This is an optimization exercise on Yosys and OpenROAD, whose aim is small area, not a production implementation.
Function was checked by simulation only, so behaviour that the tests miss may differ from the original.
Some runs may be left out. An edit can pass the tests and still lose a function that they never use.
Power figures rest on the tool's default switching activity, not on a simulated workload.

## flow/design.v in outline (module list and top-level ports)
// module rca: 18 lines
// module ge_r: 15 lines
// module fpadd: 49 lines
// module fpmul_tail: 22 lines
// module mant_mul: 327 lines
// module fpmul: 9 lines
// module mulc_0_0: 124 lines
// module mulc_0_1: 125 lines
// module mulc_0_2: 122 lines
// module mulc_0_3: 124 lines
// module mulc_0_4: 122 lines
// module mulc_0_5: 122 lines
// module mulc_0_6: 125 lines
// module mulc_0_7: 118 lines
// module mulc_0_8: 125 lines
// module mulc_0_9: 125 lines
// module mulc_0_10: 125 lines
// module mulc_0_11: 125 lines
// module mulc_0_12: 125 lines
// module mulc_0_13: 125 lines
// module mulc_0_14: 125 lines
// module mulc_0_15: 125 lines
// module mulc_1_0: 122 lines
// module mulc_1_1: 105 lines
// module mulc_1_2: 122 lines
// module mulc_1_3: 118 lines
// module mulc_1_4: 122 lines
// module mulc_1_5: 121 lines
// module mulc_1_6: 122 lines
// module mulc_1_7: 122 lines
// module mulc_1_8: 105 lines
// module mulc_1_9: 122 lines
// module mulc_1_10: 125 lines
// module mulc_1_11: 122 lines
// module mulc_1_12: 125 lines
// module mulc_1_13: 125 lines
// module mulc_1_14: 122 lines
// module mulc_1_15: 125 lines
// module mulc_2_0: 118 lines
// module mulc_2_1: 118 lines
// module mulc_2_2: 122 lines
// module mulc_2_3: 104 lines
// module mulc_2_4: 102 lines
// module mulc_2_5: 122 lines
// module mulc_2_6: 71 lines
// module mulc_2_7: 118 lines
// module mulc_2_8: 125 lines
// module mulc_2_9: 118 lines
// module mulc_2_10: 56 lines
// module mulc_2_11: 121 lines
// module mulc_2_12: 121 lines
// module mulc_2_13: 76 lines
// module mulc_2_14: 118 lines
// module mulc_2_15: 121 lines
// module CNNEngine: 1100 lines
module CNNEngine(
  input         clock,
  input         reset,
  input  [15:0] io_inputA_0,
  input  [15:0] io_inputA_1,
  input  [15:0] io_inputA_2,
  input  [15:0] io_inputA_3,
  input  [15:0] io_inputA_4,
  input  [15:0] io_inputA_5,
  input  [15:0] io_inputA_6,
  input  [15:0] io_inputA_7,
  input  [15:0] io_inputA_8,
  input  [15:0] io_inputB_0,
  input  [15:0] io_inputB_1,
  input  [15:0] io_inputB_2,
  input  [15:0] io_inputB_3,
  input  [15:0] io_inputB_4,
  input  [15:0] io_inputB_5,
  input  [15:0] io_inputB_6,
  input  [15:0] io_inputB_7,
  input  [15:0] io_inputB_8,
  input  [2:0]  io_DemuxSel0,
  input  [2:0]  io_DemuxSel,
  input         io_DemuxEn0_0,
  input         io_DemuxEn0_1,
  input         io_DemuxEn0_2,
  input         io_DemuxEn0_3,
  input         io_DemuxEn0_4,
  input         io_DemuxEn0_5,
  input         io_DemuxEn0_6,
  input         io_DemuxEn0_7,
  input         io_DemuxEn_0,
  input         io_DemuxEn_1,
  input         io_DemuxEn_2,
  input         io_DemuxEn_3,
  input         io_DemuxEn_4,
  input         io_DemuxEn_5,
  input         io_DemuxEn_6,
  input         io_DemuxEn_7,
  input         io_DemuxEn_8,
  input         io_DemuxEn_9,
  input         io_DemuxEn_10,
  input         io_DemuxEn_11,
  input         io_DemuxEn_12,
  input         io_DemuxEn_13,
  input         io_DemuxEn_14,
  input         io_DemuxEn_15,
  input         io_DemuxEn_16,
  input         io_DemuxEn_17,
  input         io_DemuxEn_18,
  input         io_DemuxEn_19,
  input         io_DemuxEn_20,
  input         io_DemuxEn_21,
  input         io_DemuxEn_22,
  input         io_DemuxEn_23,
  input         io_DemuxEn_24,
  input         io_DemuxEn_25,
  input         io_DemuxEn_26,
  input         io_DemuxEn_27,
  input         io_DemuxEn_28,
  input         io_DemuxEn_29,
  input         io_DemuxEn_30,
  input         io_DemuxEn_31,
  input         io_DemuxEn_32,
  input         io_DemuxEn_33,
  input         io_DemuxEn_34,
  input         io_DemuxEn_35,
  input         io_DemuxEn_36,
  input         io_DemuxEn_37,
  input         io_DemuxEn_38,
  input         io_DemuxEn_39,
  input         io_DemuxEn_40,
  input         io_DemuxEn_41,
  input         io_DemuxEn_42,
  input         io_DemuxEn_43,
  input         io_DemuxEn_44,
  input         io_DemuxEn_45,
  input         io_DemuxEn_46,
  input         io_DemuxEn_47,
  input         io_DemuxEn_48,
  input         io_DemuxEn_49,
  input         io_DemuxEn_50,
  input         io_DemuxEn_51,
  input         io_DemuxEn_52,
  input         io_DemuxEn_53,
  input         io_DemuxEn_54,
  input         io_DemuxEn_55,
  input         io_DemuxEn_56,
  input         io_DemuxEn_57,
  input         io_DemuxEn_58,
  input         io_DemuxEn_59,
  input         io_DemuxEn_60,
  input         io_DemuxEn_61,
  input         io_DemuxEn_62,
  input         io_DemuxEn_63,
  input  [1:0]  io_FCMuxSel,
  input         io_FCDemuxEn_0,
  input         io_FCDemuxEn_1,
  input         io_FCDemuxEn_2,
  // ...
==> flow/run.sh <==
#!/bin/bash
# synth_recipe.tcl (not shown) runs the flow's synth.tcl, then flattens the netlist and writes it again
# the make line also repeats each setting of config.mk as NAME=value (left out here)
make -C /OpenROAD-flow-scripts/flow DESIGN_CONFIG=/design/flow/config.mk WORK_HOME=/design/flow/orfs CLKGATE_MAP_FILE= SYNTH_SCRIPT=/design/flow/synth_recipe.tcl finish
==> flow/config.mk <==
export PLATFORM = sky130hd
export DESIGN_NAME = CNNEngine
export DESIGN_NICKNAME = CNNEngine
export VERILOG_FILES = /design/flow/design.v
export SDC_FILE = /design/flow/constraint.sdc
export NUM_CORES = 8
export LEC_CHECK = 0
export CAP_MARGIN = 20
export CORE_MARGIN = 2
export CORE_UTILIZATION = 40
export SLEW_MARGIN = 20
==> flow/constraint.sdc <==
create_clock -name core_clock -period 18.0 [get_ports {clock}]
set_input_delay 3.6000 -clock core_clock [delete_from_list [all_inputs] [get_ports {clock}]]
set_output_delay 3.6000 -clock core_clock [all_outputs]
set_load 0.01 [all_outputs]
Run 1, routing congestion map:
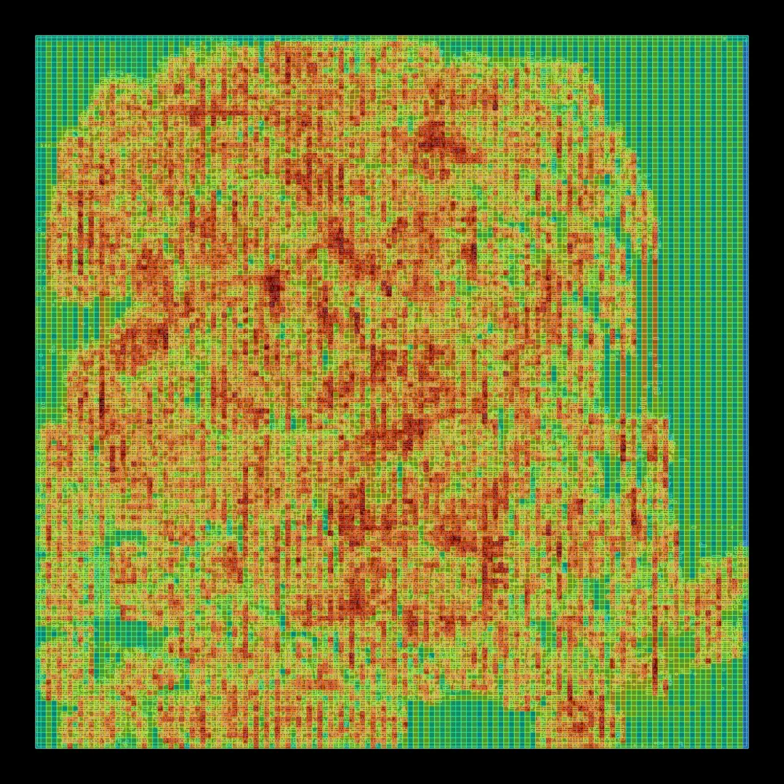
GRT met2 Usage: 0.426
fin util: 0.435
drt wl/cell: 22.9 um
met3 GRT Util: 0.0538
GRT Util Overall: 0.271

Run 1, metal layers overlaid:
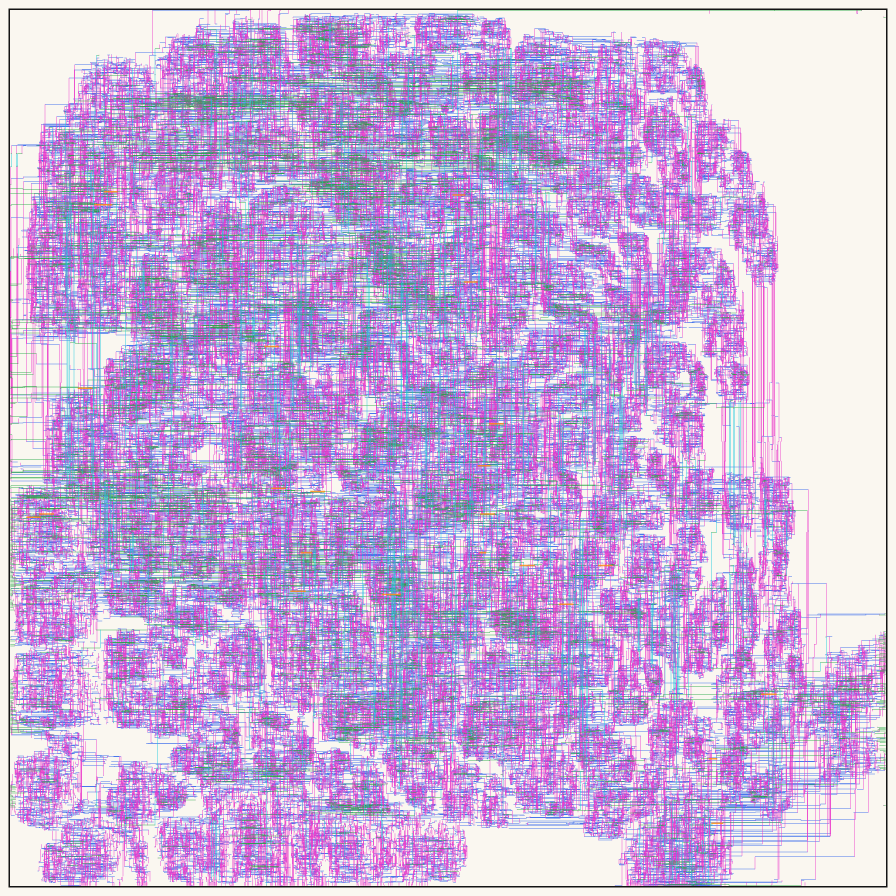
colour	layer	wire length
cyan	metal 4	54.6 mm
blue	metal 1	525 mm
green	metal 3	103 mm
magenta	metal 2	532 mm
orange	metal 5	302 um

Run 1, placement density heat map:
Bar = 200 um. The die is cut into 23 by 23 equal tiles; white is low, dark blue is high, 0 to 100% covered.
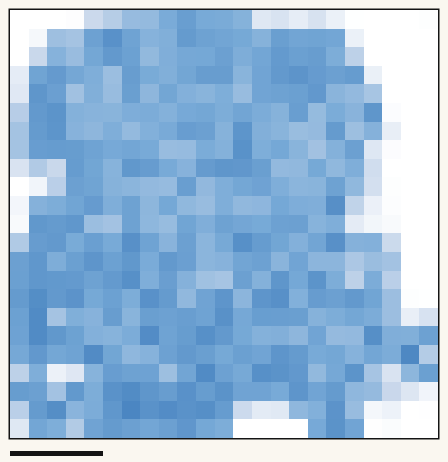
nearly empty tiles	12%
fullest tile	65%
emptiest ninth of the die	upper right

==> results.json, run 1 <==
{
  "hpwl_um": 978000,
  "rows": 338,
  "max_stage_delay_ns": 0.91,
  "cts_buffer_depth": 4,
  "post-cts-setup-buffers": 0,
  "final.min_clock_period_ns": 17.25,
  "synth_top_area_frac": 0.170,
  "yosysWarnings": 2,
  "slew_viol_final": 0,
  "holdPathStages": 0,
  "cts_sinks": 3032,
  "synth_edf_count": 150,
  "portBuffers": 542,
  "grt_pass1_wl_um": 1830000,
  "areaGrowthSynthToFinish_pct": 8.61,
  "synth_area_per_cell_um2": 8.02,
  "antenna_found_initial": 119,
  "leakagePower_nw": 149,
  "setup_viol": 0,
  "worst_pin_slew_ns": 1.43,
  "dr_total_vias": 309000,
  "cts_tree": "built",
  "numCtsBuffers": 366,
  "dr.pass1.iters": 10,
  "ctsHoldBuffers": 0,
  "clock.fmax_mhz": 58.0,
  "ys_ff_latch": 3032,
  "min_period_over_period": 0.958,
  "drive_gt1_frac": 0.0577,
  "outcome": "no timing/DRC/antenna violations",
  "hold_viol": 0,
  "rsz0062_at_grt": "no",
  "muxShareOfSynthArea": 0.0851,
  "min_path_type": "reg2reg",
  "drtIter0Drc": 32900,
  "cts_resized": 0,
  "viasPerCell": 5.82,
  "cap_violations": 0,
  "ir_drop_mv": 0.304,
  "die-area_um2": 855000,
  "synth_area_leaders": "dfxtp_1, fa_1, ha_1",
  "synth.distinct_cells": 135,
  "dp_slack_ns": 0.821,
  "gp_congestion": 0.998,
  "synth-xor-area-share": 0.0188,
  "power.density_nw_per_um2": 136,
  "grt_max_degree": 102,
  "fill_cells": 84100,
  "yosys-top-cells-count": "inv_1, nand2_1, a21oi_1",
  "cp.depth": 54,
  "synth_top_family_by_area": "adder cells",
  "cts_root_buf": "clkbuf_16",
  "crit_path_end_kind": "flip-flop",
  "worst_path_max_delay_cell": "mux2i_1",
  "die_w_um": 925,
  "r2r_cells": 54,
  "worst-path-buf-inv": 9,
  "drc": 0,
  "crit_top_cell": "fa_1",
  "crit_path_start_kind": "flip-flop",
  "grt_pass1_vias": 297000,
  "rrSetupSlack_ns": 0.75,
  "synth_most_common_cell": "inv_1",
  "ant_nets": 0,
  "routed_wl_um": 1220000,
  "synthAdderAreaFrac": 0.264,
  "worst_slack_ns": 0.754,
  "crit_type": "reg2reg",
  "syn_inst": 42300,
  "setup_tns_ns": 0,
  "io_pins": 554,
  "insertion_delay_ns": 1.13,
  "crit_arrival_ns": 18.15,
  "start_util": 0.401,
  "critPathTopFamily": "adder cells",
  "yosysTopAreaCell": "dfxtp_1",
  "whs_ns": 0.322,
  "synthArstFlopShare": 0,
  "synthSimpleGateAreaFrac": 0.164,
  "skew_ns": 0.147,
  "htree_levels": 5,
  "crit_fanout": 20,
  "synth_ff_type": "dfxtp_1",
  "relSlewSlack": 0.0468,
  "critical_path_required_ns": 18.90,
  "syn_area_um2": 339000,
  "synth_compound_area_frac": 0.198,
  "core_area_um2": 846000,
  "nets": 47000,
  "die_h_um": 925,
  "grt_overflow_total": 0,
  "yosysSeqAreaShare": 0.183,
  "clkTransAtPathRegs_ns": 0.07
}
[run 1: cell type report]
cell class	instances	area, um2	area share
inverters	5533	20800	0.0565
multi-input cells	31600	249000	0.675
repair buffers	1018	9130	0.0248
diodes	95	238	0.000646
clock inverters	198	2910	0.00791
clock buffers	482	10400	0.0282
well taps	11200	14000	0.0381
flip-flops and latches	3032	62200	0.169
[run 1: placed cells by master, fill, tap and decap left out, drive strengths merged, types with 137 or more instances in the layout]
| cell | count |
|---|---|
| edfxtp | 150 |
| nor4 | 499 |
| o21a | 159 |
| o22ai | 1031 |
| buf | 507 |
| fa | 2648 |
| maj3 | 572 |
| clkbuf | 483 |
| a21o | 412 |
| inv | 5501 |
| dfxtp | 2882 |
| nor3b | 137 |
| clkinv | 149 |
| clkdlybuf4s50 | 510 |
| nand3 | 658 |
| o211ai | 428 |
| nand2 | 4734 |
| o221ai | 232 |
| a31oi | 303 |
| and2 | 778 |
| mux4 | 158 |
| a21oi | 3559 |
| mux2i | 1994 |
| nor3 | 400 |
| a222oi | 171 |
| nor2 | 2455 |
| xnor2 | 400 |
| a22oi | 280 |
| nor2b | 486 |
| nand4 | 259 |
| o21ai | 2394 |
| xor2 | 329 |
| a211oi | 296 |
| a221oi | 208 |
| or3 | 198 |
| ha | 2456 |
| mux2 | 464 |
| nand2b | 590 |
[run 1: through the flow]
step	instance area [um2]	utilization	total power, mW	std cells
global placement	354000	0.419	40.9	52300
finish	368000	0.435	50.0	53100
global route	368000	0.435	54.4	53100
CTS	368000	0.435	49.7	53000
floorplan	339000	-	33.3	42300
detailed placement	354000	0.419	41.2	52400
[run 1: cell families (layout without fill, tap and decap cells)]
logic type / after synthesis / after routing
compound gates: 10700 / 10700
xor+xnor: 729 / 729
fa+ha+maj: 5676 / 5676
buf+inv: 7669 / 7231
flops: 3032 / 3032
mux: 2616 / 2616
other cells: 2 / 108
simple gates: 11800 / 11800
[run 1: report_power, final]
part           leakage [nW]  switching (mW)  internal (mW)
sequential             24.9           0.632           7.53
clock                  6.45            3.35           4.87
combinational           117            20.5           13.0
[run 1: routing by layer]
metal | vias up | wire [um] | GRT usage
met1 | 150000 | 525000 | 0.368
li1 | 145000 | - | -
met4 | 46 | 54600 | 0.103
met3 | 2090 | 103000 | 0.0538
met5 | - | 301 | 0
met2 | 12000 | 532000 | 0.426
Run 1, signal metal coverage by tile:
Bar = 200 um. The die is cut into 23 by 23 equal tiles; white is low, dark blue is high, scaled to the fullest tile. Values are wire area over tile area, all layers added.
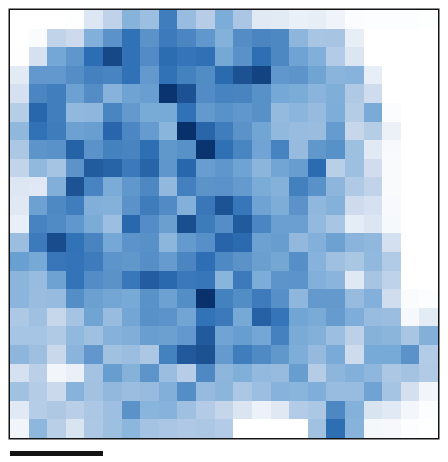

==> run 2: too many edits to list; what changed since run 1 <==
flow/design.v: 7178 -> 7215 lines; modules unchanged: 54
  fpadd_pos: new, 27 lines
  CNNEngine: edited, 1100 -> 1110 lines
==> module fpadd_pos as of run 2 <==
module fpadd_pos (
  input  [14:0] a,
  input  [14:0] b,
  output [14:0] y
);
  wire [4:0] ea = a[14:10];
  wire [4:0] eb = b[14:10];
  wire [4:0] dab, dba;
  wire cab, cba;
  rca #(5) s1 (.a(ea), .b(~eb), .ci(1'b1), .s(dab), .co(cab));   
  wire swap = ~cab;
  wire [4:0] d = swap ? (5'd0 - dab) : dab;
  wire [4:0] eB = swap ? eb : ea;
  wire [9:0] fB = swap ? b[9:0] : a[9:0];
  wire [9:0] fS = swap ? a[9:0] : b[9:0];
  wire far = d[4] | (d[3] & (d[2] | d[1]));
  wire [10:0] sh = far ? 11'd0 : ({1'b1, fS} >> d[3:0]);
  wire [10:0] s11;
  wire co;
  rca #(11) add (.a({1'b1, fB}), .b(sh), .ci(1'b0), .s(s11), .co(co));
  wire bothzero = ~|{a, b};
  wire sat = co & (eB == 5'd30);
  wire [4:0] e1 = eB + 5'd1;
  assign y = bothzero ? 15'd0 :
             sat ? {5'd30, 10'h3ff} :
             co ? {e1, s11[10:1]} : {eB, s11[9:0]};
endmodule
Run 2, signal metal coverage by tile:
Bar = 200 um. The die is cut into 22 by 22 equal tiles; white is low, dark blue is high, scaled to the fullest tile. Values are wire area over tile area, all layers added.
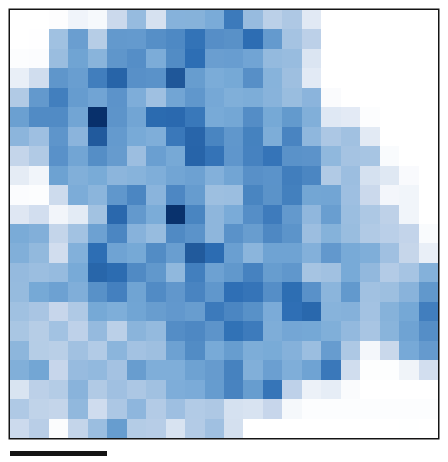
mean over tiles	0.23
fullest tile	0.58
nearly empty tiles	15%
tiles over half the peak	38%
emptiest ninth of the die	upper right

==> run 2 against run 1 <==
  * Combinational power fell by 25%
  * Fmax is 0.23% higher
  * Largest cell class unchanged
  * Critical path depth up 3
  * Area after synthesis decreased by 9.1%
  * Final cell count is 13% lower
==> results.json, run 2 <==
{
  "outcome": "no timing/DRC/antenna violations",
  "skew_ns": 0.100,
  "critPathTopFamily": "adder cells",
  "rsz0062_at_grt": "no",
  "clkTransAtPathRegs_ns": 0.06,
  "power.density_nw_per_um2": 121,
  "dr.pass1.iters": 11,
  "leakagePower_nw": 143,
  "synth_top_area_frac": 0.197,
  "start_util": 0.401,
  "synth.distinct_cells": 140,
  "grt_pass1_vias": 257000,
  "drc": 0,
  "synth_edf_count": 0,
  "yosysTopAreaCell": "dfxtp_1",
  "grt_use_total": 0.265,
  "synth_ff_type": "dfxtp_1",
  "die-area_um2": 778000,
  "crit_type": "reg2reg",
  "worst-path-buf-inv": 9,
  "final.min_clock_period_ns": 17.21,
  "worst_pin_slew_ns": 1.32,
  "synth_area_leaders": "dfxtp_1, fa_1, ha_1",
  "max_stage_delay_ns": 0.71,
  "die_h_um": 882,
  "fill_cells": 75300,
  "worst_path_max_delay_cell": "fa_1",
  "synth_area_per_cell_um2": 8.58,
  "routed_wl_um": 1070000,
  "synth_most_common_cell": "inv_1",
  "grt_pass1_wl_um": 1600000,
  "synthAdderAreaFrac": 0.269,
  "setup_viol": 0,
  "die_w_um": 882,
  "crit_top_cell": "fa_1",
  "final_cell_mix": "inv_1, nand2_1, dfxtp_1",
  "critical_path_required_ns": 18.87,
  "clock.fmax_mhz": 58.1,
  "core_area_um2": 769000,
  "synthArstFlopShare": 0,
  "syn_area_um2": 308000,
  "r2r_cells": 57,
  "relSlewSlack": 0.120,
  "io_pins": 554,
  "grt_max_degree": 146,
  "grt_overflow_total": 0,
  "slew_viol_final": 0,
  "whs_ns": 0.320,
  "crit_arrival_ns": 18.08,
  "synth-xor-area-share": 0.0255,
  "drive_gt1_frac": 0.0794,
  "muxShareOfSynthArea": 0.124,
  "cp.depth": 57,
  "cts_root_buf": "clkbuf_16",
  "yosys-top-cells-count": "inv_1, nand2_1, dfxtp_1",
  "dr_total_vias": 264000,
  "final_common_cell": "inv_1",
  "synth_top_family_by_area": "adder cells",
  "yosysWarnings": 2,
  "insertion_delay_ns": 1.08,
  "crit_path_start_kind": "flip-flop",
  "syn_inst": 35900,
  "ir_drop_mv": 0.306,
  "nets": 40400,
  "ctsHoldBuffers": 0,
  "cap_violations": 0,
  "avgRoutedWirePerCell_um": 23.3,
  "utilization": 0.437,
  "portBuffers": 542,
  "holdPathStages": 0,
  "min_period_over_period": 0.956,
  "synth_compound_area_frac": 0.162,
  "drtIter0Drc": 26800,
  "yosysSeqAreaShare": 0.197,
  "hold_viol": 0,
  "areaGrowthSynthToFinish_pct": 9.03,
  "htree_levels": 5,
  "min_path_type": "reg2reg",
  "rrSetupSlack_ns": 0.79,
  "ant_nets": 0,
  "cts_sinks": 3032,
  "cts_buffer_depth": 4,
  "antenna_found_initial": 134,
  "cts_tree": "built",
  "viasPerCell": 5.75,
  "crit_path_end_kind": "flip-flop",
  "crit_fanout": 14,
  "synthSimpleGateAreaFrac": 0.135,
  "numCtsBuffers": 357,
  "gp_congestion": 0.984,
  "setup_tns_ns": 0,
  "rows": 322,
  "hpwl_um": 854000,
  "ys_ff_latch": 3032
}
Run 2, placement density heat map:
Bar = 200 um. The die is cut into 22 by 22 equal tiles; white is low, dark blue is high, 0 to 100% covered.
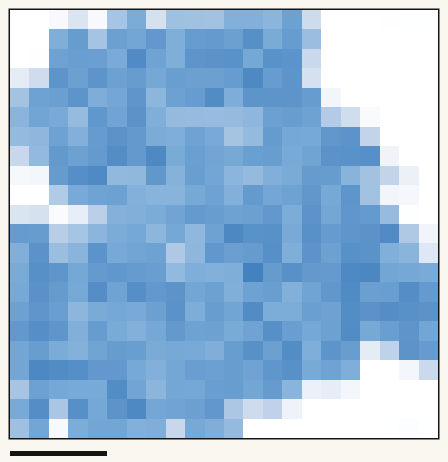
nearly empty tiles	15%
fullest tile	67%
emptiest ninth of the die	upper right

run 2: cell types whose count changed in the layout (fill, tap and decap cells not counted), moves of 298 or more:
cell,delta
nor2_1,-563
inv_1,-431
nand2_1,-1510
o21ai_0,-797
ha_1,-562
a21oi_1,-1020
mux4_2,+298
run 2: final cells by class:
class                      instances  area, um2  share of cell area
multi-input combinational      25800     221000               0.659
timing repair buffer            1044       9240              0.0275
antenna                          170        425             0.00127
inverter                        5048      19000              0.0565
clock inverter                   186       2730             0.00813
sequential                      3032      60700               0.181
tap                            10200      12800              0.0380
clock buffer                     460       9940              0.0296
run 2: layer usage:
layer / part of all wire / GRT usage
met3: 0.087 / 0.0517
met1: 0.43 / 0.364
met4: 0.043 / 0.104
met5: 0.00032 / 0
met2: 0.44 / 0.412
run 2: what timing repair did:
action	CTS	global route
hold endpoints to repair	0	0
setup endpoints to repair	0	29
setup buffers	0	2
gates resized for setup	0	4
run 2: worst reg2reg max path: cells and delay by family (launching register included):
kind / cells / cell delay (ns)
flops: 1 / 0.32
buf+inv: 9 / 1.13
mux: 2 / 1.00
xor+xnor: 2 / 0.24
simple gates: 6 / 1.26
compound gates: 12 / 3.11
fa+ha+maj: 26 / 10.03
run 2: metrics by stage:
step | instances | power, mW | setup WS [ns] | instance area (um2)
after floorplan | 35900 | 26.7 | 1.88 | 308000
after detailed placement | 45200 | 32.7 | 0.700 | 323000
after CTS | 45800 | 40.8 | 0.651 | 336000
after global routing | 45900 | 44.2 | 0.120 | 336000
after global placement | 45200 | 32.5 | 0.859 | 323000
final | 46000 | 40.8 | 0.793 | 336000
run 2: kinds of logic (layout without fill, tap and decap cells):
group / after synthesis / after routing
muxes: 3157 / 3157
buffers and inverters: 7075 / 6738
and+or+nand+nor: 8809 / 8809
AOI/OAI and AO/OA: 7954 / 7954
xor gates and xnor gates: 898 / 898
adders and majority gates: 5012 / 5012
DFF: 3032 / 3032
other: 2 / 182
run 2: power by group:
part	switching, mW	total, mW	internal (mW)
combinational	15.0	25.1	10.1
clock	3.25	7.85	4.61
sequential	0.529	7.89	7.36
==> run 3: too many edits to list; what changed since run 2 <==
flow/design.v: 7215 -> 7313 lines; modules unchanged: 53
  fpadd_pos: edited, 27 -> 27 lines
  fpmul_tail: edited, 22 -> 24 lines
  CNNEngine: edited, 1110 -> 1206 lines
==> module fpadd_pos as of run 3 <==
module fpadd_pos (
  input  [14:0] a,
  input  [14:0] b,
  output [14:0] y
);
  wire [4:0] ea = a[14:10];
  wire [4:0] eb = b[14:10];
  wire [4:0] dab;
  wire cab;
  rca #(5) s1 (.a(ea), .b(~eb), .ci(1'b1), .s(dab), .co(cab));   
  wire swap = ~cab;
  wire [4:0] d = swap ? (5'd0 - dab) : dab;
  wire [4:0] eB = swap ? eb : ea;
  wire [9:0] fB = swap ? b[9:0] : a[9:0];
  wire [9:0] fS = swap ? a[9:0] : b[9:0];
  wire far = d[4] | (d[3] & (d[2] | d[1]));
  wire [10:0] sh = far ? 11'd0 : ({1'b1, fS} >> d[3:0]);
  wire [10:0] s11;
  wire co;
  rca #(11) add (.a({1'b1, fB}), .b(sh), .ci(1'b0), .s(s11), .co(co));
  wire bothzero = ~|{a, b};
  wire [4:0] e1 = eB + 5'd1;
  wire sat = co & (&e1);
  wire [4:0] ex = co ? {e1[4:1], e1[0] & ~sat} : eB;
  wire [9:0] fr = (co ? s11[10:1] : s11[9:0]) | {10{sat}};
  assign y = {ex[4:1], ex[0] & ~bothzero, fr};
endmodule
==> module fpmul_tail as of run 3 <==
module fpmul_tail (
  input  [15:0] a,
  input  [15:0] b,
  input  [10:0] ph,
  output [15:0] y
);
  wire [4:0] ra = a[14:10];
  wire [4:0] rb = b[14:10];
  wire        h = ph[10];
  wire [4:0] t5;
  wire       t6;
  rca #(5) es (.a(ra), .b(rb), .ci(h), .s(t5), .co(t6));    
  wire under = ~t6 & ~t5[4];                                 
  wire over  = t6 & (t5[4] | (t5[3] & t5[2] & t5[1]));       
  wire n31 = (&ra) | (&rb);
  wire [4:0] e5 = {~t5[4], t5[3:0]} + {4'b0, ~n31};          
  wire [9:0] m = h ? ph[9:0] : {ph[8:0], 1'b0};
  wire       s = a[15] ^ b[15];
  wire zero = ~|ra | ~|rb;
  assign y = zero  ? 16'h0 :
             under ? {s, 5'd1, 10'h200} :
             over  ? {s, 5'd30, 10'h3ff} :
                     {s, e5, m};
endmodule
==> flow/flow/run.sh (new file) <==
#!/bin/bash
set -euo pipefail
WORK=$(pwd)
rm -rf "$WORK/scripts_abc"
cp -r "$FLOW_HOME/scripts" "$WORK/scripts_abc"
cp "$WORK/flow/abc.script" "$WORK/scripts_abc/abc_speed.script"
export SCRIPTS_DIR="$WORK/scripts_abc"
bash "$WORK/standard.sh" > "$WORK/standard_flow.log" 2>&1
==> flow/flow/abc.script (new file) <==
strash
&get -n
&fraig -x
&put
dc2
strash
dch -f
amap
==> flow/standard.sh (new file) <==
#!/bin/bash
# synth_recipe.tcl (not shown) runs the flow's synth.tcl, then flattens the netlist and writes it again
# the make line also repeats each setting of config.mk as NAME=value (left out here)
make -C /OpenROAD-flow-scripts/flow DESIGN_CONFIG=/design/flow/config.mk WORK_HOME=/design/flow/orfs CLKGATE_MAP_FILE= SYNTH_SCRIPT=/design/flow/synth_recipe.tcl "${@:-finish}"
removed: flow/run.sh
==> run 3 against run 2 <==
  * Non-clock buffer count decreased by 236
  * Final cell count decreased by 3.6%
  * Critical endpoint is now fp_2_5[9]
  * Worst hold slack got worse by 0.0035 ns
  * Sequential share of layout area increased by 3.0 points
  * Fmax increased by 15%
  * Largest cell class unchanged
  * Highest routed layer unchanged
  * Synthesized cell count decreased by 6.6%
  * Setup slack improved by 2.2 ns
  * Sequential cell count increased by 240
  * Combinational power increased by about 30%
  * Largest power group unchanged
  * Count of clock-buffer cells in the layout increased by 20
  * Sequential power increased by 16%
  * Still clean
==> results.json, run 3 <==
{
  "post-cts-setup-buffers": 0,
  "skew_ns": 0.124,
  "syn_inst": 33600,
  "ir_drop_mv": 0.437,
  "cts_tree": "built",
  "rsz0062_at_grt": "no",
  "cp.depth": 47,
  "cts_resized": 0,
  "final_cells": 44400,
  "routed_wl_um": 1010000,
  "core_area_um2": 689000,
  "clock.fmax_mhz": 66.8,
  "cts_buffer_depth": 4,
  "synth_ff_type": "dfxtp_1",
  "synth_area_leaders": "dfxtp_1, fa_1, clkinv_1",
  "holdPathStages": 0,
  "crit_fanout": 11,
  "antenna_found_initial": 153,
  "drtIter0Drc": 25200,
  "syn_area_um2": 276000,
  "min_path_type": "reg2reg",
  "crit_arrival_ns": 15.86,
  "drc": 0,
  "placedCellCount": 43600,
  "die-area_um2": 697000,
  "synth_top_area_frac": 0.237,
  "min_period_over_period": 0.832,
  "grt_pass1_wl_um": 1510000,
  "yosysTopAreaCell": "dfxtp_1",
  "grt_max_degree": 117,
  "synth_most_common_cell": "clkinv_1",
  "cts_sinks": 3272,
  "final_cell_mix": "clkinv_1, nor2_1, dfxtp_1",
  "ys_ff_latch": 3272,
  "crit_type": "reg2reg",
  "max_stage_delay_ns": 0.79,
  "die_w_um": 835,
  "ctsHoldBuffers": 0,
  "yosysSeqAreaShare": 0.237,
  "worst_path_max_delay_cell": "o21ai_0",
  "crit_top_cell": "fa_1",
  "critPathTopFamily": "adder cells",
  "synth_edf_count": 0,
  "worst_slack_ns": 3.03,
  "rrSetupSlack_ns": 3.03,
  "drive_gt1_frac": 0.0420,
  "leakagePower_nw": 112,
  "power.density_nw_per_um2": 160,
  "final_area_um2": 311000,
  "crit_path_end_kind": "flip-flop",
  "slew_viol_final": 0,
  "viasPerCell": 5.83,
  "worst_pin_slew_ns": 1.38,
  "yosysWarnings": 2,
  "die_h_um": 835,
  "dpl_cell_area_um2": 297000,
  "dp_slack_ns": 2.92,
  "hpwl_um": 816000,
  "hold_viol": 0,
  "htree_levels": 5,
  "dr_total_vias": 259000,
  "r2r_cells": 47,
  "grt_use_total": 0.279,
  "finalPower_mw": 49.8,
  "portBuffers": 542,
  "crit_path_start_kind": "flip-flop",
  "synthArstFlopShare": 0,
  "final_common_cell": "clkinv_1",
  "rows": 305,
  "setup_viol": 0,
  "yosys-top-cells-count": "clkinv_1, nor2_1, o22ai_1",
  "cts_root_buf": "clkbuf_16",
  "grt_pass1_vias": 246000,
  "clkTransAtPathRegs_ns": 0.07,
  "worst-path-buf-inv": 13,
  "relSlewSlack": 0.0744,
  "gp_congestion": 1.01,
  "nets": 39500,
  "areaGrowthSynthToFinish_pct": 12.6,
  "dr.pass1.iters": 10,
  "final.min_clock_period_ns": 14.97,
  "numCtsBuffers": 369,
  "grt_overflow_total": 0,
  "synth_area_per_cell_um2": 8.22,
  "cap_violations": 0,
  "outcome": "no timing/DRC/antenna violations",
  "synth.distinct_cells": 63,
  "insertion_delay_ns": 1.09,
  "start_util": 0.401,
  "critical_path_required_ns": 18.89,
  "ant_nets": 0,
  "io_pins": 554
}
[run 3: power breakdown]
group	switching (mW)	leakage [nW]	internal, mW
combinational	20.4	79.6	12.2
clock	3.39	6.25	4.64
sequential	0.822	26.6	8.32
[run 3: cell type report]
| cell class | count | area [um2] |
|---|---|---|
| flip-flops and latches | 3272 | 65500 |
| fillers | 68200 | 378000 |
| inverters | 6734 | 25600 |
| diodes | 88 | 220 |
| clock inverters | 200 | 2580 |
| clock buffers | 480 | 10300 |
| multi-input cells | 23600 | 187000 |
| repair buffers | 808 | 7540 |
| well taps | 9210 | 11500 |
[run 3: kinds of logic after synthesis]
kind of cell	Yosys count	share of synthesized area
AOI/OAI and AO/OA	10200	0.251
buffers and inverters	6753	0.0920
other	1	0.0000136
xor gates and xnor gates	19	0.000603
and+or+nand+nor	8950	0.141
adders and majority gates	4394	0.278
DFF	3272	0.237
[run 3: metrics by stage]
| stage | setup TNS (ns) | hold slack (ns) |
|---|---|---|
| final | 0 | 0.317 |
| after global routing | 0 | 0.327 |
| after CTS | 0 | 0.307 |
| after detailed placement | 0 | 0.312 |
| after global placement | 0 | 0.311 |
| after floorplan | -181.09 | 0.310 |
[run 3: routing by layer]
layer | routed length [um] | part of all wire | GRT usage | vias up
met2 | 435000 | 0.43 | 0.430 | 10700
met1 | 437000 | 0.43 | 0.384 | 125000
met4 | 44100 | 0.044 | 0.105 | 70
met3 | 91300 | 0.091 | 0.0607 | 1854
li1 | - | - | - | 121000
met5 | 422 | 0.00042 | 0 | -
Run 3, signal metal coverage by tile:
Bar = 200 um. The die is cut into 21 by 21 equal tiles; white is low, dark blue is high, scaled to the fullest tile. Values are wire area over tile area, all layers added.
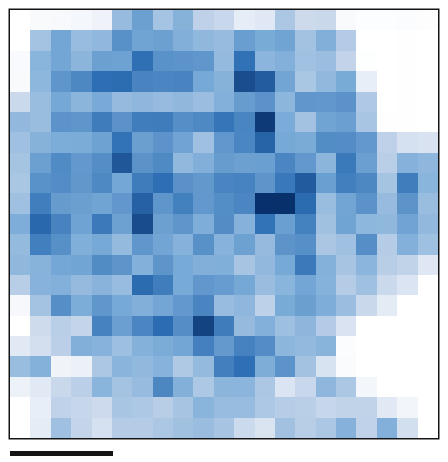
tiles over half the peak	38%
mean over tiles	0.24
nearly empty tiles	10%
fullest tile	0.59
emptiest ninth of the die	lower right

Run 3, routing congestion map:
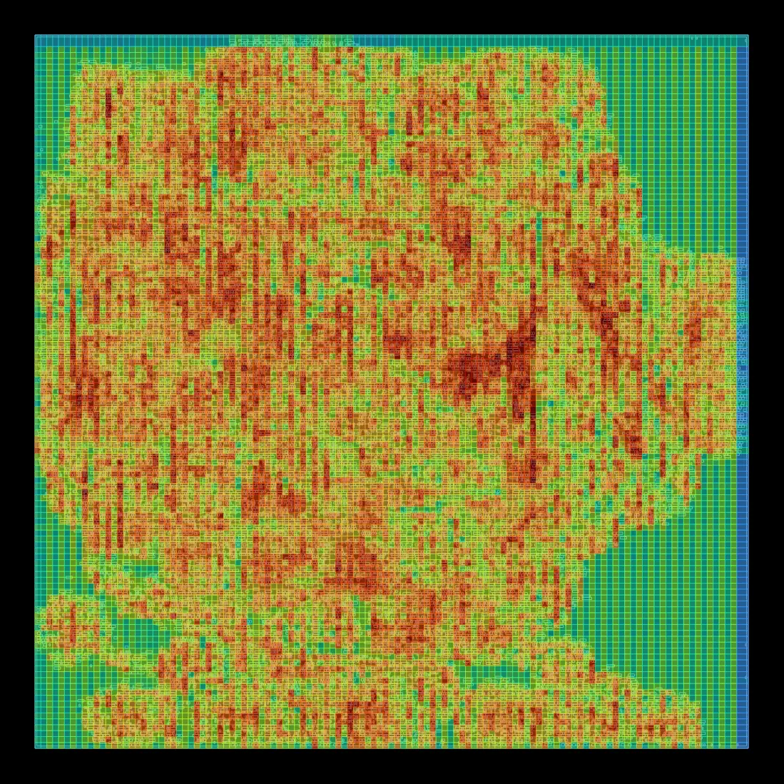
met1 usage: 0.384
GRT met2 Usage: 0.430
fin util: 0.451
drt wl/cell: 22.7 um
met3 GRT Util: 0.0607

Run 3, metal layers overlaid:
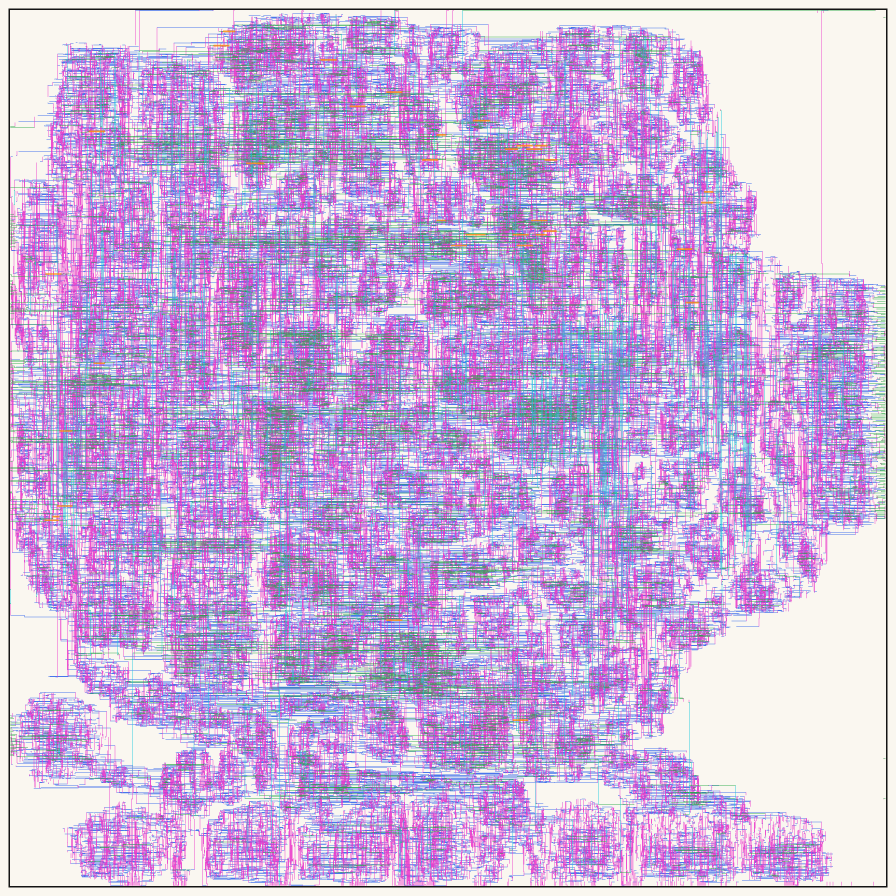

==> run 4, diff against run 3 <==
==> flow/run.sh (new file) <==
#!/bin/bash
# synth_recipe.tcl (not shown) runs the flow's synth.tcl, then flattens the netlist and writes it again
# the make line also repeats each setting of config.mk as NAME=value (left out here)
make -C /OpenROAD-flow-scripts/flow DESIGN_CONFIG=/design/flow/config.mk WORK_HOME=/design/flow/orfs CLKGATE_MAP_FILE= SYNTH_SCRIPT=/design/flow/synth_recipe.tcl finish
removed: flow/flow/run.sh
removed: flow/flow/abc.script
removed: flow/standard.sh
Run 4, metal layers overlaid:
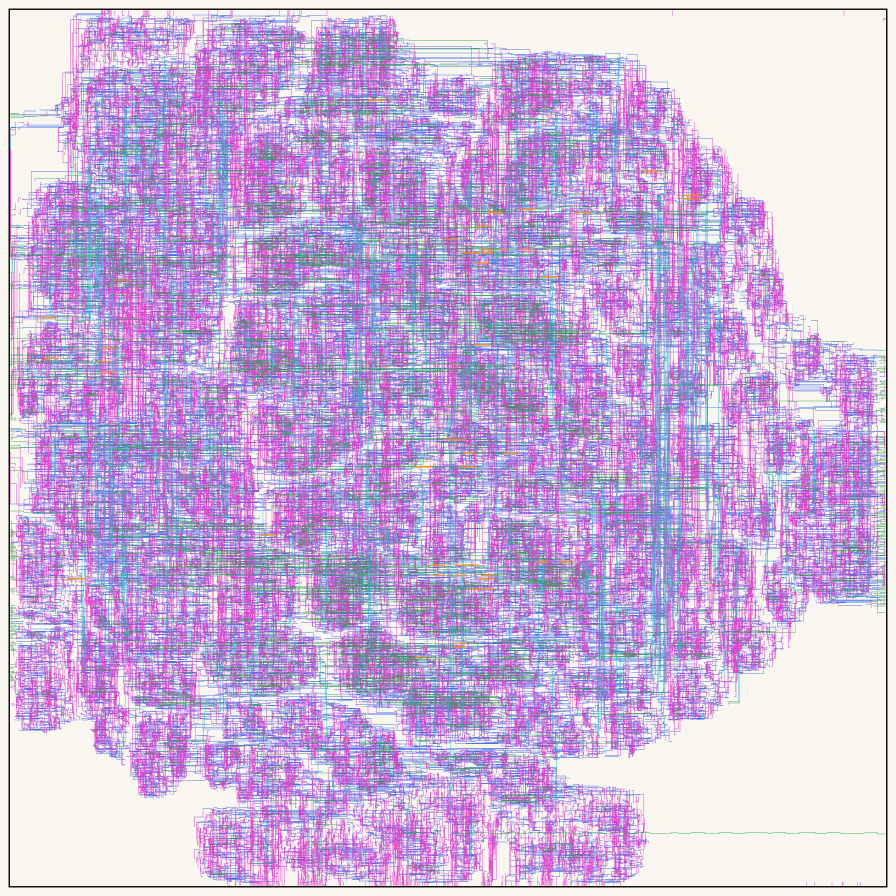
colour	layer	wire length
green	metal 3	90.3 mm
orange	metal 5	544 um
blue	metal 1	463 mm
cyan	metal 4	47.4 mm
magenta	metal 2	457 mm
GRT Util Overall: 0.264
final WL: 1060000 um
DR vias: 255000

Run 4, routing congestion map:
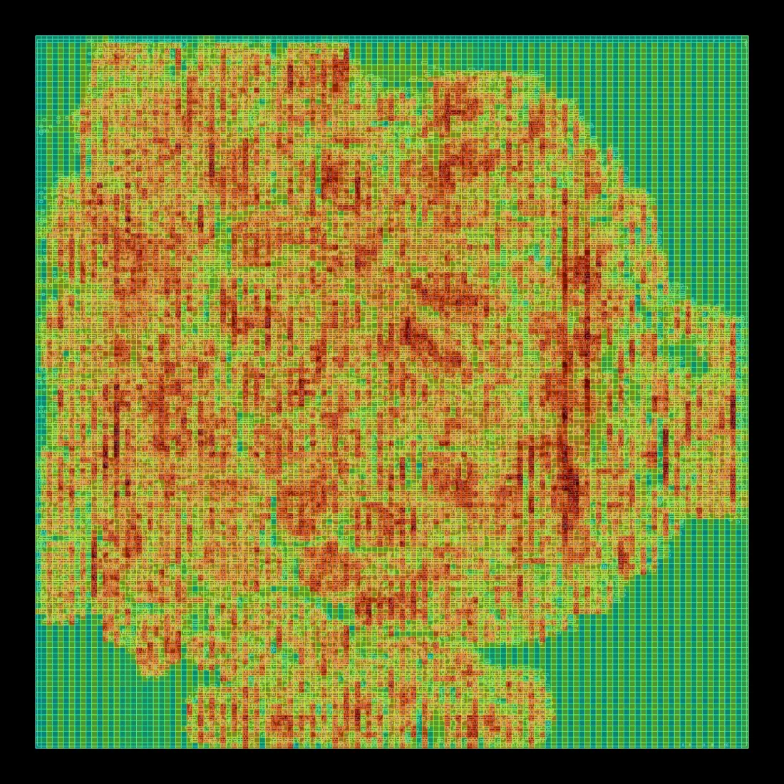
GRT met2 Usage: 0.402
drt wl/cell: 23.6 um
met1 usage: 0.368
fin util: 0.438
global route hottest layer: met2

==> run 4 against run 3 <==
  * Critical path depth fell by 8
  * Non-clock buffer count up 144
  * Still clean
  * Clock power increased by 2%
  * Clock skew shrank 0.013 ns
  * Sequential cell count unchanged
  * Area after synthesis increased by 11%
  * Final cell count rose by 1.2%
  * Fmax down 2.7%
  * Core utilization shrank 1.3 points
  * Synthesized cell count is 3.3% higher
==> results.json, run 4 <==
{
  "outcome": "no timing/DRC/antenna violations",
  "crit_path_end_kind": "flip-flop",
  "die_w_um": 878,
  "final_common_cell": "inv_1",
  "placedCellCount": 44000,
  "drtIter0Drc": 26100,
  "cts_root_buf": "clkbuf_16",
  "leakagePower_nw": 147,
  "grt_pass1_wl_um": 1580000,
  "synth_area_per_cell_um2": 8.80,
  "rows": 320,
  "post-cts-setup-buffers": 0,
  "min_period_over_period": 0.855,
  "worst_pin_slew_ns": 1.25,
  "r2r_cells": 36,
  "cts_sinks": 3272,
  "rrSetupSlack_ns": 2.93,
  "skew_ns": 0.110,
  "cts_buffer_depth": 4,
  "clock.fmax_mhz": 65.0,
  "ys_ff_latch": 3272,
  "synth.distinct_cells": 142,
  "yosysSeqAreaShare": 0.215,
  "nets": 39000,
  "ant_nets": 0,
  "synthArstFlopShare": 0,
  "core_area_um2": 760000,
  "grt_overflow_total": 0,
  "yosys-top-cells-count": "inv_1, nand2_1, dfxtp_1",
  "crit_path_start_kind": "input pin",
  "final_cells": 44900,
  "synth_edf_count": 0,
  "insertion_delay_ns": 1.11,
  "max_stage_delay_ns": 0.87,
  "clkTransAtPathRegs_ns": 0.06,
  "synth_ff_type": "dfxtp_1",
  "drc": 0,
  "cts_resized": 0,
  "hpwl_um": 848000,
  "ir_drop_mv": 0.686,
  "cts_tree": "built",
  "synth_top_area_frac": 0.215,
  "yosysTopAreaCell": "dfxtp_1",
  "fill_cells": 74600,
  "syn_area_um2": 305000,
  "grt_max_degree": 138,
  "synth_most_common_cell": "inv_1",
  "gp_congestion": 1.02,
  "critical_path_required_ns": 18.93,
  "relSlewSlack": 0.165,
  "grt_pass1_vias": 247000,
  "crit_type": "in2reg",
  "rsz0062_at_grt": "no",
  "hold_viol": 0,
  "cap_violations": 0,
  "slew_viol_final": 0,
  "start_util": 0.402,
  "crit_top_cell": "fa_1",
  "power.density_nw_per_um2": 141,
  "finalPower_mw": 47.0,
  "worst_path_max_delay_cell": "nand2_1",
  "holdPathStages": 0,
  "setup_tns_ns": 0,
  "htree_levels": 5,
  "areaGrowthSynthToFinish_pct": 9.09,
  "io_pins": 554,
  "ctsHoldBuffers": 0,
  "syn_inst": 34700,
  "final_cell_mix": "inv_1, nand2_1, dfxtp_1",
  "synth_area_leaders": "dfxtp_1, fa_1, ha_1",
  "crit_arrival_ns": 16.32,
  "final.min_clock_period_ns": 15.39,
  "numCtsBuffers": 372,
  "min_path_type": "reg2reg",
  "portBuffers": 542,
  "antenna_found_initial": 182,
  "die_h_um": 878,
  "dr.pass1.iters": 10,
  "die-area_um2": 770000,
  "setup_viol": 0,
  "viasPerCell": 5.67,
  "crit_fanout": 58,
  "yosysWarnings": 2,
  "use_met3": 0.0534,
  "drive_gt1_frac": 0.0844
}
run 4: kinds of logic after synthesis:
| kind of cell | Yosys count | synth area share |
|---|---|---|
| xor gates and xnor gates | 765 | 0.0219 |
| other | 1 | 0.0000123 |
| muxes | 3059 | 0.122 |
| and+or+nand+nor | 9422 | 0.148 |
| adders and majority gates | 4753 | 0.263 |
| DFF | 3272 | 0.215 |
| buffers and inverters | 6465 | 0.0827 |
| AOI/OAI and AO/OA | 6955 | 0.148 |
run 4: per-layer routing:
| metal | vias to the layer above | routed length (um) |
|---|---|---|
| met5 | - | 543 |
| met3 | 1705 | 90300 |
| li1 | 118000 | - |
| met1 | 125000 | 463000 |
| met2 | 9973 | 457000 |
| met4 | 88 | 47400 |
run 4: layout make-up:
class	count	area, um2	area share
Tap cell	10100	12700	0.0381
Clock inverter	202	2730	0.00820
Inverter	4678	17600	0.0528
Multi-Input combinational cell	25000	215000	0.646
Sequential cell	3272	65500	0.197
Timing Repair Buffer	952	8570	0.0257
Clock buffer	477	10400	0.0313
Antenna cell	209	523	0.00157
run 4: worst max-delay path, delay by kind of cell:
kind / cells / cell delay (ns)
fa+ha+maj: 17 / 6.21
buf+inv: 10 / 2.08
compound gates: 7 / 1.76
simple gates: 4 / 1.69
xor+xnor: 1 / 0.80
run 4: where the power goes:
group,leakage (nW),internal [mW],switching (mW),total [mW]
logic,114,11.9,18.1,30.0
registers,26.5,8.10,0.736,8.83
clock network,6.37,4.76,3.46,8.22
total,147,24.7,22.3,47.0
run 4: metrics by stage:
step	hold slack (ns)	setup WS (ns)	cell area, um2
CTS	0.304	2.91	332000
global placement	0.312	1.85	319000
finish	0.305	2.61	333000
detailed placement	0.312	1.75	319000
floorplan	0.310	0.463	305000
global route	0.314	2.13	333000
## Run 5: large edit since run 4, in outline
flow/design.v: 7313 -> 7385 lines; modules unchanged: 55
  CNNEngine: edited, 1206 -> 1278 lines
==> flow/flow/run.sh (new file) <==
#!/bin/bash
set -euo pipefail
WORK=$(pwd)
rm -rf "$WORK/scripts_abc"
cp -r "$FLOW_HOME/scripts" "$WORK/scripts_abc"
cp "$WORK/flow/abc.script" "$WORK/scripts_abc/abc_speed.script"
export SCRIPTS_DIR="$WORK/scripts_abc"
export ADDER_MAP_FILE=""
bash "$WORK/standard.sh" > "$WORK/standard_flow.log" 2>&1
==> flow/flow/abc.script (new file) <==
strash
&get -n
&fraig -x
&put
dc2
strash
dch -f
amap -m -F 3 -A 8
strash
dc2
dch -f
amap -m -F 3 -A 8
==> flow/standard.sh (new file) <==
#!/bin/bash
# synth_recipe.tcl (not shown) runs the flow's synth.tcl, then flattens the netlist and writes it again
# the make line also repeats each setting of config.mk as NAME=value (left out here)
make -C /OpenROAD-flow-scripts/flow DESIGN_CONFIG=/design/flow/config.mk WORK_HOME=/design/flow/orfs CLKGATE_MAP_FILE= SYNTH_SCRIPT=/design/flow/synth_recipe.tcl "${@:-finish}"
--- a/flow/config.mk
+++ b/flow/config.mk
@@ -9,3 +9,4 @@
 export CORE_MARGIN = 2
 export CORE_UTILIZATION = 40
+export CTS_BUF_LIST = sky130_fd_sc_hd__clkbuf_4
 export SLEW_MARGIN = 20
removed: flow/run.sh
==> run 5 against run 4 <==
  * Still clean
  * Worst hold slack worse by 0.011 ns
  * Area after synthesis decreased by 14%
  * Non-clock buffer count rose by 14
  * Count of clock-buffer cells in the layout grew 714
  * First-iteration DRC count is 29% higher
  * Setup slack gained 1.4 ns
  * Clock skew grew 0.14 ns
  * Final cell count increased by 18%
  * Register-to-register slack improved by 1.1 ns
  * Core utilization increased by 1.2 points
  * Global-route usage rose by 5.0 points
  * Via count grew 27%
  * Critical endpoint is now c3[13]
==> results.json, run 5 <==
{
  "outcome": "no timing/DRC/antenna violations",
  "cts_root_buf": "clkbuf_4",
  "synth_area_per_cell_um2": 6.31,
  "gp_congestion": 0.999,
  "syn_inst": 41600,
  "final_common_cell": "nor2_1",
  "htree_levels": 6,
  "start_util": 0.401,
  "numCtsBuffers": 869,
  "crit_path_end_kind": "flip-flop",
  "crit_arrival_ns": 15.65,
  "cts_resized": 0,
  "relSlewSlack": 0.0938,
  "drive_gt1_frac": 0.0421,
  "yosysWarnings": 2,
  "antenna_found_initial": 91,
  "min_path_type": "reg2reg",
  "grt_overflow_total": 0,
  "drc": 0,
  "grt_max_degree": 134,
  "worst_slack_ns": 4.06,
  "syn_area_um2": 263000,
  "crit_path_start_kind": "flip-flop",
  "final.min_clock_period_ns": 13.94,
  "yosys-top-cells-count": "nor2_1, o21ai_0, nand2_1",
  "synthArstFlopShare": 0,
  "hpwl_um": 874000,
  "io_pins": 554,
  "final_cell_mix": "nor2_1, o21ai_0, nand2_1",
  "die-area_um2": 663000,
  "max_stage_delay_ns": 0.71,
  "worst_pin_slew_ns": 1.35,
  "ctsHoldBuffers": 0,
  "viasPerCell": 6.10,
  "rrSetupSlack_ns": 4.06,
  "critical_path_required_ns": 19.71,
  "whs_ns": 0.294,
  "dpl_cell_area_um2": 282000,
  "setup_viol": 0,
  "areaGrowthSynthToFinish_pct": 12.1,
  "synth_edf_count": 0,
  "wl_met2_um": 467000,
  "cts_buffer_depth": 4,
  "crit_fanout": 32,
  "hold_viol": 0,
  "r2r_cells": 68,
  "fill_cells": 68800,
  "utilization": 0.450,
  "rows": 297,
  "ir_drop_mv": 0.199,
  "power.density_nw_per_um2": 133,
  "yosysTopAreaCell": "dfxtp_1",
  "drtIter0Drc": 33600,
  "dr.pass1.iters": 9,
  "setup_tns_ns": 0,
  "ant_nets": 0,
  "nets": 43800,
  "met1Wirelength_um": 483000,
  "dp_slack_ns": 4.14,
  "insertion_delay_ns": 1.91,
  "final_area_um2": 294000,
  "wl_met3_um": 102000,
  "synth.distinct_cells": 66,
  "skew_ns": 0.251,
  "synth_most_common_cell": "nor2_1",
  "worst_path_max_delay_cell": "o21ai_0",
  "crit_top_cell": "nor2_1",
  "worst-path-buf-inv": 8,
  "holdPathStages": 0,
  "grt_pass1_vias": 283000,
  "portBuffers": 542,
  "post-cts-setup-buffers": 0,
  "core_area_um2": 654000,
  "cts_sinks": 3272,
  "ys_ff_latch": 3272,
  "synth_ff_type": "dfxtp_1",
  "cp.depth": 68,
  "critPathTopFamily": "compound AO/OA/AOI/OAI gates",
  "min_period_over_period": 0.775,
  "routed.top_layer": "met5",
  "rsz0062_at_grt": "no",
  "yosysSeqAreaShare": 0.250,
  "die_h_um": 814,
  "cts_tree": "built",
  "slew_viol_final": 0,
  "synth_top_area_frac": 0.250
}
[run 5: kinds of logic after synthesis]
logic type	synth area share
compound gates	0.456
simple gates	0.233
buf+inv	0.0602
flops	0.250
xor+xnor	0.000701
mux	0.000167
other cells	0.0000143
[run 5: metrics by stage]
| step | instances | total power [mW] |
|---|---|---|
| 6_report | 52800 | 39.3 |
| 3_3_place_gp | 51200 | 31.8 |
| 4_1_cts | 52800 | 39.1 |
| 3_5_place_dp | 51200 | 31.9 |
| 5_1_grt | 52800 | 42.5 |
| 2_1_floorplan | 41600 | 25.5 |
[run 5: routing by layer]
metal,up-vias,track usage
li1,160000,-
met1,146000,0.424
met2,13900,0.484
met3,2301,0.0586
met4,54,0.147
met5,-,0
[run 5: worst register-to-register path: cells and delay by family (launching register included)]
family                 cells  cell delay (ns)
AOI/OAI and AO/OA         29             6.57
buffers and inverters      8             2.71
DFF                        1             0.35
and+or+nand+nor           31             4.39
[run 5: layout make-up]
class	count	area (um2)	share of cell area
antenna	81	203	0.000689
clock buffer	1191	8940	0.0304
clock inverter	344	2660	0.00905
inverter	4192	15800	0.0538
multi-input combinational	34100	182000	0.617
sequential	3272	65500	0.223
tap	8671	10800	0.0369
timing repair buffer	966	8730	0.0297
[run 5: power breakdown]
part | switching (mW) | leakage [nW] | internal (mW)
sequential | 0.967 | 26.7 | 8.29
combinational | 15.2 | 69.9 | 7.84
clock | 3.40 | 6.81 | 3.60
total | 19.5 | 103 | 19.7
Run 5, metal layers overlaid:
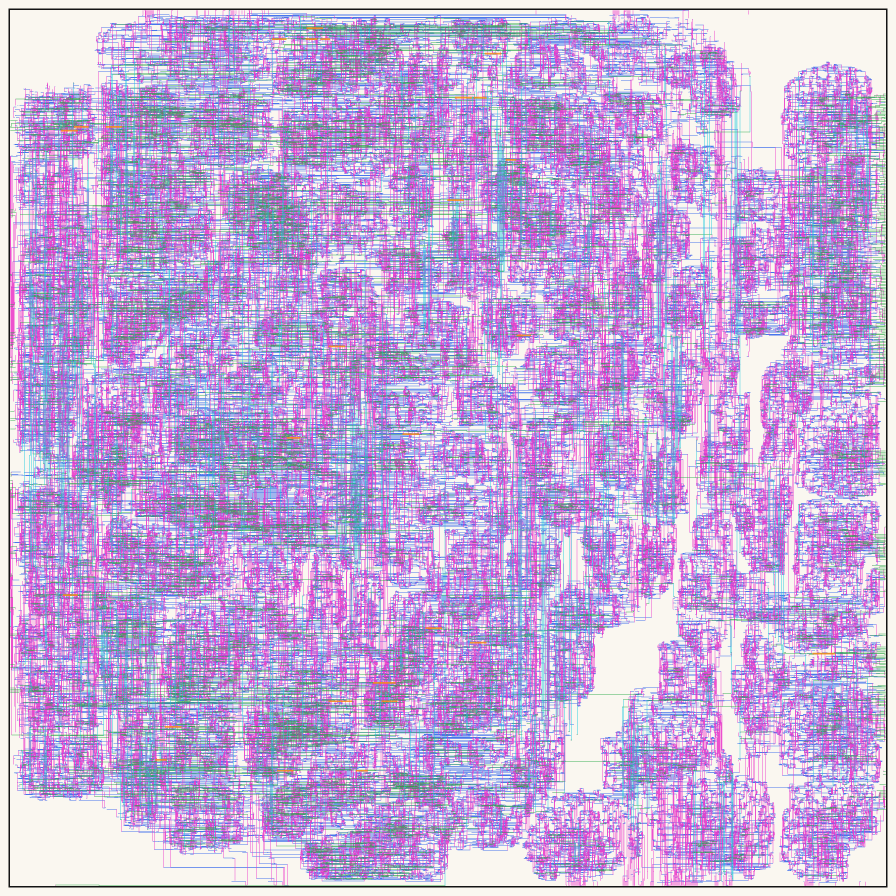
colour	layer	wire length
cyan	metal 4	58.2 mm
magenta	metal 2	467 mm
green	metal 3	102 mm
orange	metal 5	350 um
blue	metal 1	483 mm
drt wl/cell: 21.0 um
final WL: 1110000 um
DR vias: 322000
GRT Util Overall: 0.314

Run 5, signal metal coverage by tile:
Bar = 200 um. The die is cut into 20 by 20 equal tiles; white is low, dark blue is high, scaled to the fullest tile. Values are wire area over tile area, all layers added.
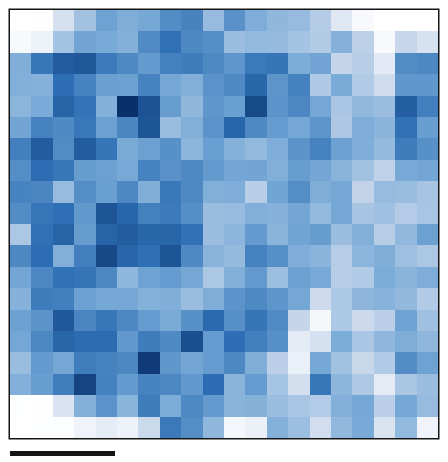
densest ninth of the die	middle left
tiles over half the peak	54%
nearly empty tiles	2.5%

--- run 6: outline of the changes from run 5 ---
flow/design.v: 7385 -> 7320 lines; modules unchanged: 54
  fpadd_pos: edited, 27 -> 27 lines
  mant_mul: edited, 327 -> 262 lines
==> module fpadd_pos as of run 6 <==
module fpadd_pos (
  input  [14:0] a,
  input  [14:0] b,
  output [14:0] y
);
  wire [4:0] ea = a[14:10];
  wire [4:0] eb = b[14:10];
  wire [4:0] dab, dba;
  wire cab, cba;
  rca #(5) s1 (.a(ea), .b(~eb), .ci(1'b1), .s(dab), .co(cab));   
  wire swap = ~cab;
  wire [4:0] d = swap ? (5'd0 - dab) : dab;
  wire [4:0] eB = swap ? eb : ea;
  wire [9:0] fB = swap ? b[9:0] : a[9:0];
  wire [9:0] fS = swap ? a[9:0] : b[9:0];
  wire far = d[4] | (d[3] & (d[2] | d[1]));
  wire [10:0] sh = far ? 11'd0 : ({1'b1, fS} >> d[3:0]);
  wire [10:0] s11;
  wire co;
  rca #(11) add (.a({1'b1, fB}), .b(sh), .ci(1'b0), .s(s11), .co(co));
  wire bothzero = ~|{a, b};
  wire sat = co & (eB == 5'd30);
  wire [4:0] e1 = eB + 5'd1;
  assign y = bothzero ? 15'd0 :
             sat ? {5'd30, 10'h3ff} :
             co ? {e1, s11[10:1]} : {eB, s11[9:0]};
endmodule
--- a/flow/flow/run.sh
+++ b/flow/flow/run.sh
@@ -7,3 +7,4 @@
 export SCRIPTS_DIR="$WORK/scripts_abc"
 export ADDER_MAP_FILE=""
+export BUFFER_PORTS_ARGS="-buffer_cell sky130_fd_sc_hd__buf_1"
 bash "$WORK/standard.sh" > "$WORK/standard_flow.log" 2>&1
==> flow/flow/abc.script (replaced) <==
strash
&get -n
&fraig -x
&put
balance
rewrite
refactor
balance
rewrite
rewrite -z
balance
refactor -z
rewrite -z
balance
dc2
dch -f
amap -m -F 3 -A 8
strash
balance
rewrite
refactor
balance
rewrite
rewrite -z
balance
refactor -z
rewrite -z
balance
dc2
dch -f
amap -m -F 3 -A 8
strash
dc2
dch -f
amap -m -F 3 -A 8
Run 6, metal layers overlaid:
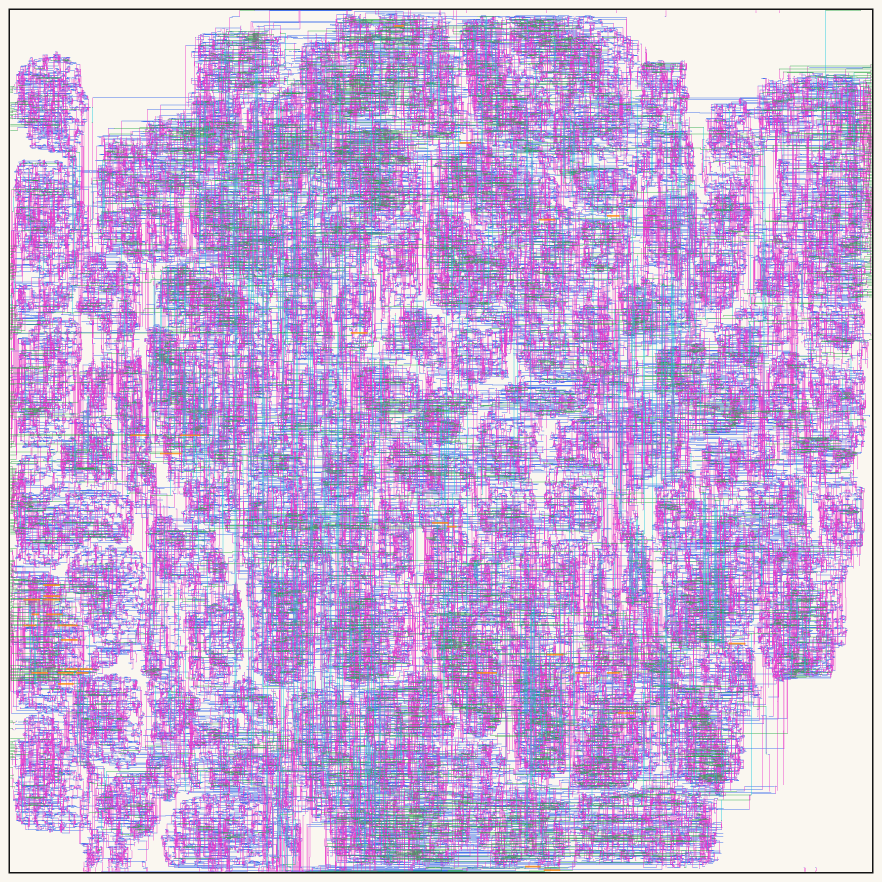
colour	layer	wire length
blue	metal 1	446 mm
green	metal 3	88.3 mm
cyan	metal 4	56.7 mm
magenta	metal 2	463 mm
orange	metal 5	417 um

==> run 6 against run 5 <==
  * Via count shrank 3.2%
  * Count of clock-buffer cells in the layout grew 10
  * Power grew 29%
  * Non-clock buffer count grew 86
  * Setup slack gained 0.24 ns
  * Sequential share of layout area grew 0.86 points
  * Synthesized cell count shrank 3.5%
  * Die area shrank 3.0%
  * Clock skew shrank 0.085 ns
  * Largest cell class unchanged
==> results.json, run 6 <==
{
  "synth_edf_count": 0,
  "rrSetupSlack_ns": 4.30,
  "cts_root_buf": "clkbuf_4",
  "grt_use_total": 0.307,
  "synth_ff_type": "dfxtp_1",
  "drc": 0,
  "portBuffers": 542,
  "synthArstFlopShare": 0,
  "drtIter0Drc": 30700,
  "critPathTopFamily": "compound AO/OA/AOI/OAI gates",
  "ant_nets": 0,
  "crit_top_cell": "nor2_1",
  "worst_path_max_delay_cell": "clkinv_1",
  "die-area_um2": 643000,
  "rows": 293,
  "crit_arrival_ns": 15.47,
  "htree_levels": 6,
  "clock.fmax_mhz": 73.0,
  "grt_overflow_total": 0,
  "areaGrowthSynthToFinish_pct": 11.2,
  "skew_ns": 0.167,
  "io_pins": 554,
  "worst-path-buf-inv": 7,
  "drive_gt1_frac": 0.0453,
  "synth_most_common_cell": "nor2_1",
  "syn_inst": 40100,
  "whs_ns": 0.282,
  "die_w_um": 802,
  "max_stage_delay_ns": 0.78,
  "viasPerCell": 6.09,
  "final.min_clock_period_ns": 13.70,
  "synth_area_leaders": "dfxtp_1, o22ai_1, nor2_1",
  "cts_tree": "built",
  "holdPathStages": 0,
  "yosysWarnings": 2,
  "final_common_cell": "nor2_1",
  "rsz0062_at_grt": "no",
  "nets": 42400,
  "critical_path_required_ns": 19.77,
  "finalPower_mw": 50.5,
  "ir_drop_mv": 0.325,
  "start_util": 0.401,
  "cts_sinks": 3272,
  "avgRoutedWirePerCell_um": 20.6,
  "min_period_over_period": 0.761,
  "power.density_nw_per_um2": 178,
  "core_area_um2": 635000,
  "outcome": "no timing/DRC/antenna violations",
  "dp_slack_ns": 4.21,
  "post-cts-setup-buffers": 0,
  "combPwrFrac": 0.664,
  "cap_violations": 0,
  "setup_viol": 0,
  "grt_pass1_wl_um": 1590000,
  "synth.distinct_cells": 63,
  "syn_area_um2": 255000,
  "min_path_type": "reg2reg",
  "ctsHoldBuffers": 0,
  "cts_buffer_depth": 4,
  "crit_path_end_kind": "flip-flop",
  "swShare": 0.526,
  "yosys-top-cells-count": "nor2_1, o22ai_1, o21ai_0",
  "hold_viol": 0,
  "dr.pass1.iters": 9,
  "cp.depth": 68,
  "hpwl_um": 822000,
  "leakagePower_nw": 98.1,
  "routed_wl_um": 1050000,
  "p_clk_frac": 0.138,
  "ys_ff_latch": 3272,
  "crit_type": "reg2reg",
  "numCtsBuffers": 864,
  "grt_max_degree": 130,
  "antenna_found_initial": 157,
  "yosysSeqAreaShare": 0.257,
  "crit_fanout": 27,
  "die_h_um": 802,
  "gp_congestion": 1.00,
  "worst_slack_ns": 4.30,
  "dr_total_vias": 312000,
  "synth_area_per_cell_um2": 6.34,
  "crit_path_start_kind": "flip-flop",
  "yosysTopAreaCell": "dfxtp_1",
  "r2r_cells": 68,
  "insertion_delay_ns": 1.95,
  "intPower_mw": 23.9,
  "final_cell_mix": "nor2_1, o22ai_1, o21ai_0",
  "grt_pass1_vias": 276000,
  "p_switching_mw": 26.5,
  "synth_top_area_frac": 0.257,
  "seqPwrFrac": 0.198,
  "relSlewSlack": 0.179,
  "slew_viol_final": 0,
  "cts_resized": 0,
  "clkTransAtPathRegs_ns": 0.07,
  "worst_pin_slew_ns": 1.22
}
Run 6, routing congestion map:
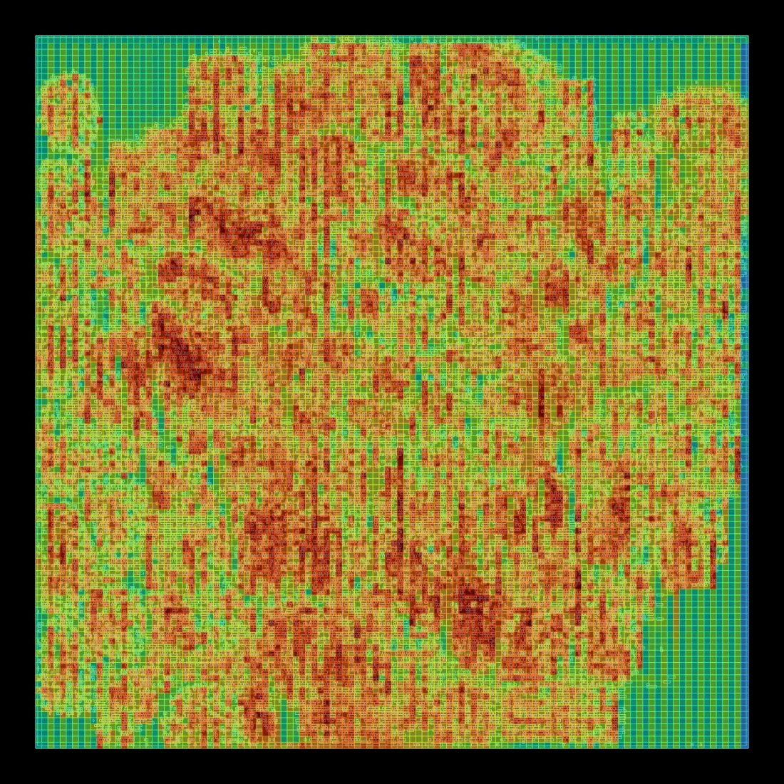
met3 GRT Util: 0.0494
fin util: 0.446

[run 6: cell count changes in the layout (fill, tap and decap cells not counted), sizes merged, moves of 265 or more]
cell           change
a21oi            +265
buf              +616
clkdlybuf4s50    -538
clkinv           -440
nand2            -821
o21ai            -822
o221ai           -466
o22a             -523
o22ai            +976
[run 6: logic make-up (layout without fill, tap and decap cells)]
| logic type | count (synthesis) | in the layout | share of synthesized area |
|---|---|---|---|
| compound gates | 18800 | 18800 | 0.455 |
| xor+xnor | 18 | 18 | 0.000619 |
| buf+inv | 3787 | 6351 | 0.0560 |
| flops | 3272 | 3272 | 0.257 |
| other cells | 1 | 110 | 0.0000147 |
| simple gates | 14300 | 14300 | 0.231 |
[run 6: worst register-to-register path, delay by kind of cell (launching register included)]
family	cells	cell delay, ns
compound gates	28	5.40
simple gates	33	5.38
buf+inv	7	2.34
flops	1	0.41
[run 6: per-stage QoR]
step | instance area, um2 | std cells | setup TNS [ns]
after floorplan | 255000 | 40200 | -3.85
after global placement | 271000 | 49600 | 0
after detailed placement | 271000 | 49600 | 0
after CTS | 283000 | 51100 | 0
after global routing | 283000 | 51200 | 0
final | 283000 | 51200 | 0
[run 6: cell type report]
class	count	area [um2]
fill	67100	352000
multi-input combinational	33100	175000
sequential	3272	65500
inverter	3776	14300
tap	8407	10500
clock buffer	1201	9020
timing repair buffer	1052	6020
clock inverter	322	2530
antenna	99	248
[run 6: metal layers]
layer / vias up / part of all wire / GRT usage
met5: - / 0.00039 / 0
met4: 66 / 0.054 / 0.152
met3: 2253 / 0.084 / 0.0494
met1: 141000 / 0.42 / 0.400
li1: 155000 / - / -
met2: 12900 / 0.44 / 0.491
[run 6: power groups by stage]
stage / Combinational [mW] / Sequential [mW] / Clock, mW
floorplan: 24.3 / 9.52 / 0
global placement: 32.6 / 10.1 / 0
detailed placement: 32.6 / 10.1 / 0
CTS: 32.9 / 9.99 / 7.13
global route: 37.1 / 10.1 / 7.50
finish: 33.5 / 10.0 / 6.96
==> run 7, diff against run 6 <==
--- a/flow/config.mk
+++ b/flow/config.mk
@@ -5,8 +5,8 @@
 export SDC_FILE = /design/flow/constraint.sdc
 export NUM_CORES = 8
 export LEC_CHECK = 0
-export CAP_MARGIN = 20
+export CAP_MARGIN = 35
 export CORE_MARGIN = 2
 export CORE_UTILIZATION = 40
 export CTS_BUF_LIST = sky130_fd_sc_hd__clkbuf_4
-export SLEW_MARGIN = 20
+export SLEW_MARGIN = 30
==> run 7 against run 6 <==
  * Via count up 0.14%
  * Clock power decreased by 2%
  * Core utilization is essentially flat
  * Fmax rose by 0.82%
  * Combinational power barely moved
  * Register-to-register slack better by 0.11 ns
  * Cell area barely moved
  * Global-route usage hardly changed
  * Critical path depth unchanged
  * Non-clock buffer count is 54 higher
  * Power about the same
  * Sequential cell count did not move
  * Highest routed layer unchanged
==> results.json, run 7 <==
{
  "outcome": "no timing/DRC/antenna violations",
  "slew_viol_final": 0,
  "crit_arrival_ns": 15.30,
  "synthArstFlopShare": 0,
  "insertion_delay_ns": 1.93,
  "min_path_type": "reg2reg",
  "ctsHoldBuffers": 0,
  "antenna_found_initial": 158,
  "die_w_um": 802,
  "intPower_mw": 23.8,
  "critical_path_required_ns": 19.71,
  "synth_area_per_cell_um2": 6.34,
  "synth_edf_count": 0,
  "cts_sinks": 3272,
  "ir_drop_mv": 0.335,
  "wl_met3_um": 90300,
  "wl_met2_um": 464000,
  "dr.pass1.iters": 9,
  "cts_root_buf": "clkbuf_4",
  "drive_gt1_frac": 0.0467,
  "post-cts-setup-buffers": 0,
  "final_cell_mix": "nor2_1, o22ai_1, o21ai_0",
  "leakagePower_nw": 98.3,
  "crit_top_cell": "nor2_1",
  "grt_pass1_vias": 277000,
  "holdPathStages": 0,
  "placedCellCount": 49600,
  "routed.top_layer": "met5",
  "swShare": 0.528,
  "synth_top_area_frac": 0.257,
  "setup_viol": 0,
  "ys_ff_latch": 3272,
  "dp_slack_ns": 4.62,
  "grt_pass1_wl_um": 1590000,
  "core_area_um2": 635000,
  "rsz0062_at_grt": "no",
  "crit_fanout": 27,
  "fill_cells": 67100,
  "die_h_um": 802,
  "yosysWarnings": 2,
  "syn_inst": 40100,
  "nets": 42500,
  "grt_overflow_total": 0,
  "clock.fmax_mhz": 73.6,
  "crit_path_end_kind": "flip-flop",
  "drtIter0Drc": 31200,
  "synth_most_common_cell": "nor2_1",
  "rrSetupSlack_ns": 4.41,
  "yosysTopAreaCell": "dfxtp_1",
  "register_area_um2": 65500,
  "gp_congestion": 1.00,
  "numCtsBuffers": 866,
  "routed_wl_um": 1060000,
  "drc": 0,
  "r2r_cells": 68,
  "crit_path_start_kind": "flip-flop",
  "met1Wirelength_um": 444000,
  "grt_use_total": 0.306,
  "yosysSeqAreaShare": 0.257,
  "dr_total_vias": 312000,
  "die-area_um2": 643000,
  "p_switching_mw": 26.6,
  "rows": 293,
  "start_util": 0.401,
  "final.min_clock_period_ns": 13.59,
  "power.density_nw_per_um2": 178,
  "cap_violations": 0,
  "max_stage_delay_ns": 0.78,
  "cts_resized": 0,
  "relSlewSlack": 0.308,
  "synth_area_leaders": "dfxtp_1, o22ai_1, nor2_1",
  "final_cells": 51300,
  "syn_area_um2": 255000,
  "htree_levels": 6,
  "yosys-top-cells-count": "nor2_1, o22ai_1, o21ai_0",
  "ant_nets": 0,
  "p_clk_frac": 0.136,
  "grt_max_degree": 130,
  "hpwl_um": 823000,
  "finalPower_mw": 50.5
}
-- run 7: cell type report --
cell class | count | area share
diodes | 82 | 0.000724
clock buffers | 1186 | 0.0314
clock inverters | 354 | 0.00850
inverters | 3776 | 0.0503
multi-input cells | 33100 | 0.618
flip-flops and latches | 3272 | 0.231
well taps | 8407 | 0.0371
repair buffers | 1106 | 0.0226
-- run 7: cell families after synthesis --
kind of cell / count (synthesis) / synth area share
XOR/XNOR: 18 / 0.000619
AND/OR/NAND/NOR: 14300 / 0.231
AO/OA/AOI/OAI: 18800 / 0.455
flip-flops: 3272 / 0.257
other: 1 / 0.0000147
buffers and inverters: 3787 / 0.0560
-- run 7: power groups by stage --
stage	clock network (mW)	logic [mW]	registers (mW)
floorplan	0	24.3	9.52
global placement	0	32.6	10.1
detailed placement	0	32.7	10.1
CTS	7.00	33.0	9.98
global route	7.37	37.2	10.1
finish	6.84	33.6	10.0
-- run 7: critical path: cells and delay by family, from the launching register on --
| kind | cells | cell delay [ns] |
|---|---|---|
| AO/OA/AOI/OAI | 31 | 6.22 |
| flip-flops | 1 | 0.39 |
| buffers and inverters | 7 | 2.37 |
| AND/OR/NAND/NOR | 30 | 4.43 |
-- run 7: through the flow --
stage,instance area [um2],util,hold slack (ns)
2_1_floorplan,255000,-,0.310
3_3_place_gp,271000,0.427,0.310
3_5_place_dp,272000,0.428,0.312
4_1_cts,283000,0.445,0.268
5_1_grt,283000,0.446,0.296
6_report,283000,0.446,0.292
-- run 7: layer usage --
| layer | up-vias | track usage |
|---|---|---|
| met5 | - | 0 |
| met4 | 78 | 0.151 |
| met3 | 2357 | 0.0513 |
| met2 | 13200 | 0.493 |
| met1 | 141000 | 0.397 |
| li1 | 156000 | - |
Run 7, metal layers overlaid:
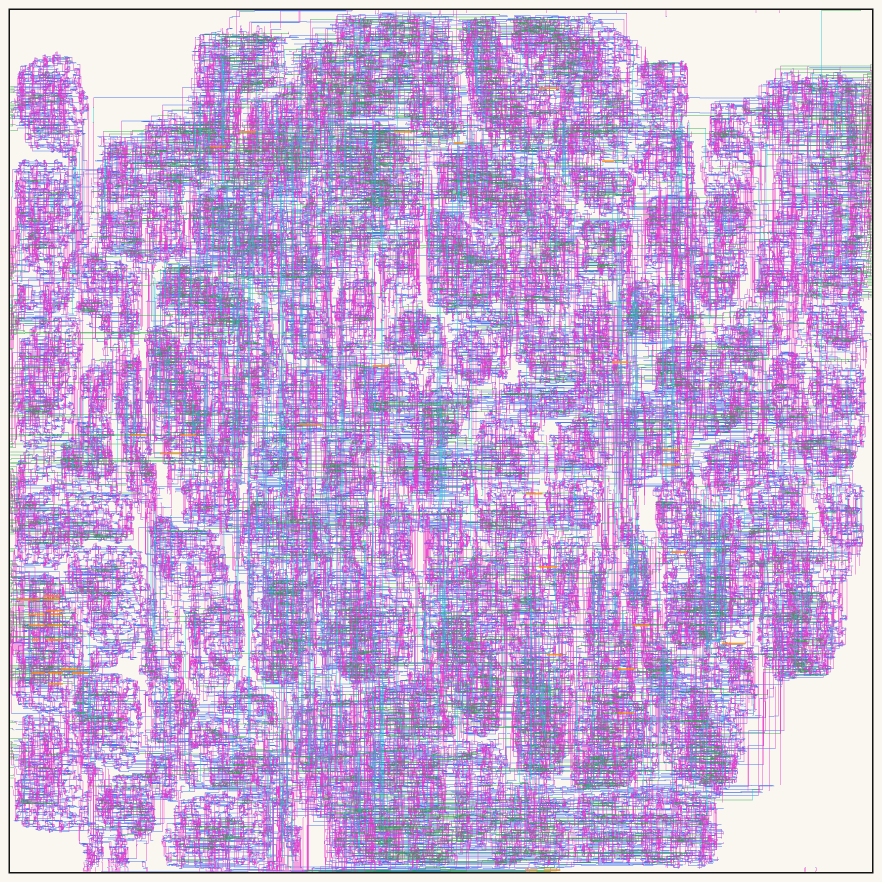
colour	layer	wire length
blue	metal 1	444 mm
magenta	metal 2	464 mm
green	metal 3	90.3 mm
orange	metal 5	533 um
cyan	metal 4	56.1 mm

Run 7, routing congestion map:
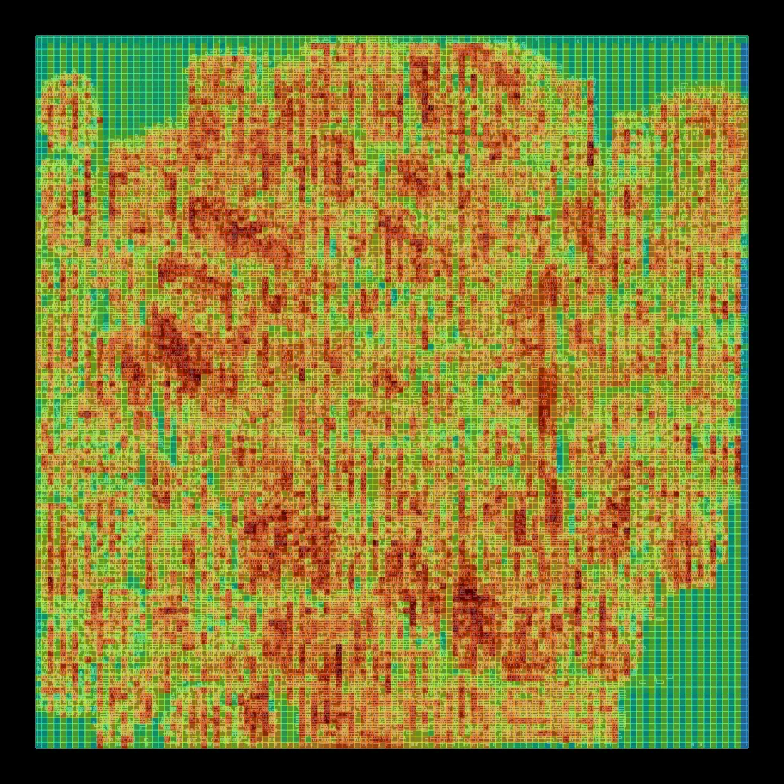
GRT met2 Usage: 0.493
drt wl/cell: 20.6 um

==> run 8, diff against run 7 <==
==> flow/flow/abc.script (replaced) <==
strash
&get -n
&fraig -x
&put
balance -l
resub -K 6 -l
rewrite -l
resub -K 6 -N 2 -l
refactor -l
resub -K 8 -l
balance -l
resub -K 8 -N 2 -l
rewrite -l
resub -K 10 -l
rewrite -z -l
resub -K 10 -N 2 -l
balance -l
resub -K 12 -l
refactor -z -l
resub -K 12 -N 2 -l
rewrite -z -l
balance -l
dc2
dch -f
amap -m -F 3 -A 8
strash
balance -l
resub -K 6 -l
rewrite -l
resub -K 6 -N 2 -l
refactor -l
resub -K 8 -l
balance -l
resub -K 8 -N 2 -l
rewrite -l
resub -K 10 -l
rewrite -z -l
resub -K 10 -N 2 -l
balance -l
resub -K 12 -l
refactor -z -l
resub -K 12 -N 2 -l
rewrite -z -l
balance -l
dc2
dch -f
amap -m -F 3 -A 8
strash
dc2
dch -f
amap -m -F 3 -A 8
==> run 8 against run 7 <==
  * Die area decreased by 0.84%
  * Largest power group unchanged
  * Setup slack better by 0.13 ns
  * Clock skew increased by 0.14 ns
  * Register-to-register slack better by 0.13 ns
  * Synthesized cell count is 2.2% lower
  * Worst hold slack lost 0.0034 ns
  * Power rose by 0.93%
  * Sequential cell count unchanged
  * Cell area decreased by 0.66%
==> results.json, run 8 <==
{
  "ir_drop_mv": 0.196,
  "grt_pass1_vias": 272000,
  "slew_viol_final": 0,
  "final_cell_mix": "nor2_1, o22ai_1, o21ai_0",
  "drive_gt1_frac": 0.0462,
  "final.min_clock_period_ns": 13.45,
  "synth-xor-area-share": 0.0000347,
  "setup_viol": 0,
  "crit_type": "reg2reg",
  "leakagePower_nw": 97.9,
  "critical_path_required_ns": 19.65,
  "cts_sinks": 3272,
  "synth_edf_count": 0,
  "crit_path_start_kind": "flip-flop",
  "final_cells": 50400,
  "clock.fmax_mhz": 74.3,
  "max_stage_delay_ns": 0.70,
  "areaGrowthSynthToFinish_pct": 11.5,
  "placedCellCount": 48700,
  "grt_overflow_total": 0,
  "cap_violations": 0,
  "finalPower_mw": 50.9,
  "worst_path_max_delay_cell": "o21ai_0",
  "synthArstFlopShare": 0,
  "cts_tree": "built",
  "grt_pass1_wl_um": 1600000,
  "die_h_um": 799,
  "outcome": "no timing/DRC/antenna violations",
  "synth.distinct_cells": 60,
  "crit_fanout": 26,
  "nets": 41600,
  "yosysSeqAreaShare": 0.259,
  "worst_slack_ns": 4.55,
  "holdPathStages": 0,
  "synth_top_area_frac": 0.259,
  "crit_path_end_kind": "flip-flop",
  "power.density_nw_per_um2": 181,
  "rows": 291,
  "muxShareOfSynthArea": 0,
  "syn_area_um2": 253000,
  "portBuffers": 542,
  "antenna_found_initial": 119,
  "die-area_um2": 638000,
  "r2r_cells": 71,
  "crit_top_cell": "nor2_1",
  "numCtsBuffers": 858,
  "cts_resized": 0,
  "setup_tns_ns": 0,
  "min_path_type": "reg2reg",
  "final_common_cell": "nor2_1",
  "whs_ns": 0.289,
  "drtIter0Drc": 33500,
  "viasPerCell": 6.14,
  "ctsHoldBuffers": 0,
  "gp_congestion": 1.01,
  "syn_inst": 39300,
  "start_util": 0.402,
  "synthSimpleGateAreaFrac": 0.216,
  "yosys-top-cells-count": "nor2_1, o22ai_1, o21ai_0",
  "rrSetupSlack_ns": 4.55,
  "io_pins": 554,
  "worst_pin_slew_ns": 1.14,
  "relSlewSlack": 0.238,
  "synth_area_per_cell_um2": 6.43,
  "min_period_over_period": 0.747,
  "synth_ff_type": "dfxtp_1",
  "cts_root_buf": "clkbuf_4"
}
## run 8: cell count changes in the layout (fill, tap and decap cells not counted), moves of 57 or more
cell	before	now
and2_0	409	191
buf_4	499	442
nor2_1	7930	7214
nor4_1	345	262
a21o_1	532	632
o21ai_0	4921	4727
or4_1	55	119
o22a_1	1064	1452
a31oi_1	427	327
a21oi_1	3371	3288
diode_2	82	170
nand2_1	3921	4088
## run 8: report_power, final
group / leakage [nW] / switching (mW) / internal (mW)
combinational: 64.5 / 22.1 / 11.8
clock: 6.68 / 3.41 / 3.53
sequential: 26.8 / 1.40 / 8.69
## run 8: cells by family (layout without fill, tap and decap cells)
family | Yosys count | after routing
AO/OA/AOI/OAI | 18900 | 18900
XOR/XNOR | 1 | 1
buffers and inverters | 3743 | 6329
flip-flops | 3272 | 3272
other | 1 | 181
AND/OR/NAND/NOR | 13300 | 13300
## run 8: metrics by stage
stage | area (um2) | utilization
after floorplan | 253000 | -
after global placement | 269000 | 0.428
after detailed placement | 269000 | 0.429
after CTS | 281000 | 0.447
after global routing | 281000 | 0.448
final | 282000 | 0.448
## run 8: area by class of cell
cell class / instances / area, um2
tap: 8350 / 10400
multi-input combinational: 32300 / 173000
timing repair buffer: 1071 / 6430
clock inverter: 347 / 2620
antenna: 170 / 425
inverter: 3732 / 14100
fill: 66400 / 347000
clock buffer: 1179 / 8850
sequential: 3272 / 65500
## run 8: critical path: cells and delay by family (launching register included)
family / cells / cell delay (ns)
AND/OR/NAND/NOR: 35 / 5.17
buffers and inverters: 7 / 1.92
flip-flops: 1 / 0.38
AO/OA/AOI/OAI: 29 / 5.85
## run 8: routing by layer
layer	GRT usage	part of all wire	routed length (um)
met5	0	0.00043	460
met4	0.174	0.060	64500
met3	0.0621	0.091	98100
met2	0.497	0.43	465000
met1	0.408	0.42	452000
Run 8, routing congestion map:
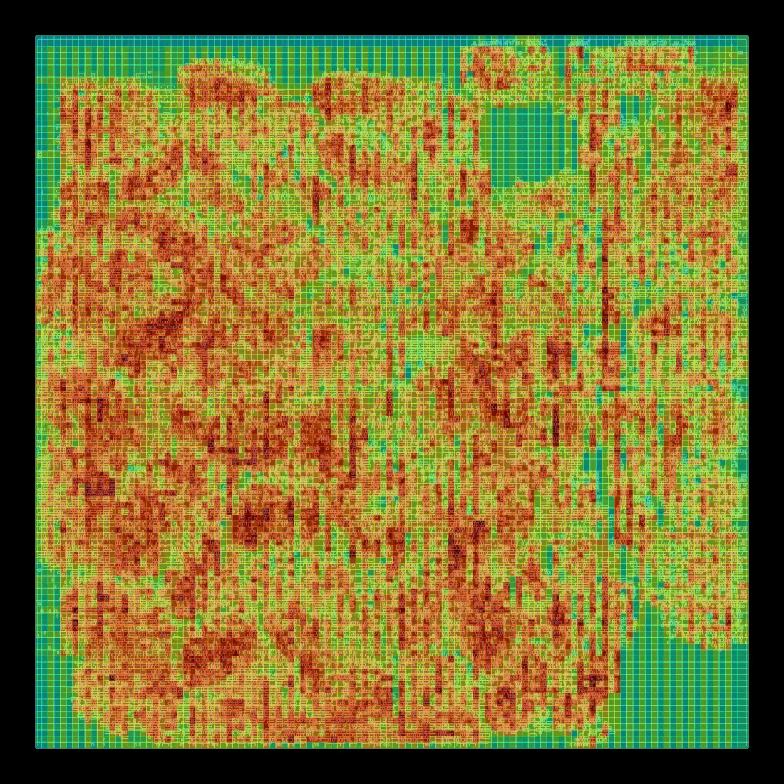
GRT Util Overall: 0.317
met1 usage: 0.408
drt wl/cell: 21.4 um
met3 GRT Util: 0.0621

Run 8, signal metal coverage by tile:
Bar = 200 um. The die is cut into 40 by 40 equal tiles; white is low, dark blue is high, scaled to the fullest tile. Values are wire area over tile area, all layers added.
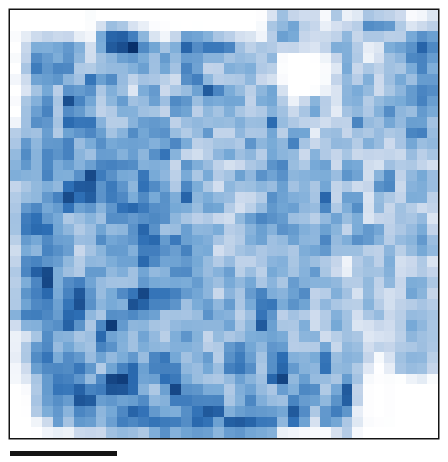
nearly empty tiles	6.6%
fullest tile	0.69
mean over tiles	0.29
emptiest ninth of the die	lower right
DR vias: 309000
final WL: 1080000 um

==> run 9, diff against run 8 <==
--- a/flow/design.v
+++ b/flow/design.v
@@ -6567,149 +6567,133 @@
   wire [14:0] Mn_7_7 = ({15{mw_7_7}} & R_7) | ({15{~io_DemuxEn_63}} & M_7_7);
   always @(posedge clock) Mi_7_7 <= ~Mn_7_7;
   wire ga_0, gb_0, gc_0;
-  ge_r #(15) pga_0 (.a(Mn_0_0), .b(Mn_1_0), .ge(ga_0));
-  ge_r #(15) pgb_0 (.a(Mn_0_1), .b(Mn_1_1), .ge(gb_0));
-  wire [14:0] pa_0 = ga_0 ? Mn_0_0 : Mn_1_0;
-  wire [14:0] pb_0 = gb_0 ? Mn_0_1 : Mn_1_1;
+  ge_r #(15) pga_0 (.a(M_0_0), .b(M_1_0), .ge(ga_0));
+  ge_r #(15) pgb_0 (.a(M_0_1), .b(M_1_1), .ge(gb_0));
+  wire [14:0] pa_0 = ga_0 ? M_0_0 : M_1_0;
+  wire [14:0] pb_0 = gb_0 ? M_0_1 : M_1_1;
   ge_r #(15) pgc_0 (.a(pa_0), .b(pb_0), .ge(gc_0));
   wire [14:0] pooln_0 = gc_0 ? pa_0 : pb_0;
-  reg [14:0] pool_0;
-  always @(posedge clock) pool_0 <= pooln_0;
+  wire [14:0] pool_0 = pooln_0;
   wire ga_1, gb_1, gc_1;
-  ge_r #(15) pga_1 (.a(Mn_2_0), .b(Mn_3_0), .ge(ga_1));
-  ge_r #(15) pgb_1 (.a(Mn_2_1), .b(Mn_3_1), .ge(gb_1));
-  wire [14:0] pa_1 = ga_1 ? Mn_2_0 : Mn_3_0;
-  wire [14:0] pb_1 = gb_1 ? Mn_2_1 : Mn_3_1;
+  ge_r #(15) pga_1 (.a(M_2_0), .b(M_3_0), .ge(ga_1));
+  ge_r #(15) pgb_1 (.a(M_2_1), .b(M_3_1), .ge(gb_1));
+  wire [14:0] pa_1 = ga_1 ? M_2_0 : M_3_0;
+  wire [14:0] pb_1 = gb_1 ? M_2_1 : M_3_1;
   ge_r #(15) pgc_1 (.a(pa_1), .b(pb_1), .ge(gc_1));
   wire [14:0] pooln_1 = gc_1 ? pa_1 : pb_1;
-  reg [14:0] pool_1;
-  always @(posedge clock) pool_1 <= pooln_1;
+  wire [14:0] pool_1 = pooln_1;
   wire ga_2, gb_2, gc_2;
-  ge_r #(15) pga_2 (.a(Mn_4_0), .b(Mn_5_0), .ge(ga_2));
-  ge_r #(15) pgb_2 (.a(Mn_4_1), .b(Mn_5_1), .ge(gb_2));
-  wire [14:0] pa_2 = ga_2 ? Mn_4_0 : Mn_5_0;
-  wire [14:0] pb_2 = gb_2 ? Mn_4_1 : Mn_5_1;
+  ge_r #(15) pga_2 (.a(M_4_0), .b(M_5_0), .ge(ga_2));
+  ge_r #(15) pgb_2 (.a(M_4_1), .b(M_5_1), .ge(gb_2));
+  wire [14:0] pa_2 = ga_2 ? M_4_0 : M_5_0;
+  wire [14:0] pb_2 = gb_2 ? M_4_1 : M_5_1;
   ge_r #(15) pgc_2 (.a(pa_2), .b(pb_2), .ge(gc_2));
   wire [14:0] pooln_2 = gc_2 ? pa_2 : pb_2;
-  reg [14:0] pool_2;
-  always @(posedge clock) pool_2 <= pooln_2;
+  wire [14:0] pool_2 = pooln_2;
   wire ga_3, gb_3, gc_3;
-  ge_r #(15) pga_3 (.a(Mn_6_0), .b(Mn_7_0), .ge(ga_3));
-  ge_r #(15) pgb_3 (.a(Mn_6_1), .b(Mn_7_1), .ge(gb_3));
-  wire [14:0] pa_3 = ga_3 ? Mn_6_0 : Mn_7_0;
-  wire [14:0] pb_3 = gb_3 ? Mn_6_1 : Mn_7_1;
+  ge_r #(15) pga_3 (.a(M_6_0), .b(M_7_0), .ge(ga_3));
+  ge_r #(15) pgb_3 (.a(M_6_1), .b(M_7_1), .ge(gb_3));
+  wire [14:0] pa_3 = ga_3 ? M_6_0 : M_7_0;
+  wire [14:0] pb_3 = gb_3 ? M_6_1 : M_7_1;
   ge_r #(15) pgc_3 (.a(pa_3), .b(pb_3), .ge(gc_3));
   wire [14:0] pooln_3 = gc_3 ? pa_3 : pb_3;
-  reg [14:0] pool_3;
-  always @(posedge clock) pool_3 <= pooln_3;
+  wire [14:0] pool_3 = pooln_3;
   wire ga_4, gb_4, gc_4;
-  ge_r #(15) pga_4 (.a(Mn_0_2), .b(Mn_1_2), .ge(ga_4));
-  ge_r #(15) pgb_4 (.a(Mn_0_3), .b(Mn_1_3), .ge(gb_4));
-  wire [14:0] pa_4 = ga_4 ? Mn_0_2 : Mn_1_2;
-  wire [14:0] pb_4 = gb_4 ? Mn_0_3 : Mn_1_3;
+  ge_r #(15) pga_4 (.a(M_0_2), .b(M_1_2), .ge(ga_4));
+  ge_r #(15) pgb_4 (.a(M_0_3), .b(M_1_3), .ge(gb_4));
+  wire [14:0] pa_4 = ga_4 ? M_0_2 : M_1_2;
+  wire [14:0] pb_4 = gb_4 ? M_0_3 : M_1_3;
   ge_r #(15) pgc_4 (.a(pa_4), .b(pb_4), .ge(gc_4));
   wire [14:0] pooln_4 = gc_4 ? pa_4 : pb_4;
-  reg [14:0] pool_4;
-  always @(posedge clock) pool_4 <= pooln_4;
+  wire [14:0] pool_4 = pooln_4;
   wire ga_5, gb_5, gc_5;
-  ge_r #(15) pga_5 (.a(Mn_2_2), .b(Mn_3_2), .ge(ga_5));
-  ge_r #(15) pgb_5 (.a(Mn_2_3), .b(Mn_3_3), .ge(gb_5));
-  wire [14:0] pa_5 = ga_5 ? Mn_2_2 : Mn_3_2;
-  wire [14:0] pb_5 = gb_5 ? Mn_2_3 : Mn_3_3;
+  ge_r #(15) pga_5 (.a(M_2_2), .b(M_3_2), .ge(ga_5));
+  ge_r #(15) pgb_5 (.a(M_2_3), .b(M_3_3), .ge(gb_5));
+  wire [14:0] pa_5 = ga_5 ? M_2_2 : M_3_2;
+  wire [14:0] pb_5 = gb_5 ? M_2_3 : M_3_3;
   ge_r #(15) pgc_5 (.a(pa_5), .b(pb_5), .ge(gc_5));
   wire [14:0] pooln_5 = gc_5 ? pa_5 : pb_5;
-  reg [14:0] pool_5;
-  always @(posedge clock) pool_5 <= pooln_5;
+  wire [14:0] pool_5 = pooln_5;
   wire ga_6, gb_6, gc_6;
-  ge_r #(15) pga_6 (.a(Mn_4_2), .b(Mn_5_2), .ge(ga_6));
-  ge_r #(15) pgb_6 (.a(Mn_4_3), .b(Mn_5_3), .ge(gb_6));
-  wire [14:0] pa_6 = ga_6 ? Mn_4_2 : Mn_5_2;
-  wire [14:0] pb_6 = gb_6 ? Mn_4_3 : Mn_5_3;
+  ge_r #(15) pga_6 (.a(M_4_2), .b(M_5_2), .ge(ga_6));
+  ge_r #(15) pgb_6 (.a(M_4_3), .b(M_5_3), .ge(gb_6));
+  wire [14:0] pa_6 = ga_6 ? M_4_2 : M_5_2;
+  wire [14:0] pb_6 = gb_6 ? M_4_3 : M_5_3;
   ge_r #(15) pgc_6 (.a(pa_6), .b(pb_6), .ge(gc_6));
   wire [14:0] pooln_6 = gc_6 ? pa_6 : pb_6;
-  reg [14:0] pool_6;
-  always @(posedge clock) pool_6 <= pooln_6;
+  wire [14:0] pool_6 = pooln_6;
   wire ga_7, gb_7, gc_7;
-  ge_r #(15) pga_7 (.a(Mn_6_2), .b(Mn_7_2), .ge(ga_7));
-  ge_r #(15) pgb_7 (.a(Mn_6_3), .b(Mn_7_3), .ge(gb_7));
-  wire [14:0] pa_7 = ga_7 ? Mn_6_2 : Mn_7_2;
-  wire [14:0] pb_7 = gb_7 ? Mn_6_3 : Mn_7_3;
+  ge_r #(15) pga_7 (.a(M_6_2), .b(M_7_2), .ge(ga_7));
+  ge_r #(15) pgb_7 (.a(M_6_3), .b(M_7_3), .ge(gb_7));
+  wire [14:0] pa_7 = ga_7 ? M_6_2 : M_7_2;
+  wire [14:0] pb_7 = gb_7 ? M_6_3 : M_7_3;
   ge_r #(15) pgc_7 (.a(pa_7), .b(pb_7), .ge(gc_7));
   wire [14:0] pooln_7 = gc_7 ? pa_7 : pb_7;
-  reg [14:0] pool_7;
-  always @(posedge clock) pool_7 <= pooln_7;
+  wire [14:0] pool_7 = pooln_7;
   wire ga_8, gb_8, gc_8;
-  ge_r #(15) pga_8 (.a(Mn_0_4), .b(Mn_1_4), .ge(ga_8));
-  ge_r #(15) pgb_8 (.a(Mn_0_5), .b(Mn_1_5), .ge(gb_8));
-  wire [14:0] pa_8 = ga_8 ? Mn_0_4 : Mn_1_4;
-  wire [14:0] pb_8 = gb_8 ? Mn_0_5 : Mn_1_5;
+  ge_r #(15) pga_8 (.a(M_0_4), .b(M_1_4), .ge(ga_8));
+  ge_r #(15) pgb_8 (.a(M_0_5), .b(M_1_5), .ge(gb_8));
+  wire [14:0] pa_8 = ga_8 ? M_0_4 : M_1_4;
+  wire [14:0] pb_8 = gb_8 ? M_0_5 : M_1_5;
   ge_r #(15) pgc_8 (.a(pa_8), .b(pb_8), .ge(gc_8));
   wire [14:0] pooln_8 = gc_8 ? pa_8 : pb_8;
-  reg [14:0] pool_8;
-  always @(posedge clock) pool_8 <= pooln_8;
+  wire [14:0] pool_8 = pooln_8;
   wire ga_9, gb_9, gc_9;
-  ge_r #(15) pga_9 (.a(Mn_2_4), .b(Mn_3_4), .ge(ga_9));
-  ge_r #(15) pgb_9 (.a(Mn_2_5), .b(Mn_3_5), .ge(gb_9));
-  wire [14:0] pa_9 = ga_9 ? Mn_2_4 : Mn_3_4;
-  wire [14:0] pb_9 = gb_9 ? Mn_2_5 : Mn_3_5;
+  ge_r #(15) pga_9 (.a(M_2_4), .b(M_3_4), .ge(ga_9));
+  ge_r #(15) pgb_9 (.a(M_2_5), .b(M_3_5), .ge(gb_9));
+  wire [14:0] pa_9 = ga_9 ? M_2_4 : M_3_4;
+  wire [14:0] pb_9 = gb_9 ? M_2_5 : M_3_5;
   ge_r #(15) pgc_9 (.a(pa_9), .b(pb_9), .ge(gc_9));
   wire [14:0] pooln_9 = gc_9 ? pa_9 : pb_9;
-  reg [14:0] pool_9;
-  always @(posedge clock) pool_9 <= pooln_9;
+  wire [14:0] pool_9 = pooln_9;
   wire ga_10, gb_10, gc_10;
-  ge_r #(15) pga_10 (.a(Mn_4_4), .b(Mn_5_4), .ge(ga_10));
-  ge_r #(15) pgb_10 (.a(Mn_4_5), .b(Mn_5_5), .ge(gb_10));
-  wire [14:0] pa_10 = ga_10 ? Mn_4_4 : Mn_5_4;
-  wire [14:0] pb_10 = gb_10 ? Mn_4_5 : Mn_5_5;
+  ge_r #(15) pga_10 (.a(M_4_4), .b(M_5_4), .ge(ga_10));
+  ge_r #(15) pgb_10 (.a(M_4_5), .b(M_5_5), .ge(gb_10));
+  wire [14:0] pa_10 = ga_10 ? M_4_4 : M_5_4;
+  wire [14:0] pb_10 = gb_10 ? M_4_5 : M_5_5;
   ge_r #(15) pgc_10 (.a(pa_10), .b(pb_10), .ge(gc_10));
   wire [14:0] pooln_10 = gc_10 ? pa_10 : pb_10;
-  reg [14:0] pool_10;
-  always @(posedge clock) pool_10 <= pooln_10;
+  wire [14:0] pool_10 = pooln_10;
   wire ga_11, gb_11, gc_11;
-  ge_r #(15) pga_11 (.a(Mn_6_4), .b(Mn_7_4), .ge(ga_11));
-  ge_r #(15) pgb_11 (.a(Mn_6_5), .b(Mn_7_5), .ge(gb_11));
-  wire [14:0] pa_11 = ga_11 ? Mn_6_4 : Mn_7_4;
-  wire [14:0] pb_11 = gb_11 ? Mn_6_5 : Mn_7_5;
+  ge_r #(15) pga_11 (.a(M_6_4), .b(M_7_4), .ge(ga_11));
+  ge_r #(15) pgb_11 (.a(M_6_5), .b(M_7_5), .ge(gb_11));
+  wire [14:0] pa_11 = ga_11 ? M_6_4 : M_7_4;
+  wire [14:0] pb_11 = gb_11 ? M_6_5 : M_7_5;
   ge_r #(15) pgc_11 (.a(pa_11), .b(pb_11), .ge(gc_11));
   wire [14:0] pooln_11 = gc_11 ? pa_11 : pb_11;
-  reg [14:0] pool_11;
-  always @(posedge clock) pool_11 <= pooln_11;
+  wire [14:0] pool_11 = pooln_11;
   wire ga_12, gb_12, gc_12;
-  ge_r #(15) pga_12 (.a(Mn_0_6), .b(Mn_1_6), .ge(ga_12));
-  ge_r #(15) pgb_12 (.a(Mn_0_7), .b(Mn_1_7), .ge(gb_12));
-  wire [14:0] pa_12 = ga_12 ? Mn_0_6 : Mn_1_6;
-  wire [14:0] pb_12 = gb_12 ? Mn_0_7 : Mn_1_7;
+  ge_r #(15) pga_12 (.a(M_0_6), .b(M_1_6), .ge(ga_12));
+  ge_r #(15) pgb_12 (.a(M_0_7), .b(M_1_7), .ge(gb_12));
+  wire [14:0] pa_12 = ga_12 ? M_0_6 : M_1_6;
+  wire [14:0] pb_12 = gb_12 ? M_0_7 : M_1_7;
   ge_r #(15) pgc_12 (.a(pa_12), .b(pb_12), .ge(gc_12));
   wire [14:0] pooln_12 = gc_12 ? pa_12 : pb_12;
-  reg [14:0] pool_12;
-  always @(posedge clock) pool_12 <= pooln_12;
+  wire [14:0] pool_12 = pooln_12;
   wire ga_13, gb_13, gc_13;
-  ge_r #(15) pga_13 (.a(Mn_2_6), .b(Mn_3_6), .ge(ga_13));
-  ge_r #(15) pgb_13 (.a(Mn_2_7), .b(Mn_3_7), .ge(gb_13));
-  wire [14:0] pa_13 = ga_13 ? Mn_2_6 : Mn_3_6;
-  wire [14:0] pb_13 = gb_13 ? Mn_2_7 : Mn_3_7;
+  ge_r #(15) pga_13 (.a(M_2_6), .b(M_3_6), .ge(ga_13));
+  ge_r #(15) pgb_13 (.a(M_2_7), .b(M_3_7), .ge(gb_13));
+  wire [14:0] pa_13 = ga_13 ? M_2_6 : M_3_6;
+  wire [14:0] pb_13 = gb_13 ? M_2_7 : M_3_7;
   ge_r #(15) pgc_13 (.a(pa_13), .b(pb_13), .ge(gc_13));
   wire [14:0] pooln_13 = gc_13 ? pa_13 : pb_13;
-  reg [14:0] pool_13;
-  always @(posedge clock) pool_13 <= pooln_13;
+  wire [14:0] pool_13 = pooln_13;
   wire ga_14, gb_14, gc_14;
-  ge_r #(15) pga_14 (.a(Mn_4_6), .b(Mn_5_6), .ge(ga_14));
-  ge_r #(15) pgb_14 (.a(Mn_4_7), .b(Mn_5_7), .ge(gb_14));
-  wire [14:0] pa_14 = ga_14 ? Mn_4_6 : Mn_5_6;
-  wire [14:0] pb_14 = gb_14 ? Mn_4_7 : Mn_5_7;
+  ge_r #(15) pga_14 (.a(M_4_6), .b(M_5_6), .ge(ga_14));
+  ge_r #(15) pgb_14 (.a(M_4_7), .b(M_5_7), .ge(gb_14));
+  wire [14:0] pa_14 = ga_14 ? M_4_6 : M_5_6;
+  wire [14:0] pb_14 = gb_14 ? M_4_7 : M_5_7;
   ge_r #(15) pgc_14 (.a(pa_14), .b(pb_14), .ge(gc_14));
   wire [14:0] pooln_14 = gc_14 ? pa_14 : pb_14;
-  reg [14:0] pool_14;
-  always @(posedge clock) pool_14 <= pooln_14;
+  wire [14:0] pool_14 = pooln_14;
   wire ga_15, gb_15, gc_15;
-  ge_r #(15) pga_15 (.a(Mn_6_6), .b(Mn_7_6), .ge(ga_15));
-  ge_r #(15) pgb_15 (.a(Mn_6_7), .b(Mn_7_7), .ge(gb_15));
-  wire [14:0] pa_15 = ga_15 ? Mn_6_6 : Mn_7_6;
-  wire [14:0] pb_15 = gb_15 ? Mn_6_7 : Mn_7_7;
+  ge_r #(15) pga_15 (.a(M_6_6), .b(M_7_6), .ge(ga_15));
+  ge_r #(15) pgb_15 (.a(M_6_7), .b(M_7_7), .ge(gb_15));
+  wire [14:0] pa_15 = ga_15 ? M_6_6 : M_7_6;
+  wire [14:0] pb_15 = gb_15 ? M_6_7 : M_7_7;
   ge_r #(15) pgc_15 (.a(pa_15), .b(pb_15), .ge(gc_15));
   wire [14:0] pooln_15 = gc_15 ? pa_15 : pb_15;
-  reg [14:0] pool_15;
-  always @(posedge clock) pool_15 <= pooln_15;
+  wire [14:0] pool_15 = pooln_15;
   wire [14:0] mm1_0 = {4'b0, 1'b1, pool_0[9:0]};
   wire [14:0] mm3_0; wire mc3_0; rca #(15) ma3_0 (.a(mm1_0 << 2), .b(~mm1_0), .ci(1'b1), .s(mm3_0), .co(mc3_0));
   wire [14:0] mm5_0; wire mc5_0; rca #(15) ma5_0 (.a(mm1_0 << 2), .b(mm1_0), .ci(1'b0), .s(mm5_0), .co(mc5_0));
==> flow/flow/abc.script (replaced) <==
strash
&get -n
&fraig -x
&put
balance
rewrite
refactor
balance
rewrite
rewrite -z
balance
refactor -z
rewrite -z
balance
dc2
dch -f
amap -m -F 3 -A 8
strash
balance
rewrite
refactor
balance
rewrite
rewrite -z
balance
refactor -z
rewrite -z
balance
dc2
dch -f
amap -m -F 3 -A 8
strash
dc2
dch -f
amap -m -F 3 -A 8
--- a/flow/config.mk
+++ b/flow/config.mk
@@ -9,4 +9,5 @@
 export CORE_MARGIN = 2
 export CORE_UTILIZATION = 40
 export CTS_BUF_LIST = sky130_fd_sc_hd__clkbuf_4
+export SETUP_SLACK_MARGIN = 0.3
 export SLEW_MARGIN = 30
Run 9, placement density heat map:
Bar = 200 um. The die is cut into 40 by 40 equal tiles; white is low, dark blue is high, 0 to 100% covered.
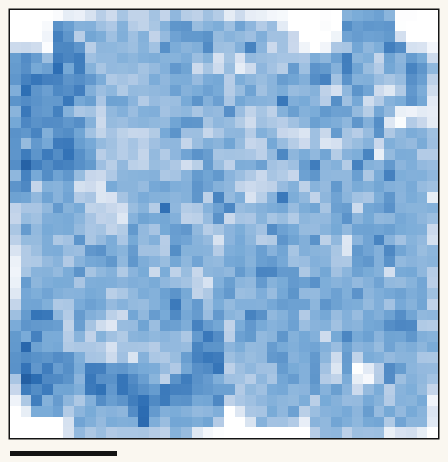
fullest tile	81%
mean over tiles	43%
tiles over 75% full	0.40%
nearly empty tiles	3.8%
emptiest ninth of the die	upper right

Run 9, metal layers overlaid:
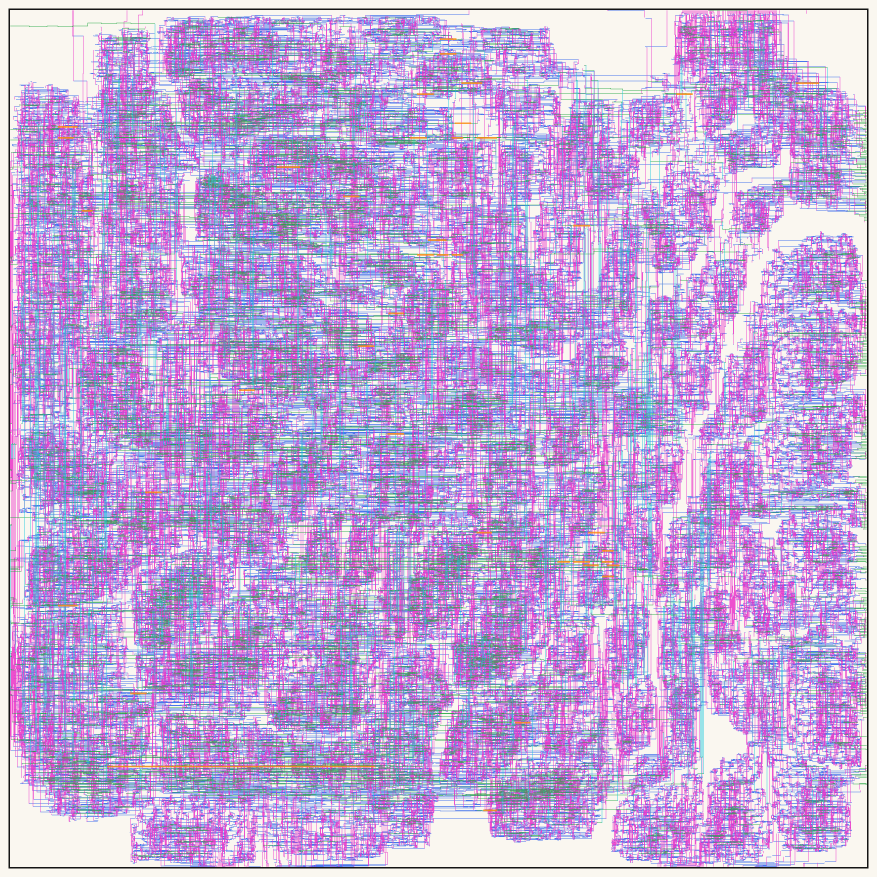
colour	layer	wire length
green	metal 3	104 mm
orange	metal 5	751 um
cyan	metal 4	54.0 mm
magenta	metal 2	461 mm
blue	metal 1	484 mm
GRT Util Overall: 0.325
DR vias: 314000
drt wl/cell: 21.6 um

==> run 9 against run 8 <==
  * Still clean
  * Worst hold slack better by 0.024 ns
  * Final cell count rose by 1.2%
  * Routed wire length is 2.1% higher
  * First-iteration DRC count rose by 5.0%
  * Global-route usage rose by 0.83 points
  * Clock power fell by 8.4%
  * Area after synthesis decreased by 0.32%
  * Setup slack worse by 2.7 ns
  * Combinational power down 13%
  * Sequential power decreased by 9%
  * Critical endpoint is now fp_1_3[10]
==> results.json, run 9 <==
{
  "utilization": 0.449,
  "yosys-top-cells-count": "nor2_1, o22ai_1, o21ai_0",
  "portBuffers": 542,
  "synth_compound_area_frac": 0.464,
  "htree_levels": 6,
  "critPathTopFamily": "compound AO/OA/AOI/OAI gates",
  "grt_overflow_total": 0,
  "die_w_um": 797,
  "viasPerCell": 6.15,
  "core_area_um2": 627000,
  "worst_pin_slew_ns": 1.21,
  "relSlewSlack": 0.191,
  "skew_ns": 0.279,
  "critical_path_required_ns": 19.70,
  "cts_buffer_depth": 4,
  "min_period_over_period": 0.896,
  "cts_root_buf": "clkbuf_4",
  "rows": 291,
  "worst_slack_ns": 1.86,
  "synthSimpleGateAreaFrac": 0.239,
  "holdPathStages": 0,
  "die-area_um2": 636000,
  "clkTransAtPathRegs_ns": 0.07,
  "worst-path-buf-inv": 8,
  "ir_drop_mv": 0.335,
  "final_cell_mix": "nor2_1, o22ai_1, o21ai_0",
  "dpl_cell_area_um2": 270000,
  "synth_top_area_frac": 0.241,
  "synth_ff_type": "dfxtp_1",
  "yosysWarnings": 2,
  "crit_path_start_kind": "flip-flop",
  "hold_viol": 0,
  "cp.depth": 97,
  "syn_inst": 39800,
  "setup_viol": 0,
  "final.min_clock_period_ns": 16.14,
  "ant_nets": 0,
  "grt_max_degree": 115,
  "yosysSeqAreaShare": 0.241,
  "nets": 42300,
  "drc": 0,
  "numCtsBuffers": 811,
  "dr.pass1.iters": 9,
  "ys_ff_latch": 3032,
  "die_h_um": 797,
  "hpwl_um": 871000,
  "grt_pass1_vias": 274000,
  "power.density_nw_per_um2": 160,
  "io_pins": 554,
  "routed_wl_um": 1100000,
  "rsz0062_at_grt": "no",
  "outcome": "no timing/DRC/antenna violations",
  "crit_type": "reg2reg",
  "rrSetupSlack_ns": 1.86,
  "crit_path_end_kind": "flip-flop",
  "setup_tns_ns": 0,
  "synth_area_leaders": "dfxtp_1, nor2_1, o22ai_1",
  "synthArstFlopShare": 0,
  "drive_gt1_frac": 0.0530,
  "synth_top_family_by_area": "compound AO/OA/AOI/OAI gates",
  "start_util": 0.401,
  "max_stage_delay_ns": 0.48,
  "synthAdderAreaFrac": 0,
  "leakagePower_nw": 98.9,
  "areaGrowthSynthToFinish_pct": 12.0,
  "dp_slack_ns": 1.40,
  "insertion_delay_ns": 1.92,
  "synth.distinct_cells": 67,
  "muxShareOfSynthArea": 0,
  "crit_fanout": 17,
  "syn_area_um2": 252000,
  "crit_top_cell": "o21ai_0",
  "crit_arrival_ns": 17.84,
  "slew_viol_final": 0,
  "whs_ns": 0.312,
  "fill_cells": 66400,
  "final_area_um2": 282000,
  "antenna_found_initial": 127,
  "worst_path_max_delay_cell": "clkinv_1",
  "drtIter0Drc": 35100,
  "cap_violations": 0,
  "synth_most_common_cell": "nor2_1",
  "grt_pass1_wl_um": 1640000,
  "clock.fmax_mhz": 62.0,
  "min_path_type": "reg2reg",
  "cts_tree": "built",
  "final_common_cell": "nor2_1",
  "synth-xor-area-share": 0.000661,
  "yosysTopAreaCell": "dfxtp_1",
  "cts_sinks": 3032,
  "synth_area_per_cell_um2": 6.32,
  "r2r_cells": 97,
  "gp_congestion": 1.02,
  "synth_edf_count": 0
}
## run 9: cell types whose count changed after synthesis, moves of 66 or more
| cell | before | now |
|---|---|---|
| o221ai_1 | 493 | 371 |
| and2_0 | 191 | 405 |
| o22a_1 | 1452 | 1889 |
| o22ai_1 | 5519 | 4791 |
| a31oi_1 | 327 | 422 |
| o211ai_1 | 177 | 243 |
| nand2_1 | 4088 | 3901 |
| nor2_1 | 7224 | 8190 |
| or4_1 | 119 | 34 |
| clkinv_1 | 3732 | 3655 |
| dfxtp_1 | 3272 | 3032 |
| nor4_1 | 262 | 361 |
## run 9: what timing repair did
action	in CTS	in global routing
hold buffers	0	0
hold endpoints to repair	0	0
resized for setup	0	119
setup buffers	0	10
endpoints found under the setup margin	0	307
## run 9: metal layers
metal	wire length (um)	global-route usage	share of wire	vias up
met5	750	0	0.00068	-
met4	54000	0.146	0.049	78
met3	104000	0.0620	0.094	2278
met2	461000	0.494	0.42	14000
met1	484000	0.445	0.44	142000
li1	-	-	-	155000
## run 9: cell type report
cell class	instances	area (um2)	area share
clock inverter	340	2270	0.00804
inverter	3655	13900	0.0495
timing repair buffer	1268	7810	0.0277
tap	8350	10400	0.0371
multi-input combinational	33200	178000	0.632
sequential	3032	60700	0.215
antenna	88	220	0.000781
clock buffer	1104	8290	0.0294
## run 9: cells by family after synthesis
logic type	Yosys count
AND/OR/NAND/NOR	14600
buffers and inverters	3666
AO/OA/AOI/OAI	18600
flip-flops	3032
XOR/XNOR	19
other	1
## run 9: stage by stage
| stage | cells | power, mW |
|---|---|---|
| floorplan | 39900 | 29.7 |
| global placement | 49400 | 37.7 |
| CTS | 50900 | 44.5 |
| finish | 51000 | 45.0 |
| detailed placement | 49400 | 37.9 |
| global route | 50900 | 48.7 |
## run 9: power by group
part	total, mW	switching [mW]	internal (mW)
Sequential	9.23	1.20	8.03
Combinational	29.4	19.3	10.1
Clock	6.36	3.20	3.16
Total	45.0	23.6	21.3

==> gallery <==
Placement density heat map.
(a)
Bar = 200 um. The die is cut into 20 by 20 equal tiles; white is low, dark blue is high, 0 to 100% covered.
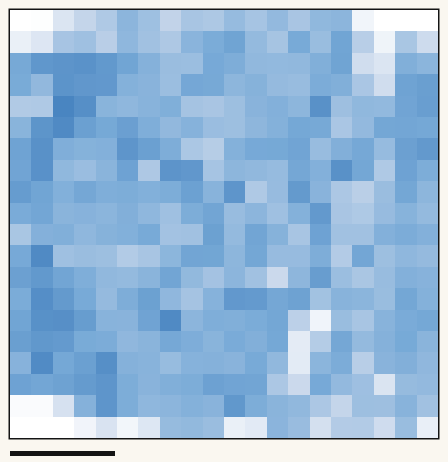
(b)
Bar = 200 um. The die is cut into 40 by 40 equal tiles; white is low, dark blue is high, 0 to 100% covered.
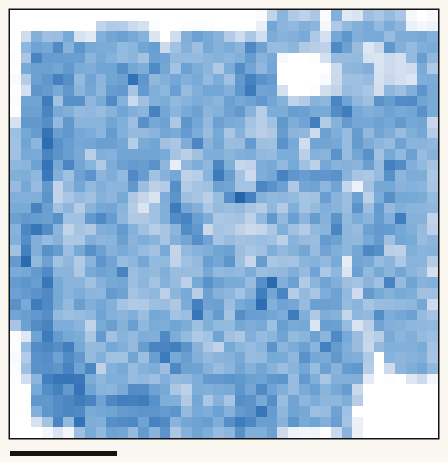
(c)
Bar = 200 um. The die is cut into 22 by 22 equal tiles; white is low, dark blue is high, 0 to 100% covered.
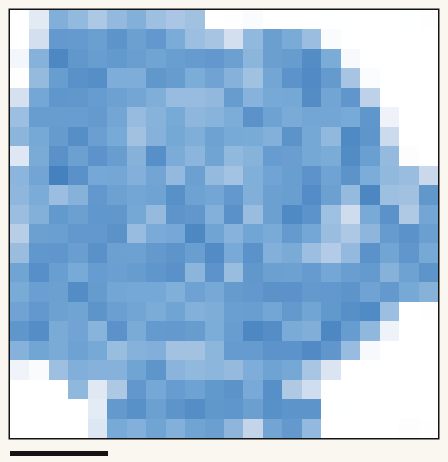
(d)
Bar = 200 um. The die is cut into 20 by 20 equal tiles; white is low, dark blue is high, 0 to 100% covered.
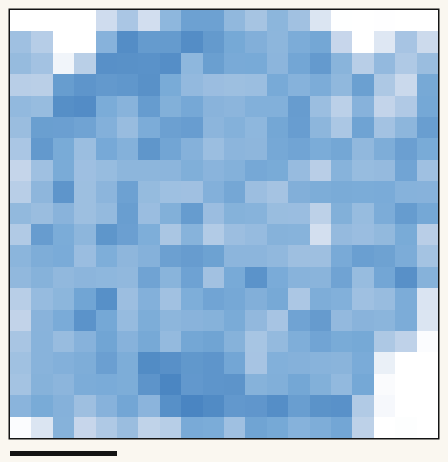
(e)
Bar = 200 um. The die is cut into 21 by 21 equal tiles; white is low, dark blue is high, 0 to 100% covered.
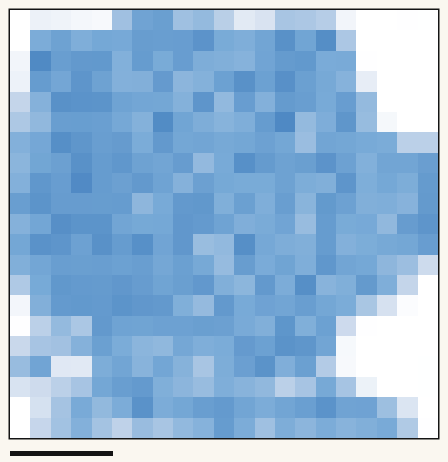
run 6: (d)
run 3: (e)
run 8: (b)
run 4: (c)
run 5: (a)

Key to (d):
mean over tiles	42%
fullest tile	65%
nearly empty tiles	5.8%


==> gallery <==
Signal metal coverage by tile.
picture 1
Bar = 200 um. The die is cut into 40 by 40 equal tiles; white is low, dark blue is high, scaled to the fullest tile. Values are wire area over tile area, all layers added.
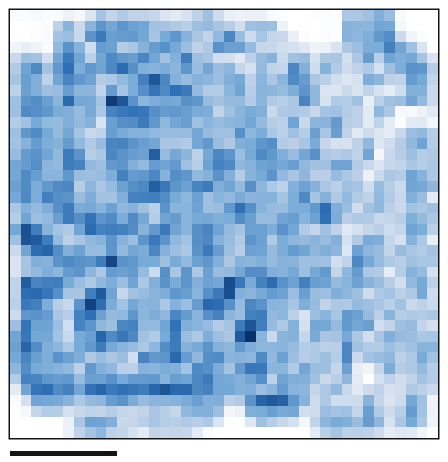
picture 2
Bar = 200 um. The die is cut into 20 by 20 equal tiles; white is low, dark blue is high, scaled to the fullest tile. Values are wire area over tile area, all layers added.
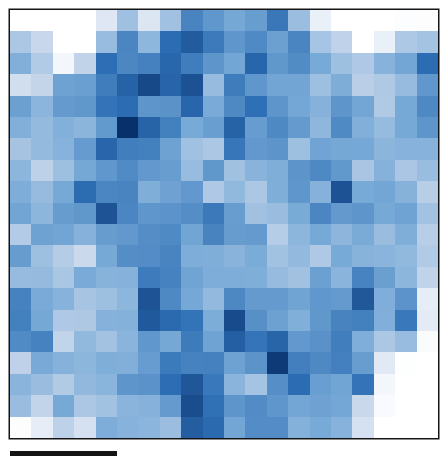
picture 3
Bar = 200 um. The die is cut into 22 by 22 equal tiles; white is low, dark blue is high, scaled to the fullest tile. Values are wire area over tile area, all layers added.
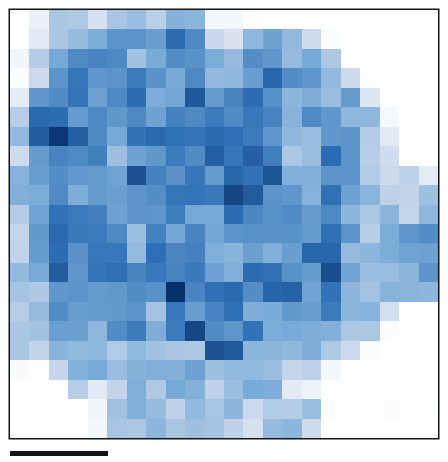
For run 9, see picture 1.
For run 4, see picture 3.
For run 6, see picture 2.
Of these, largest die: picture 3

[re-timing with driven ports]
How much do the figures lean on ideal ports? The routed layouts below were timed once more, with nothing changed but the port constraints.
Step 1, drivers: a clkbuf_16 drives clock and a buf_2 each remaining input, both assumed.
Step 2 moves the port delays by t, midway between the first and last clock arrival at a register: inputs arrive t later, outputs are due t later. That takes back most of the time a late clock gives input paths.
Three values: ideal ports, drivers, drivers and shift; two values: the first two.
run	shift t [ns]	slack for setup (ns)	hold slack, ns	worst setup path after step 2
run 1	1.200	0.754 / 0.754 / 0.754	0.322 / 0.322 / 0.322	register to register
run 2	1.169	0.793 / 0.793 / 0.793	0.320 / 0.320 / 0.320	register to register
run 3	1.160	3.029 / 3.029 / 2.943	0.317 / 0.317 / 0.317	input to register
run 4	1.201	2.611 / 2.658 / 1.457	0.305 / 0.305 / 0.305	input to register
run 5	1.904	4.056 / 4.056 / 4.056	0.294 / 0.294 / 0.294	register to register
run 6	2.012	4.301 / 4.301 / 4.029	0.282 / 0.282 / 0.282	input to register
run 7	1.998	4.412 / 4.412 / 4.340	0.292 / 0.292 / 0.292	input to register
run 8	1.924	4.546 / 4.546 / 4.546	0.289 / 0.289 / 0.289	register to register
run 9	1.921	1.865 / 1.865 / 1.865	0.312 / 0.312 / 0.312	register to register
After both steps every run listed still meets setup and hold. For run 4, which loses most, drivers alone change the setup slack by +0.047 ns; drivers and shift together by -1.154 ns.
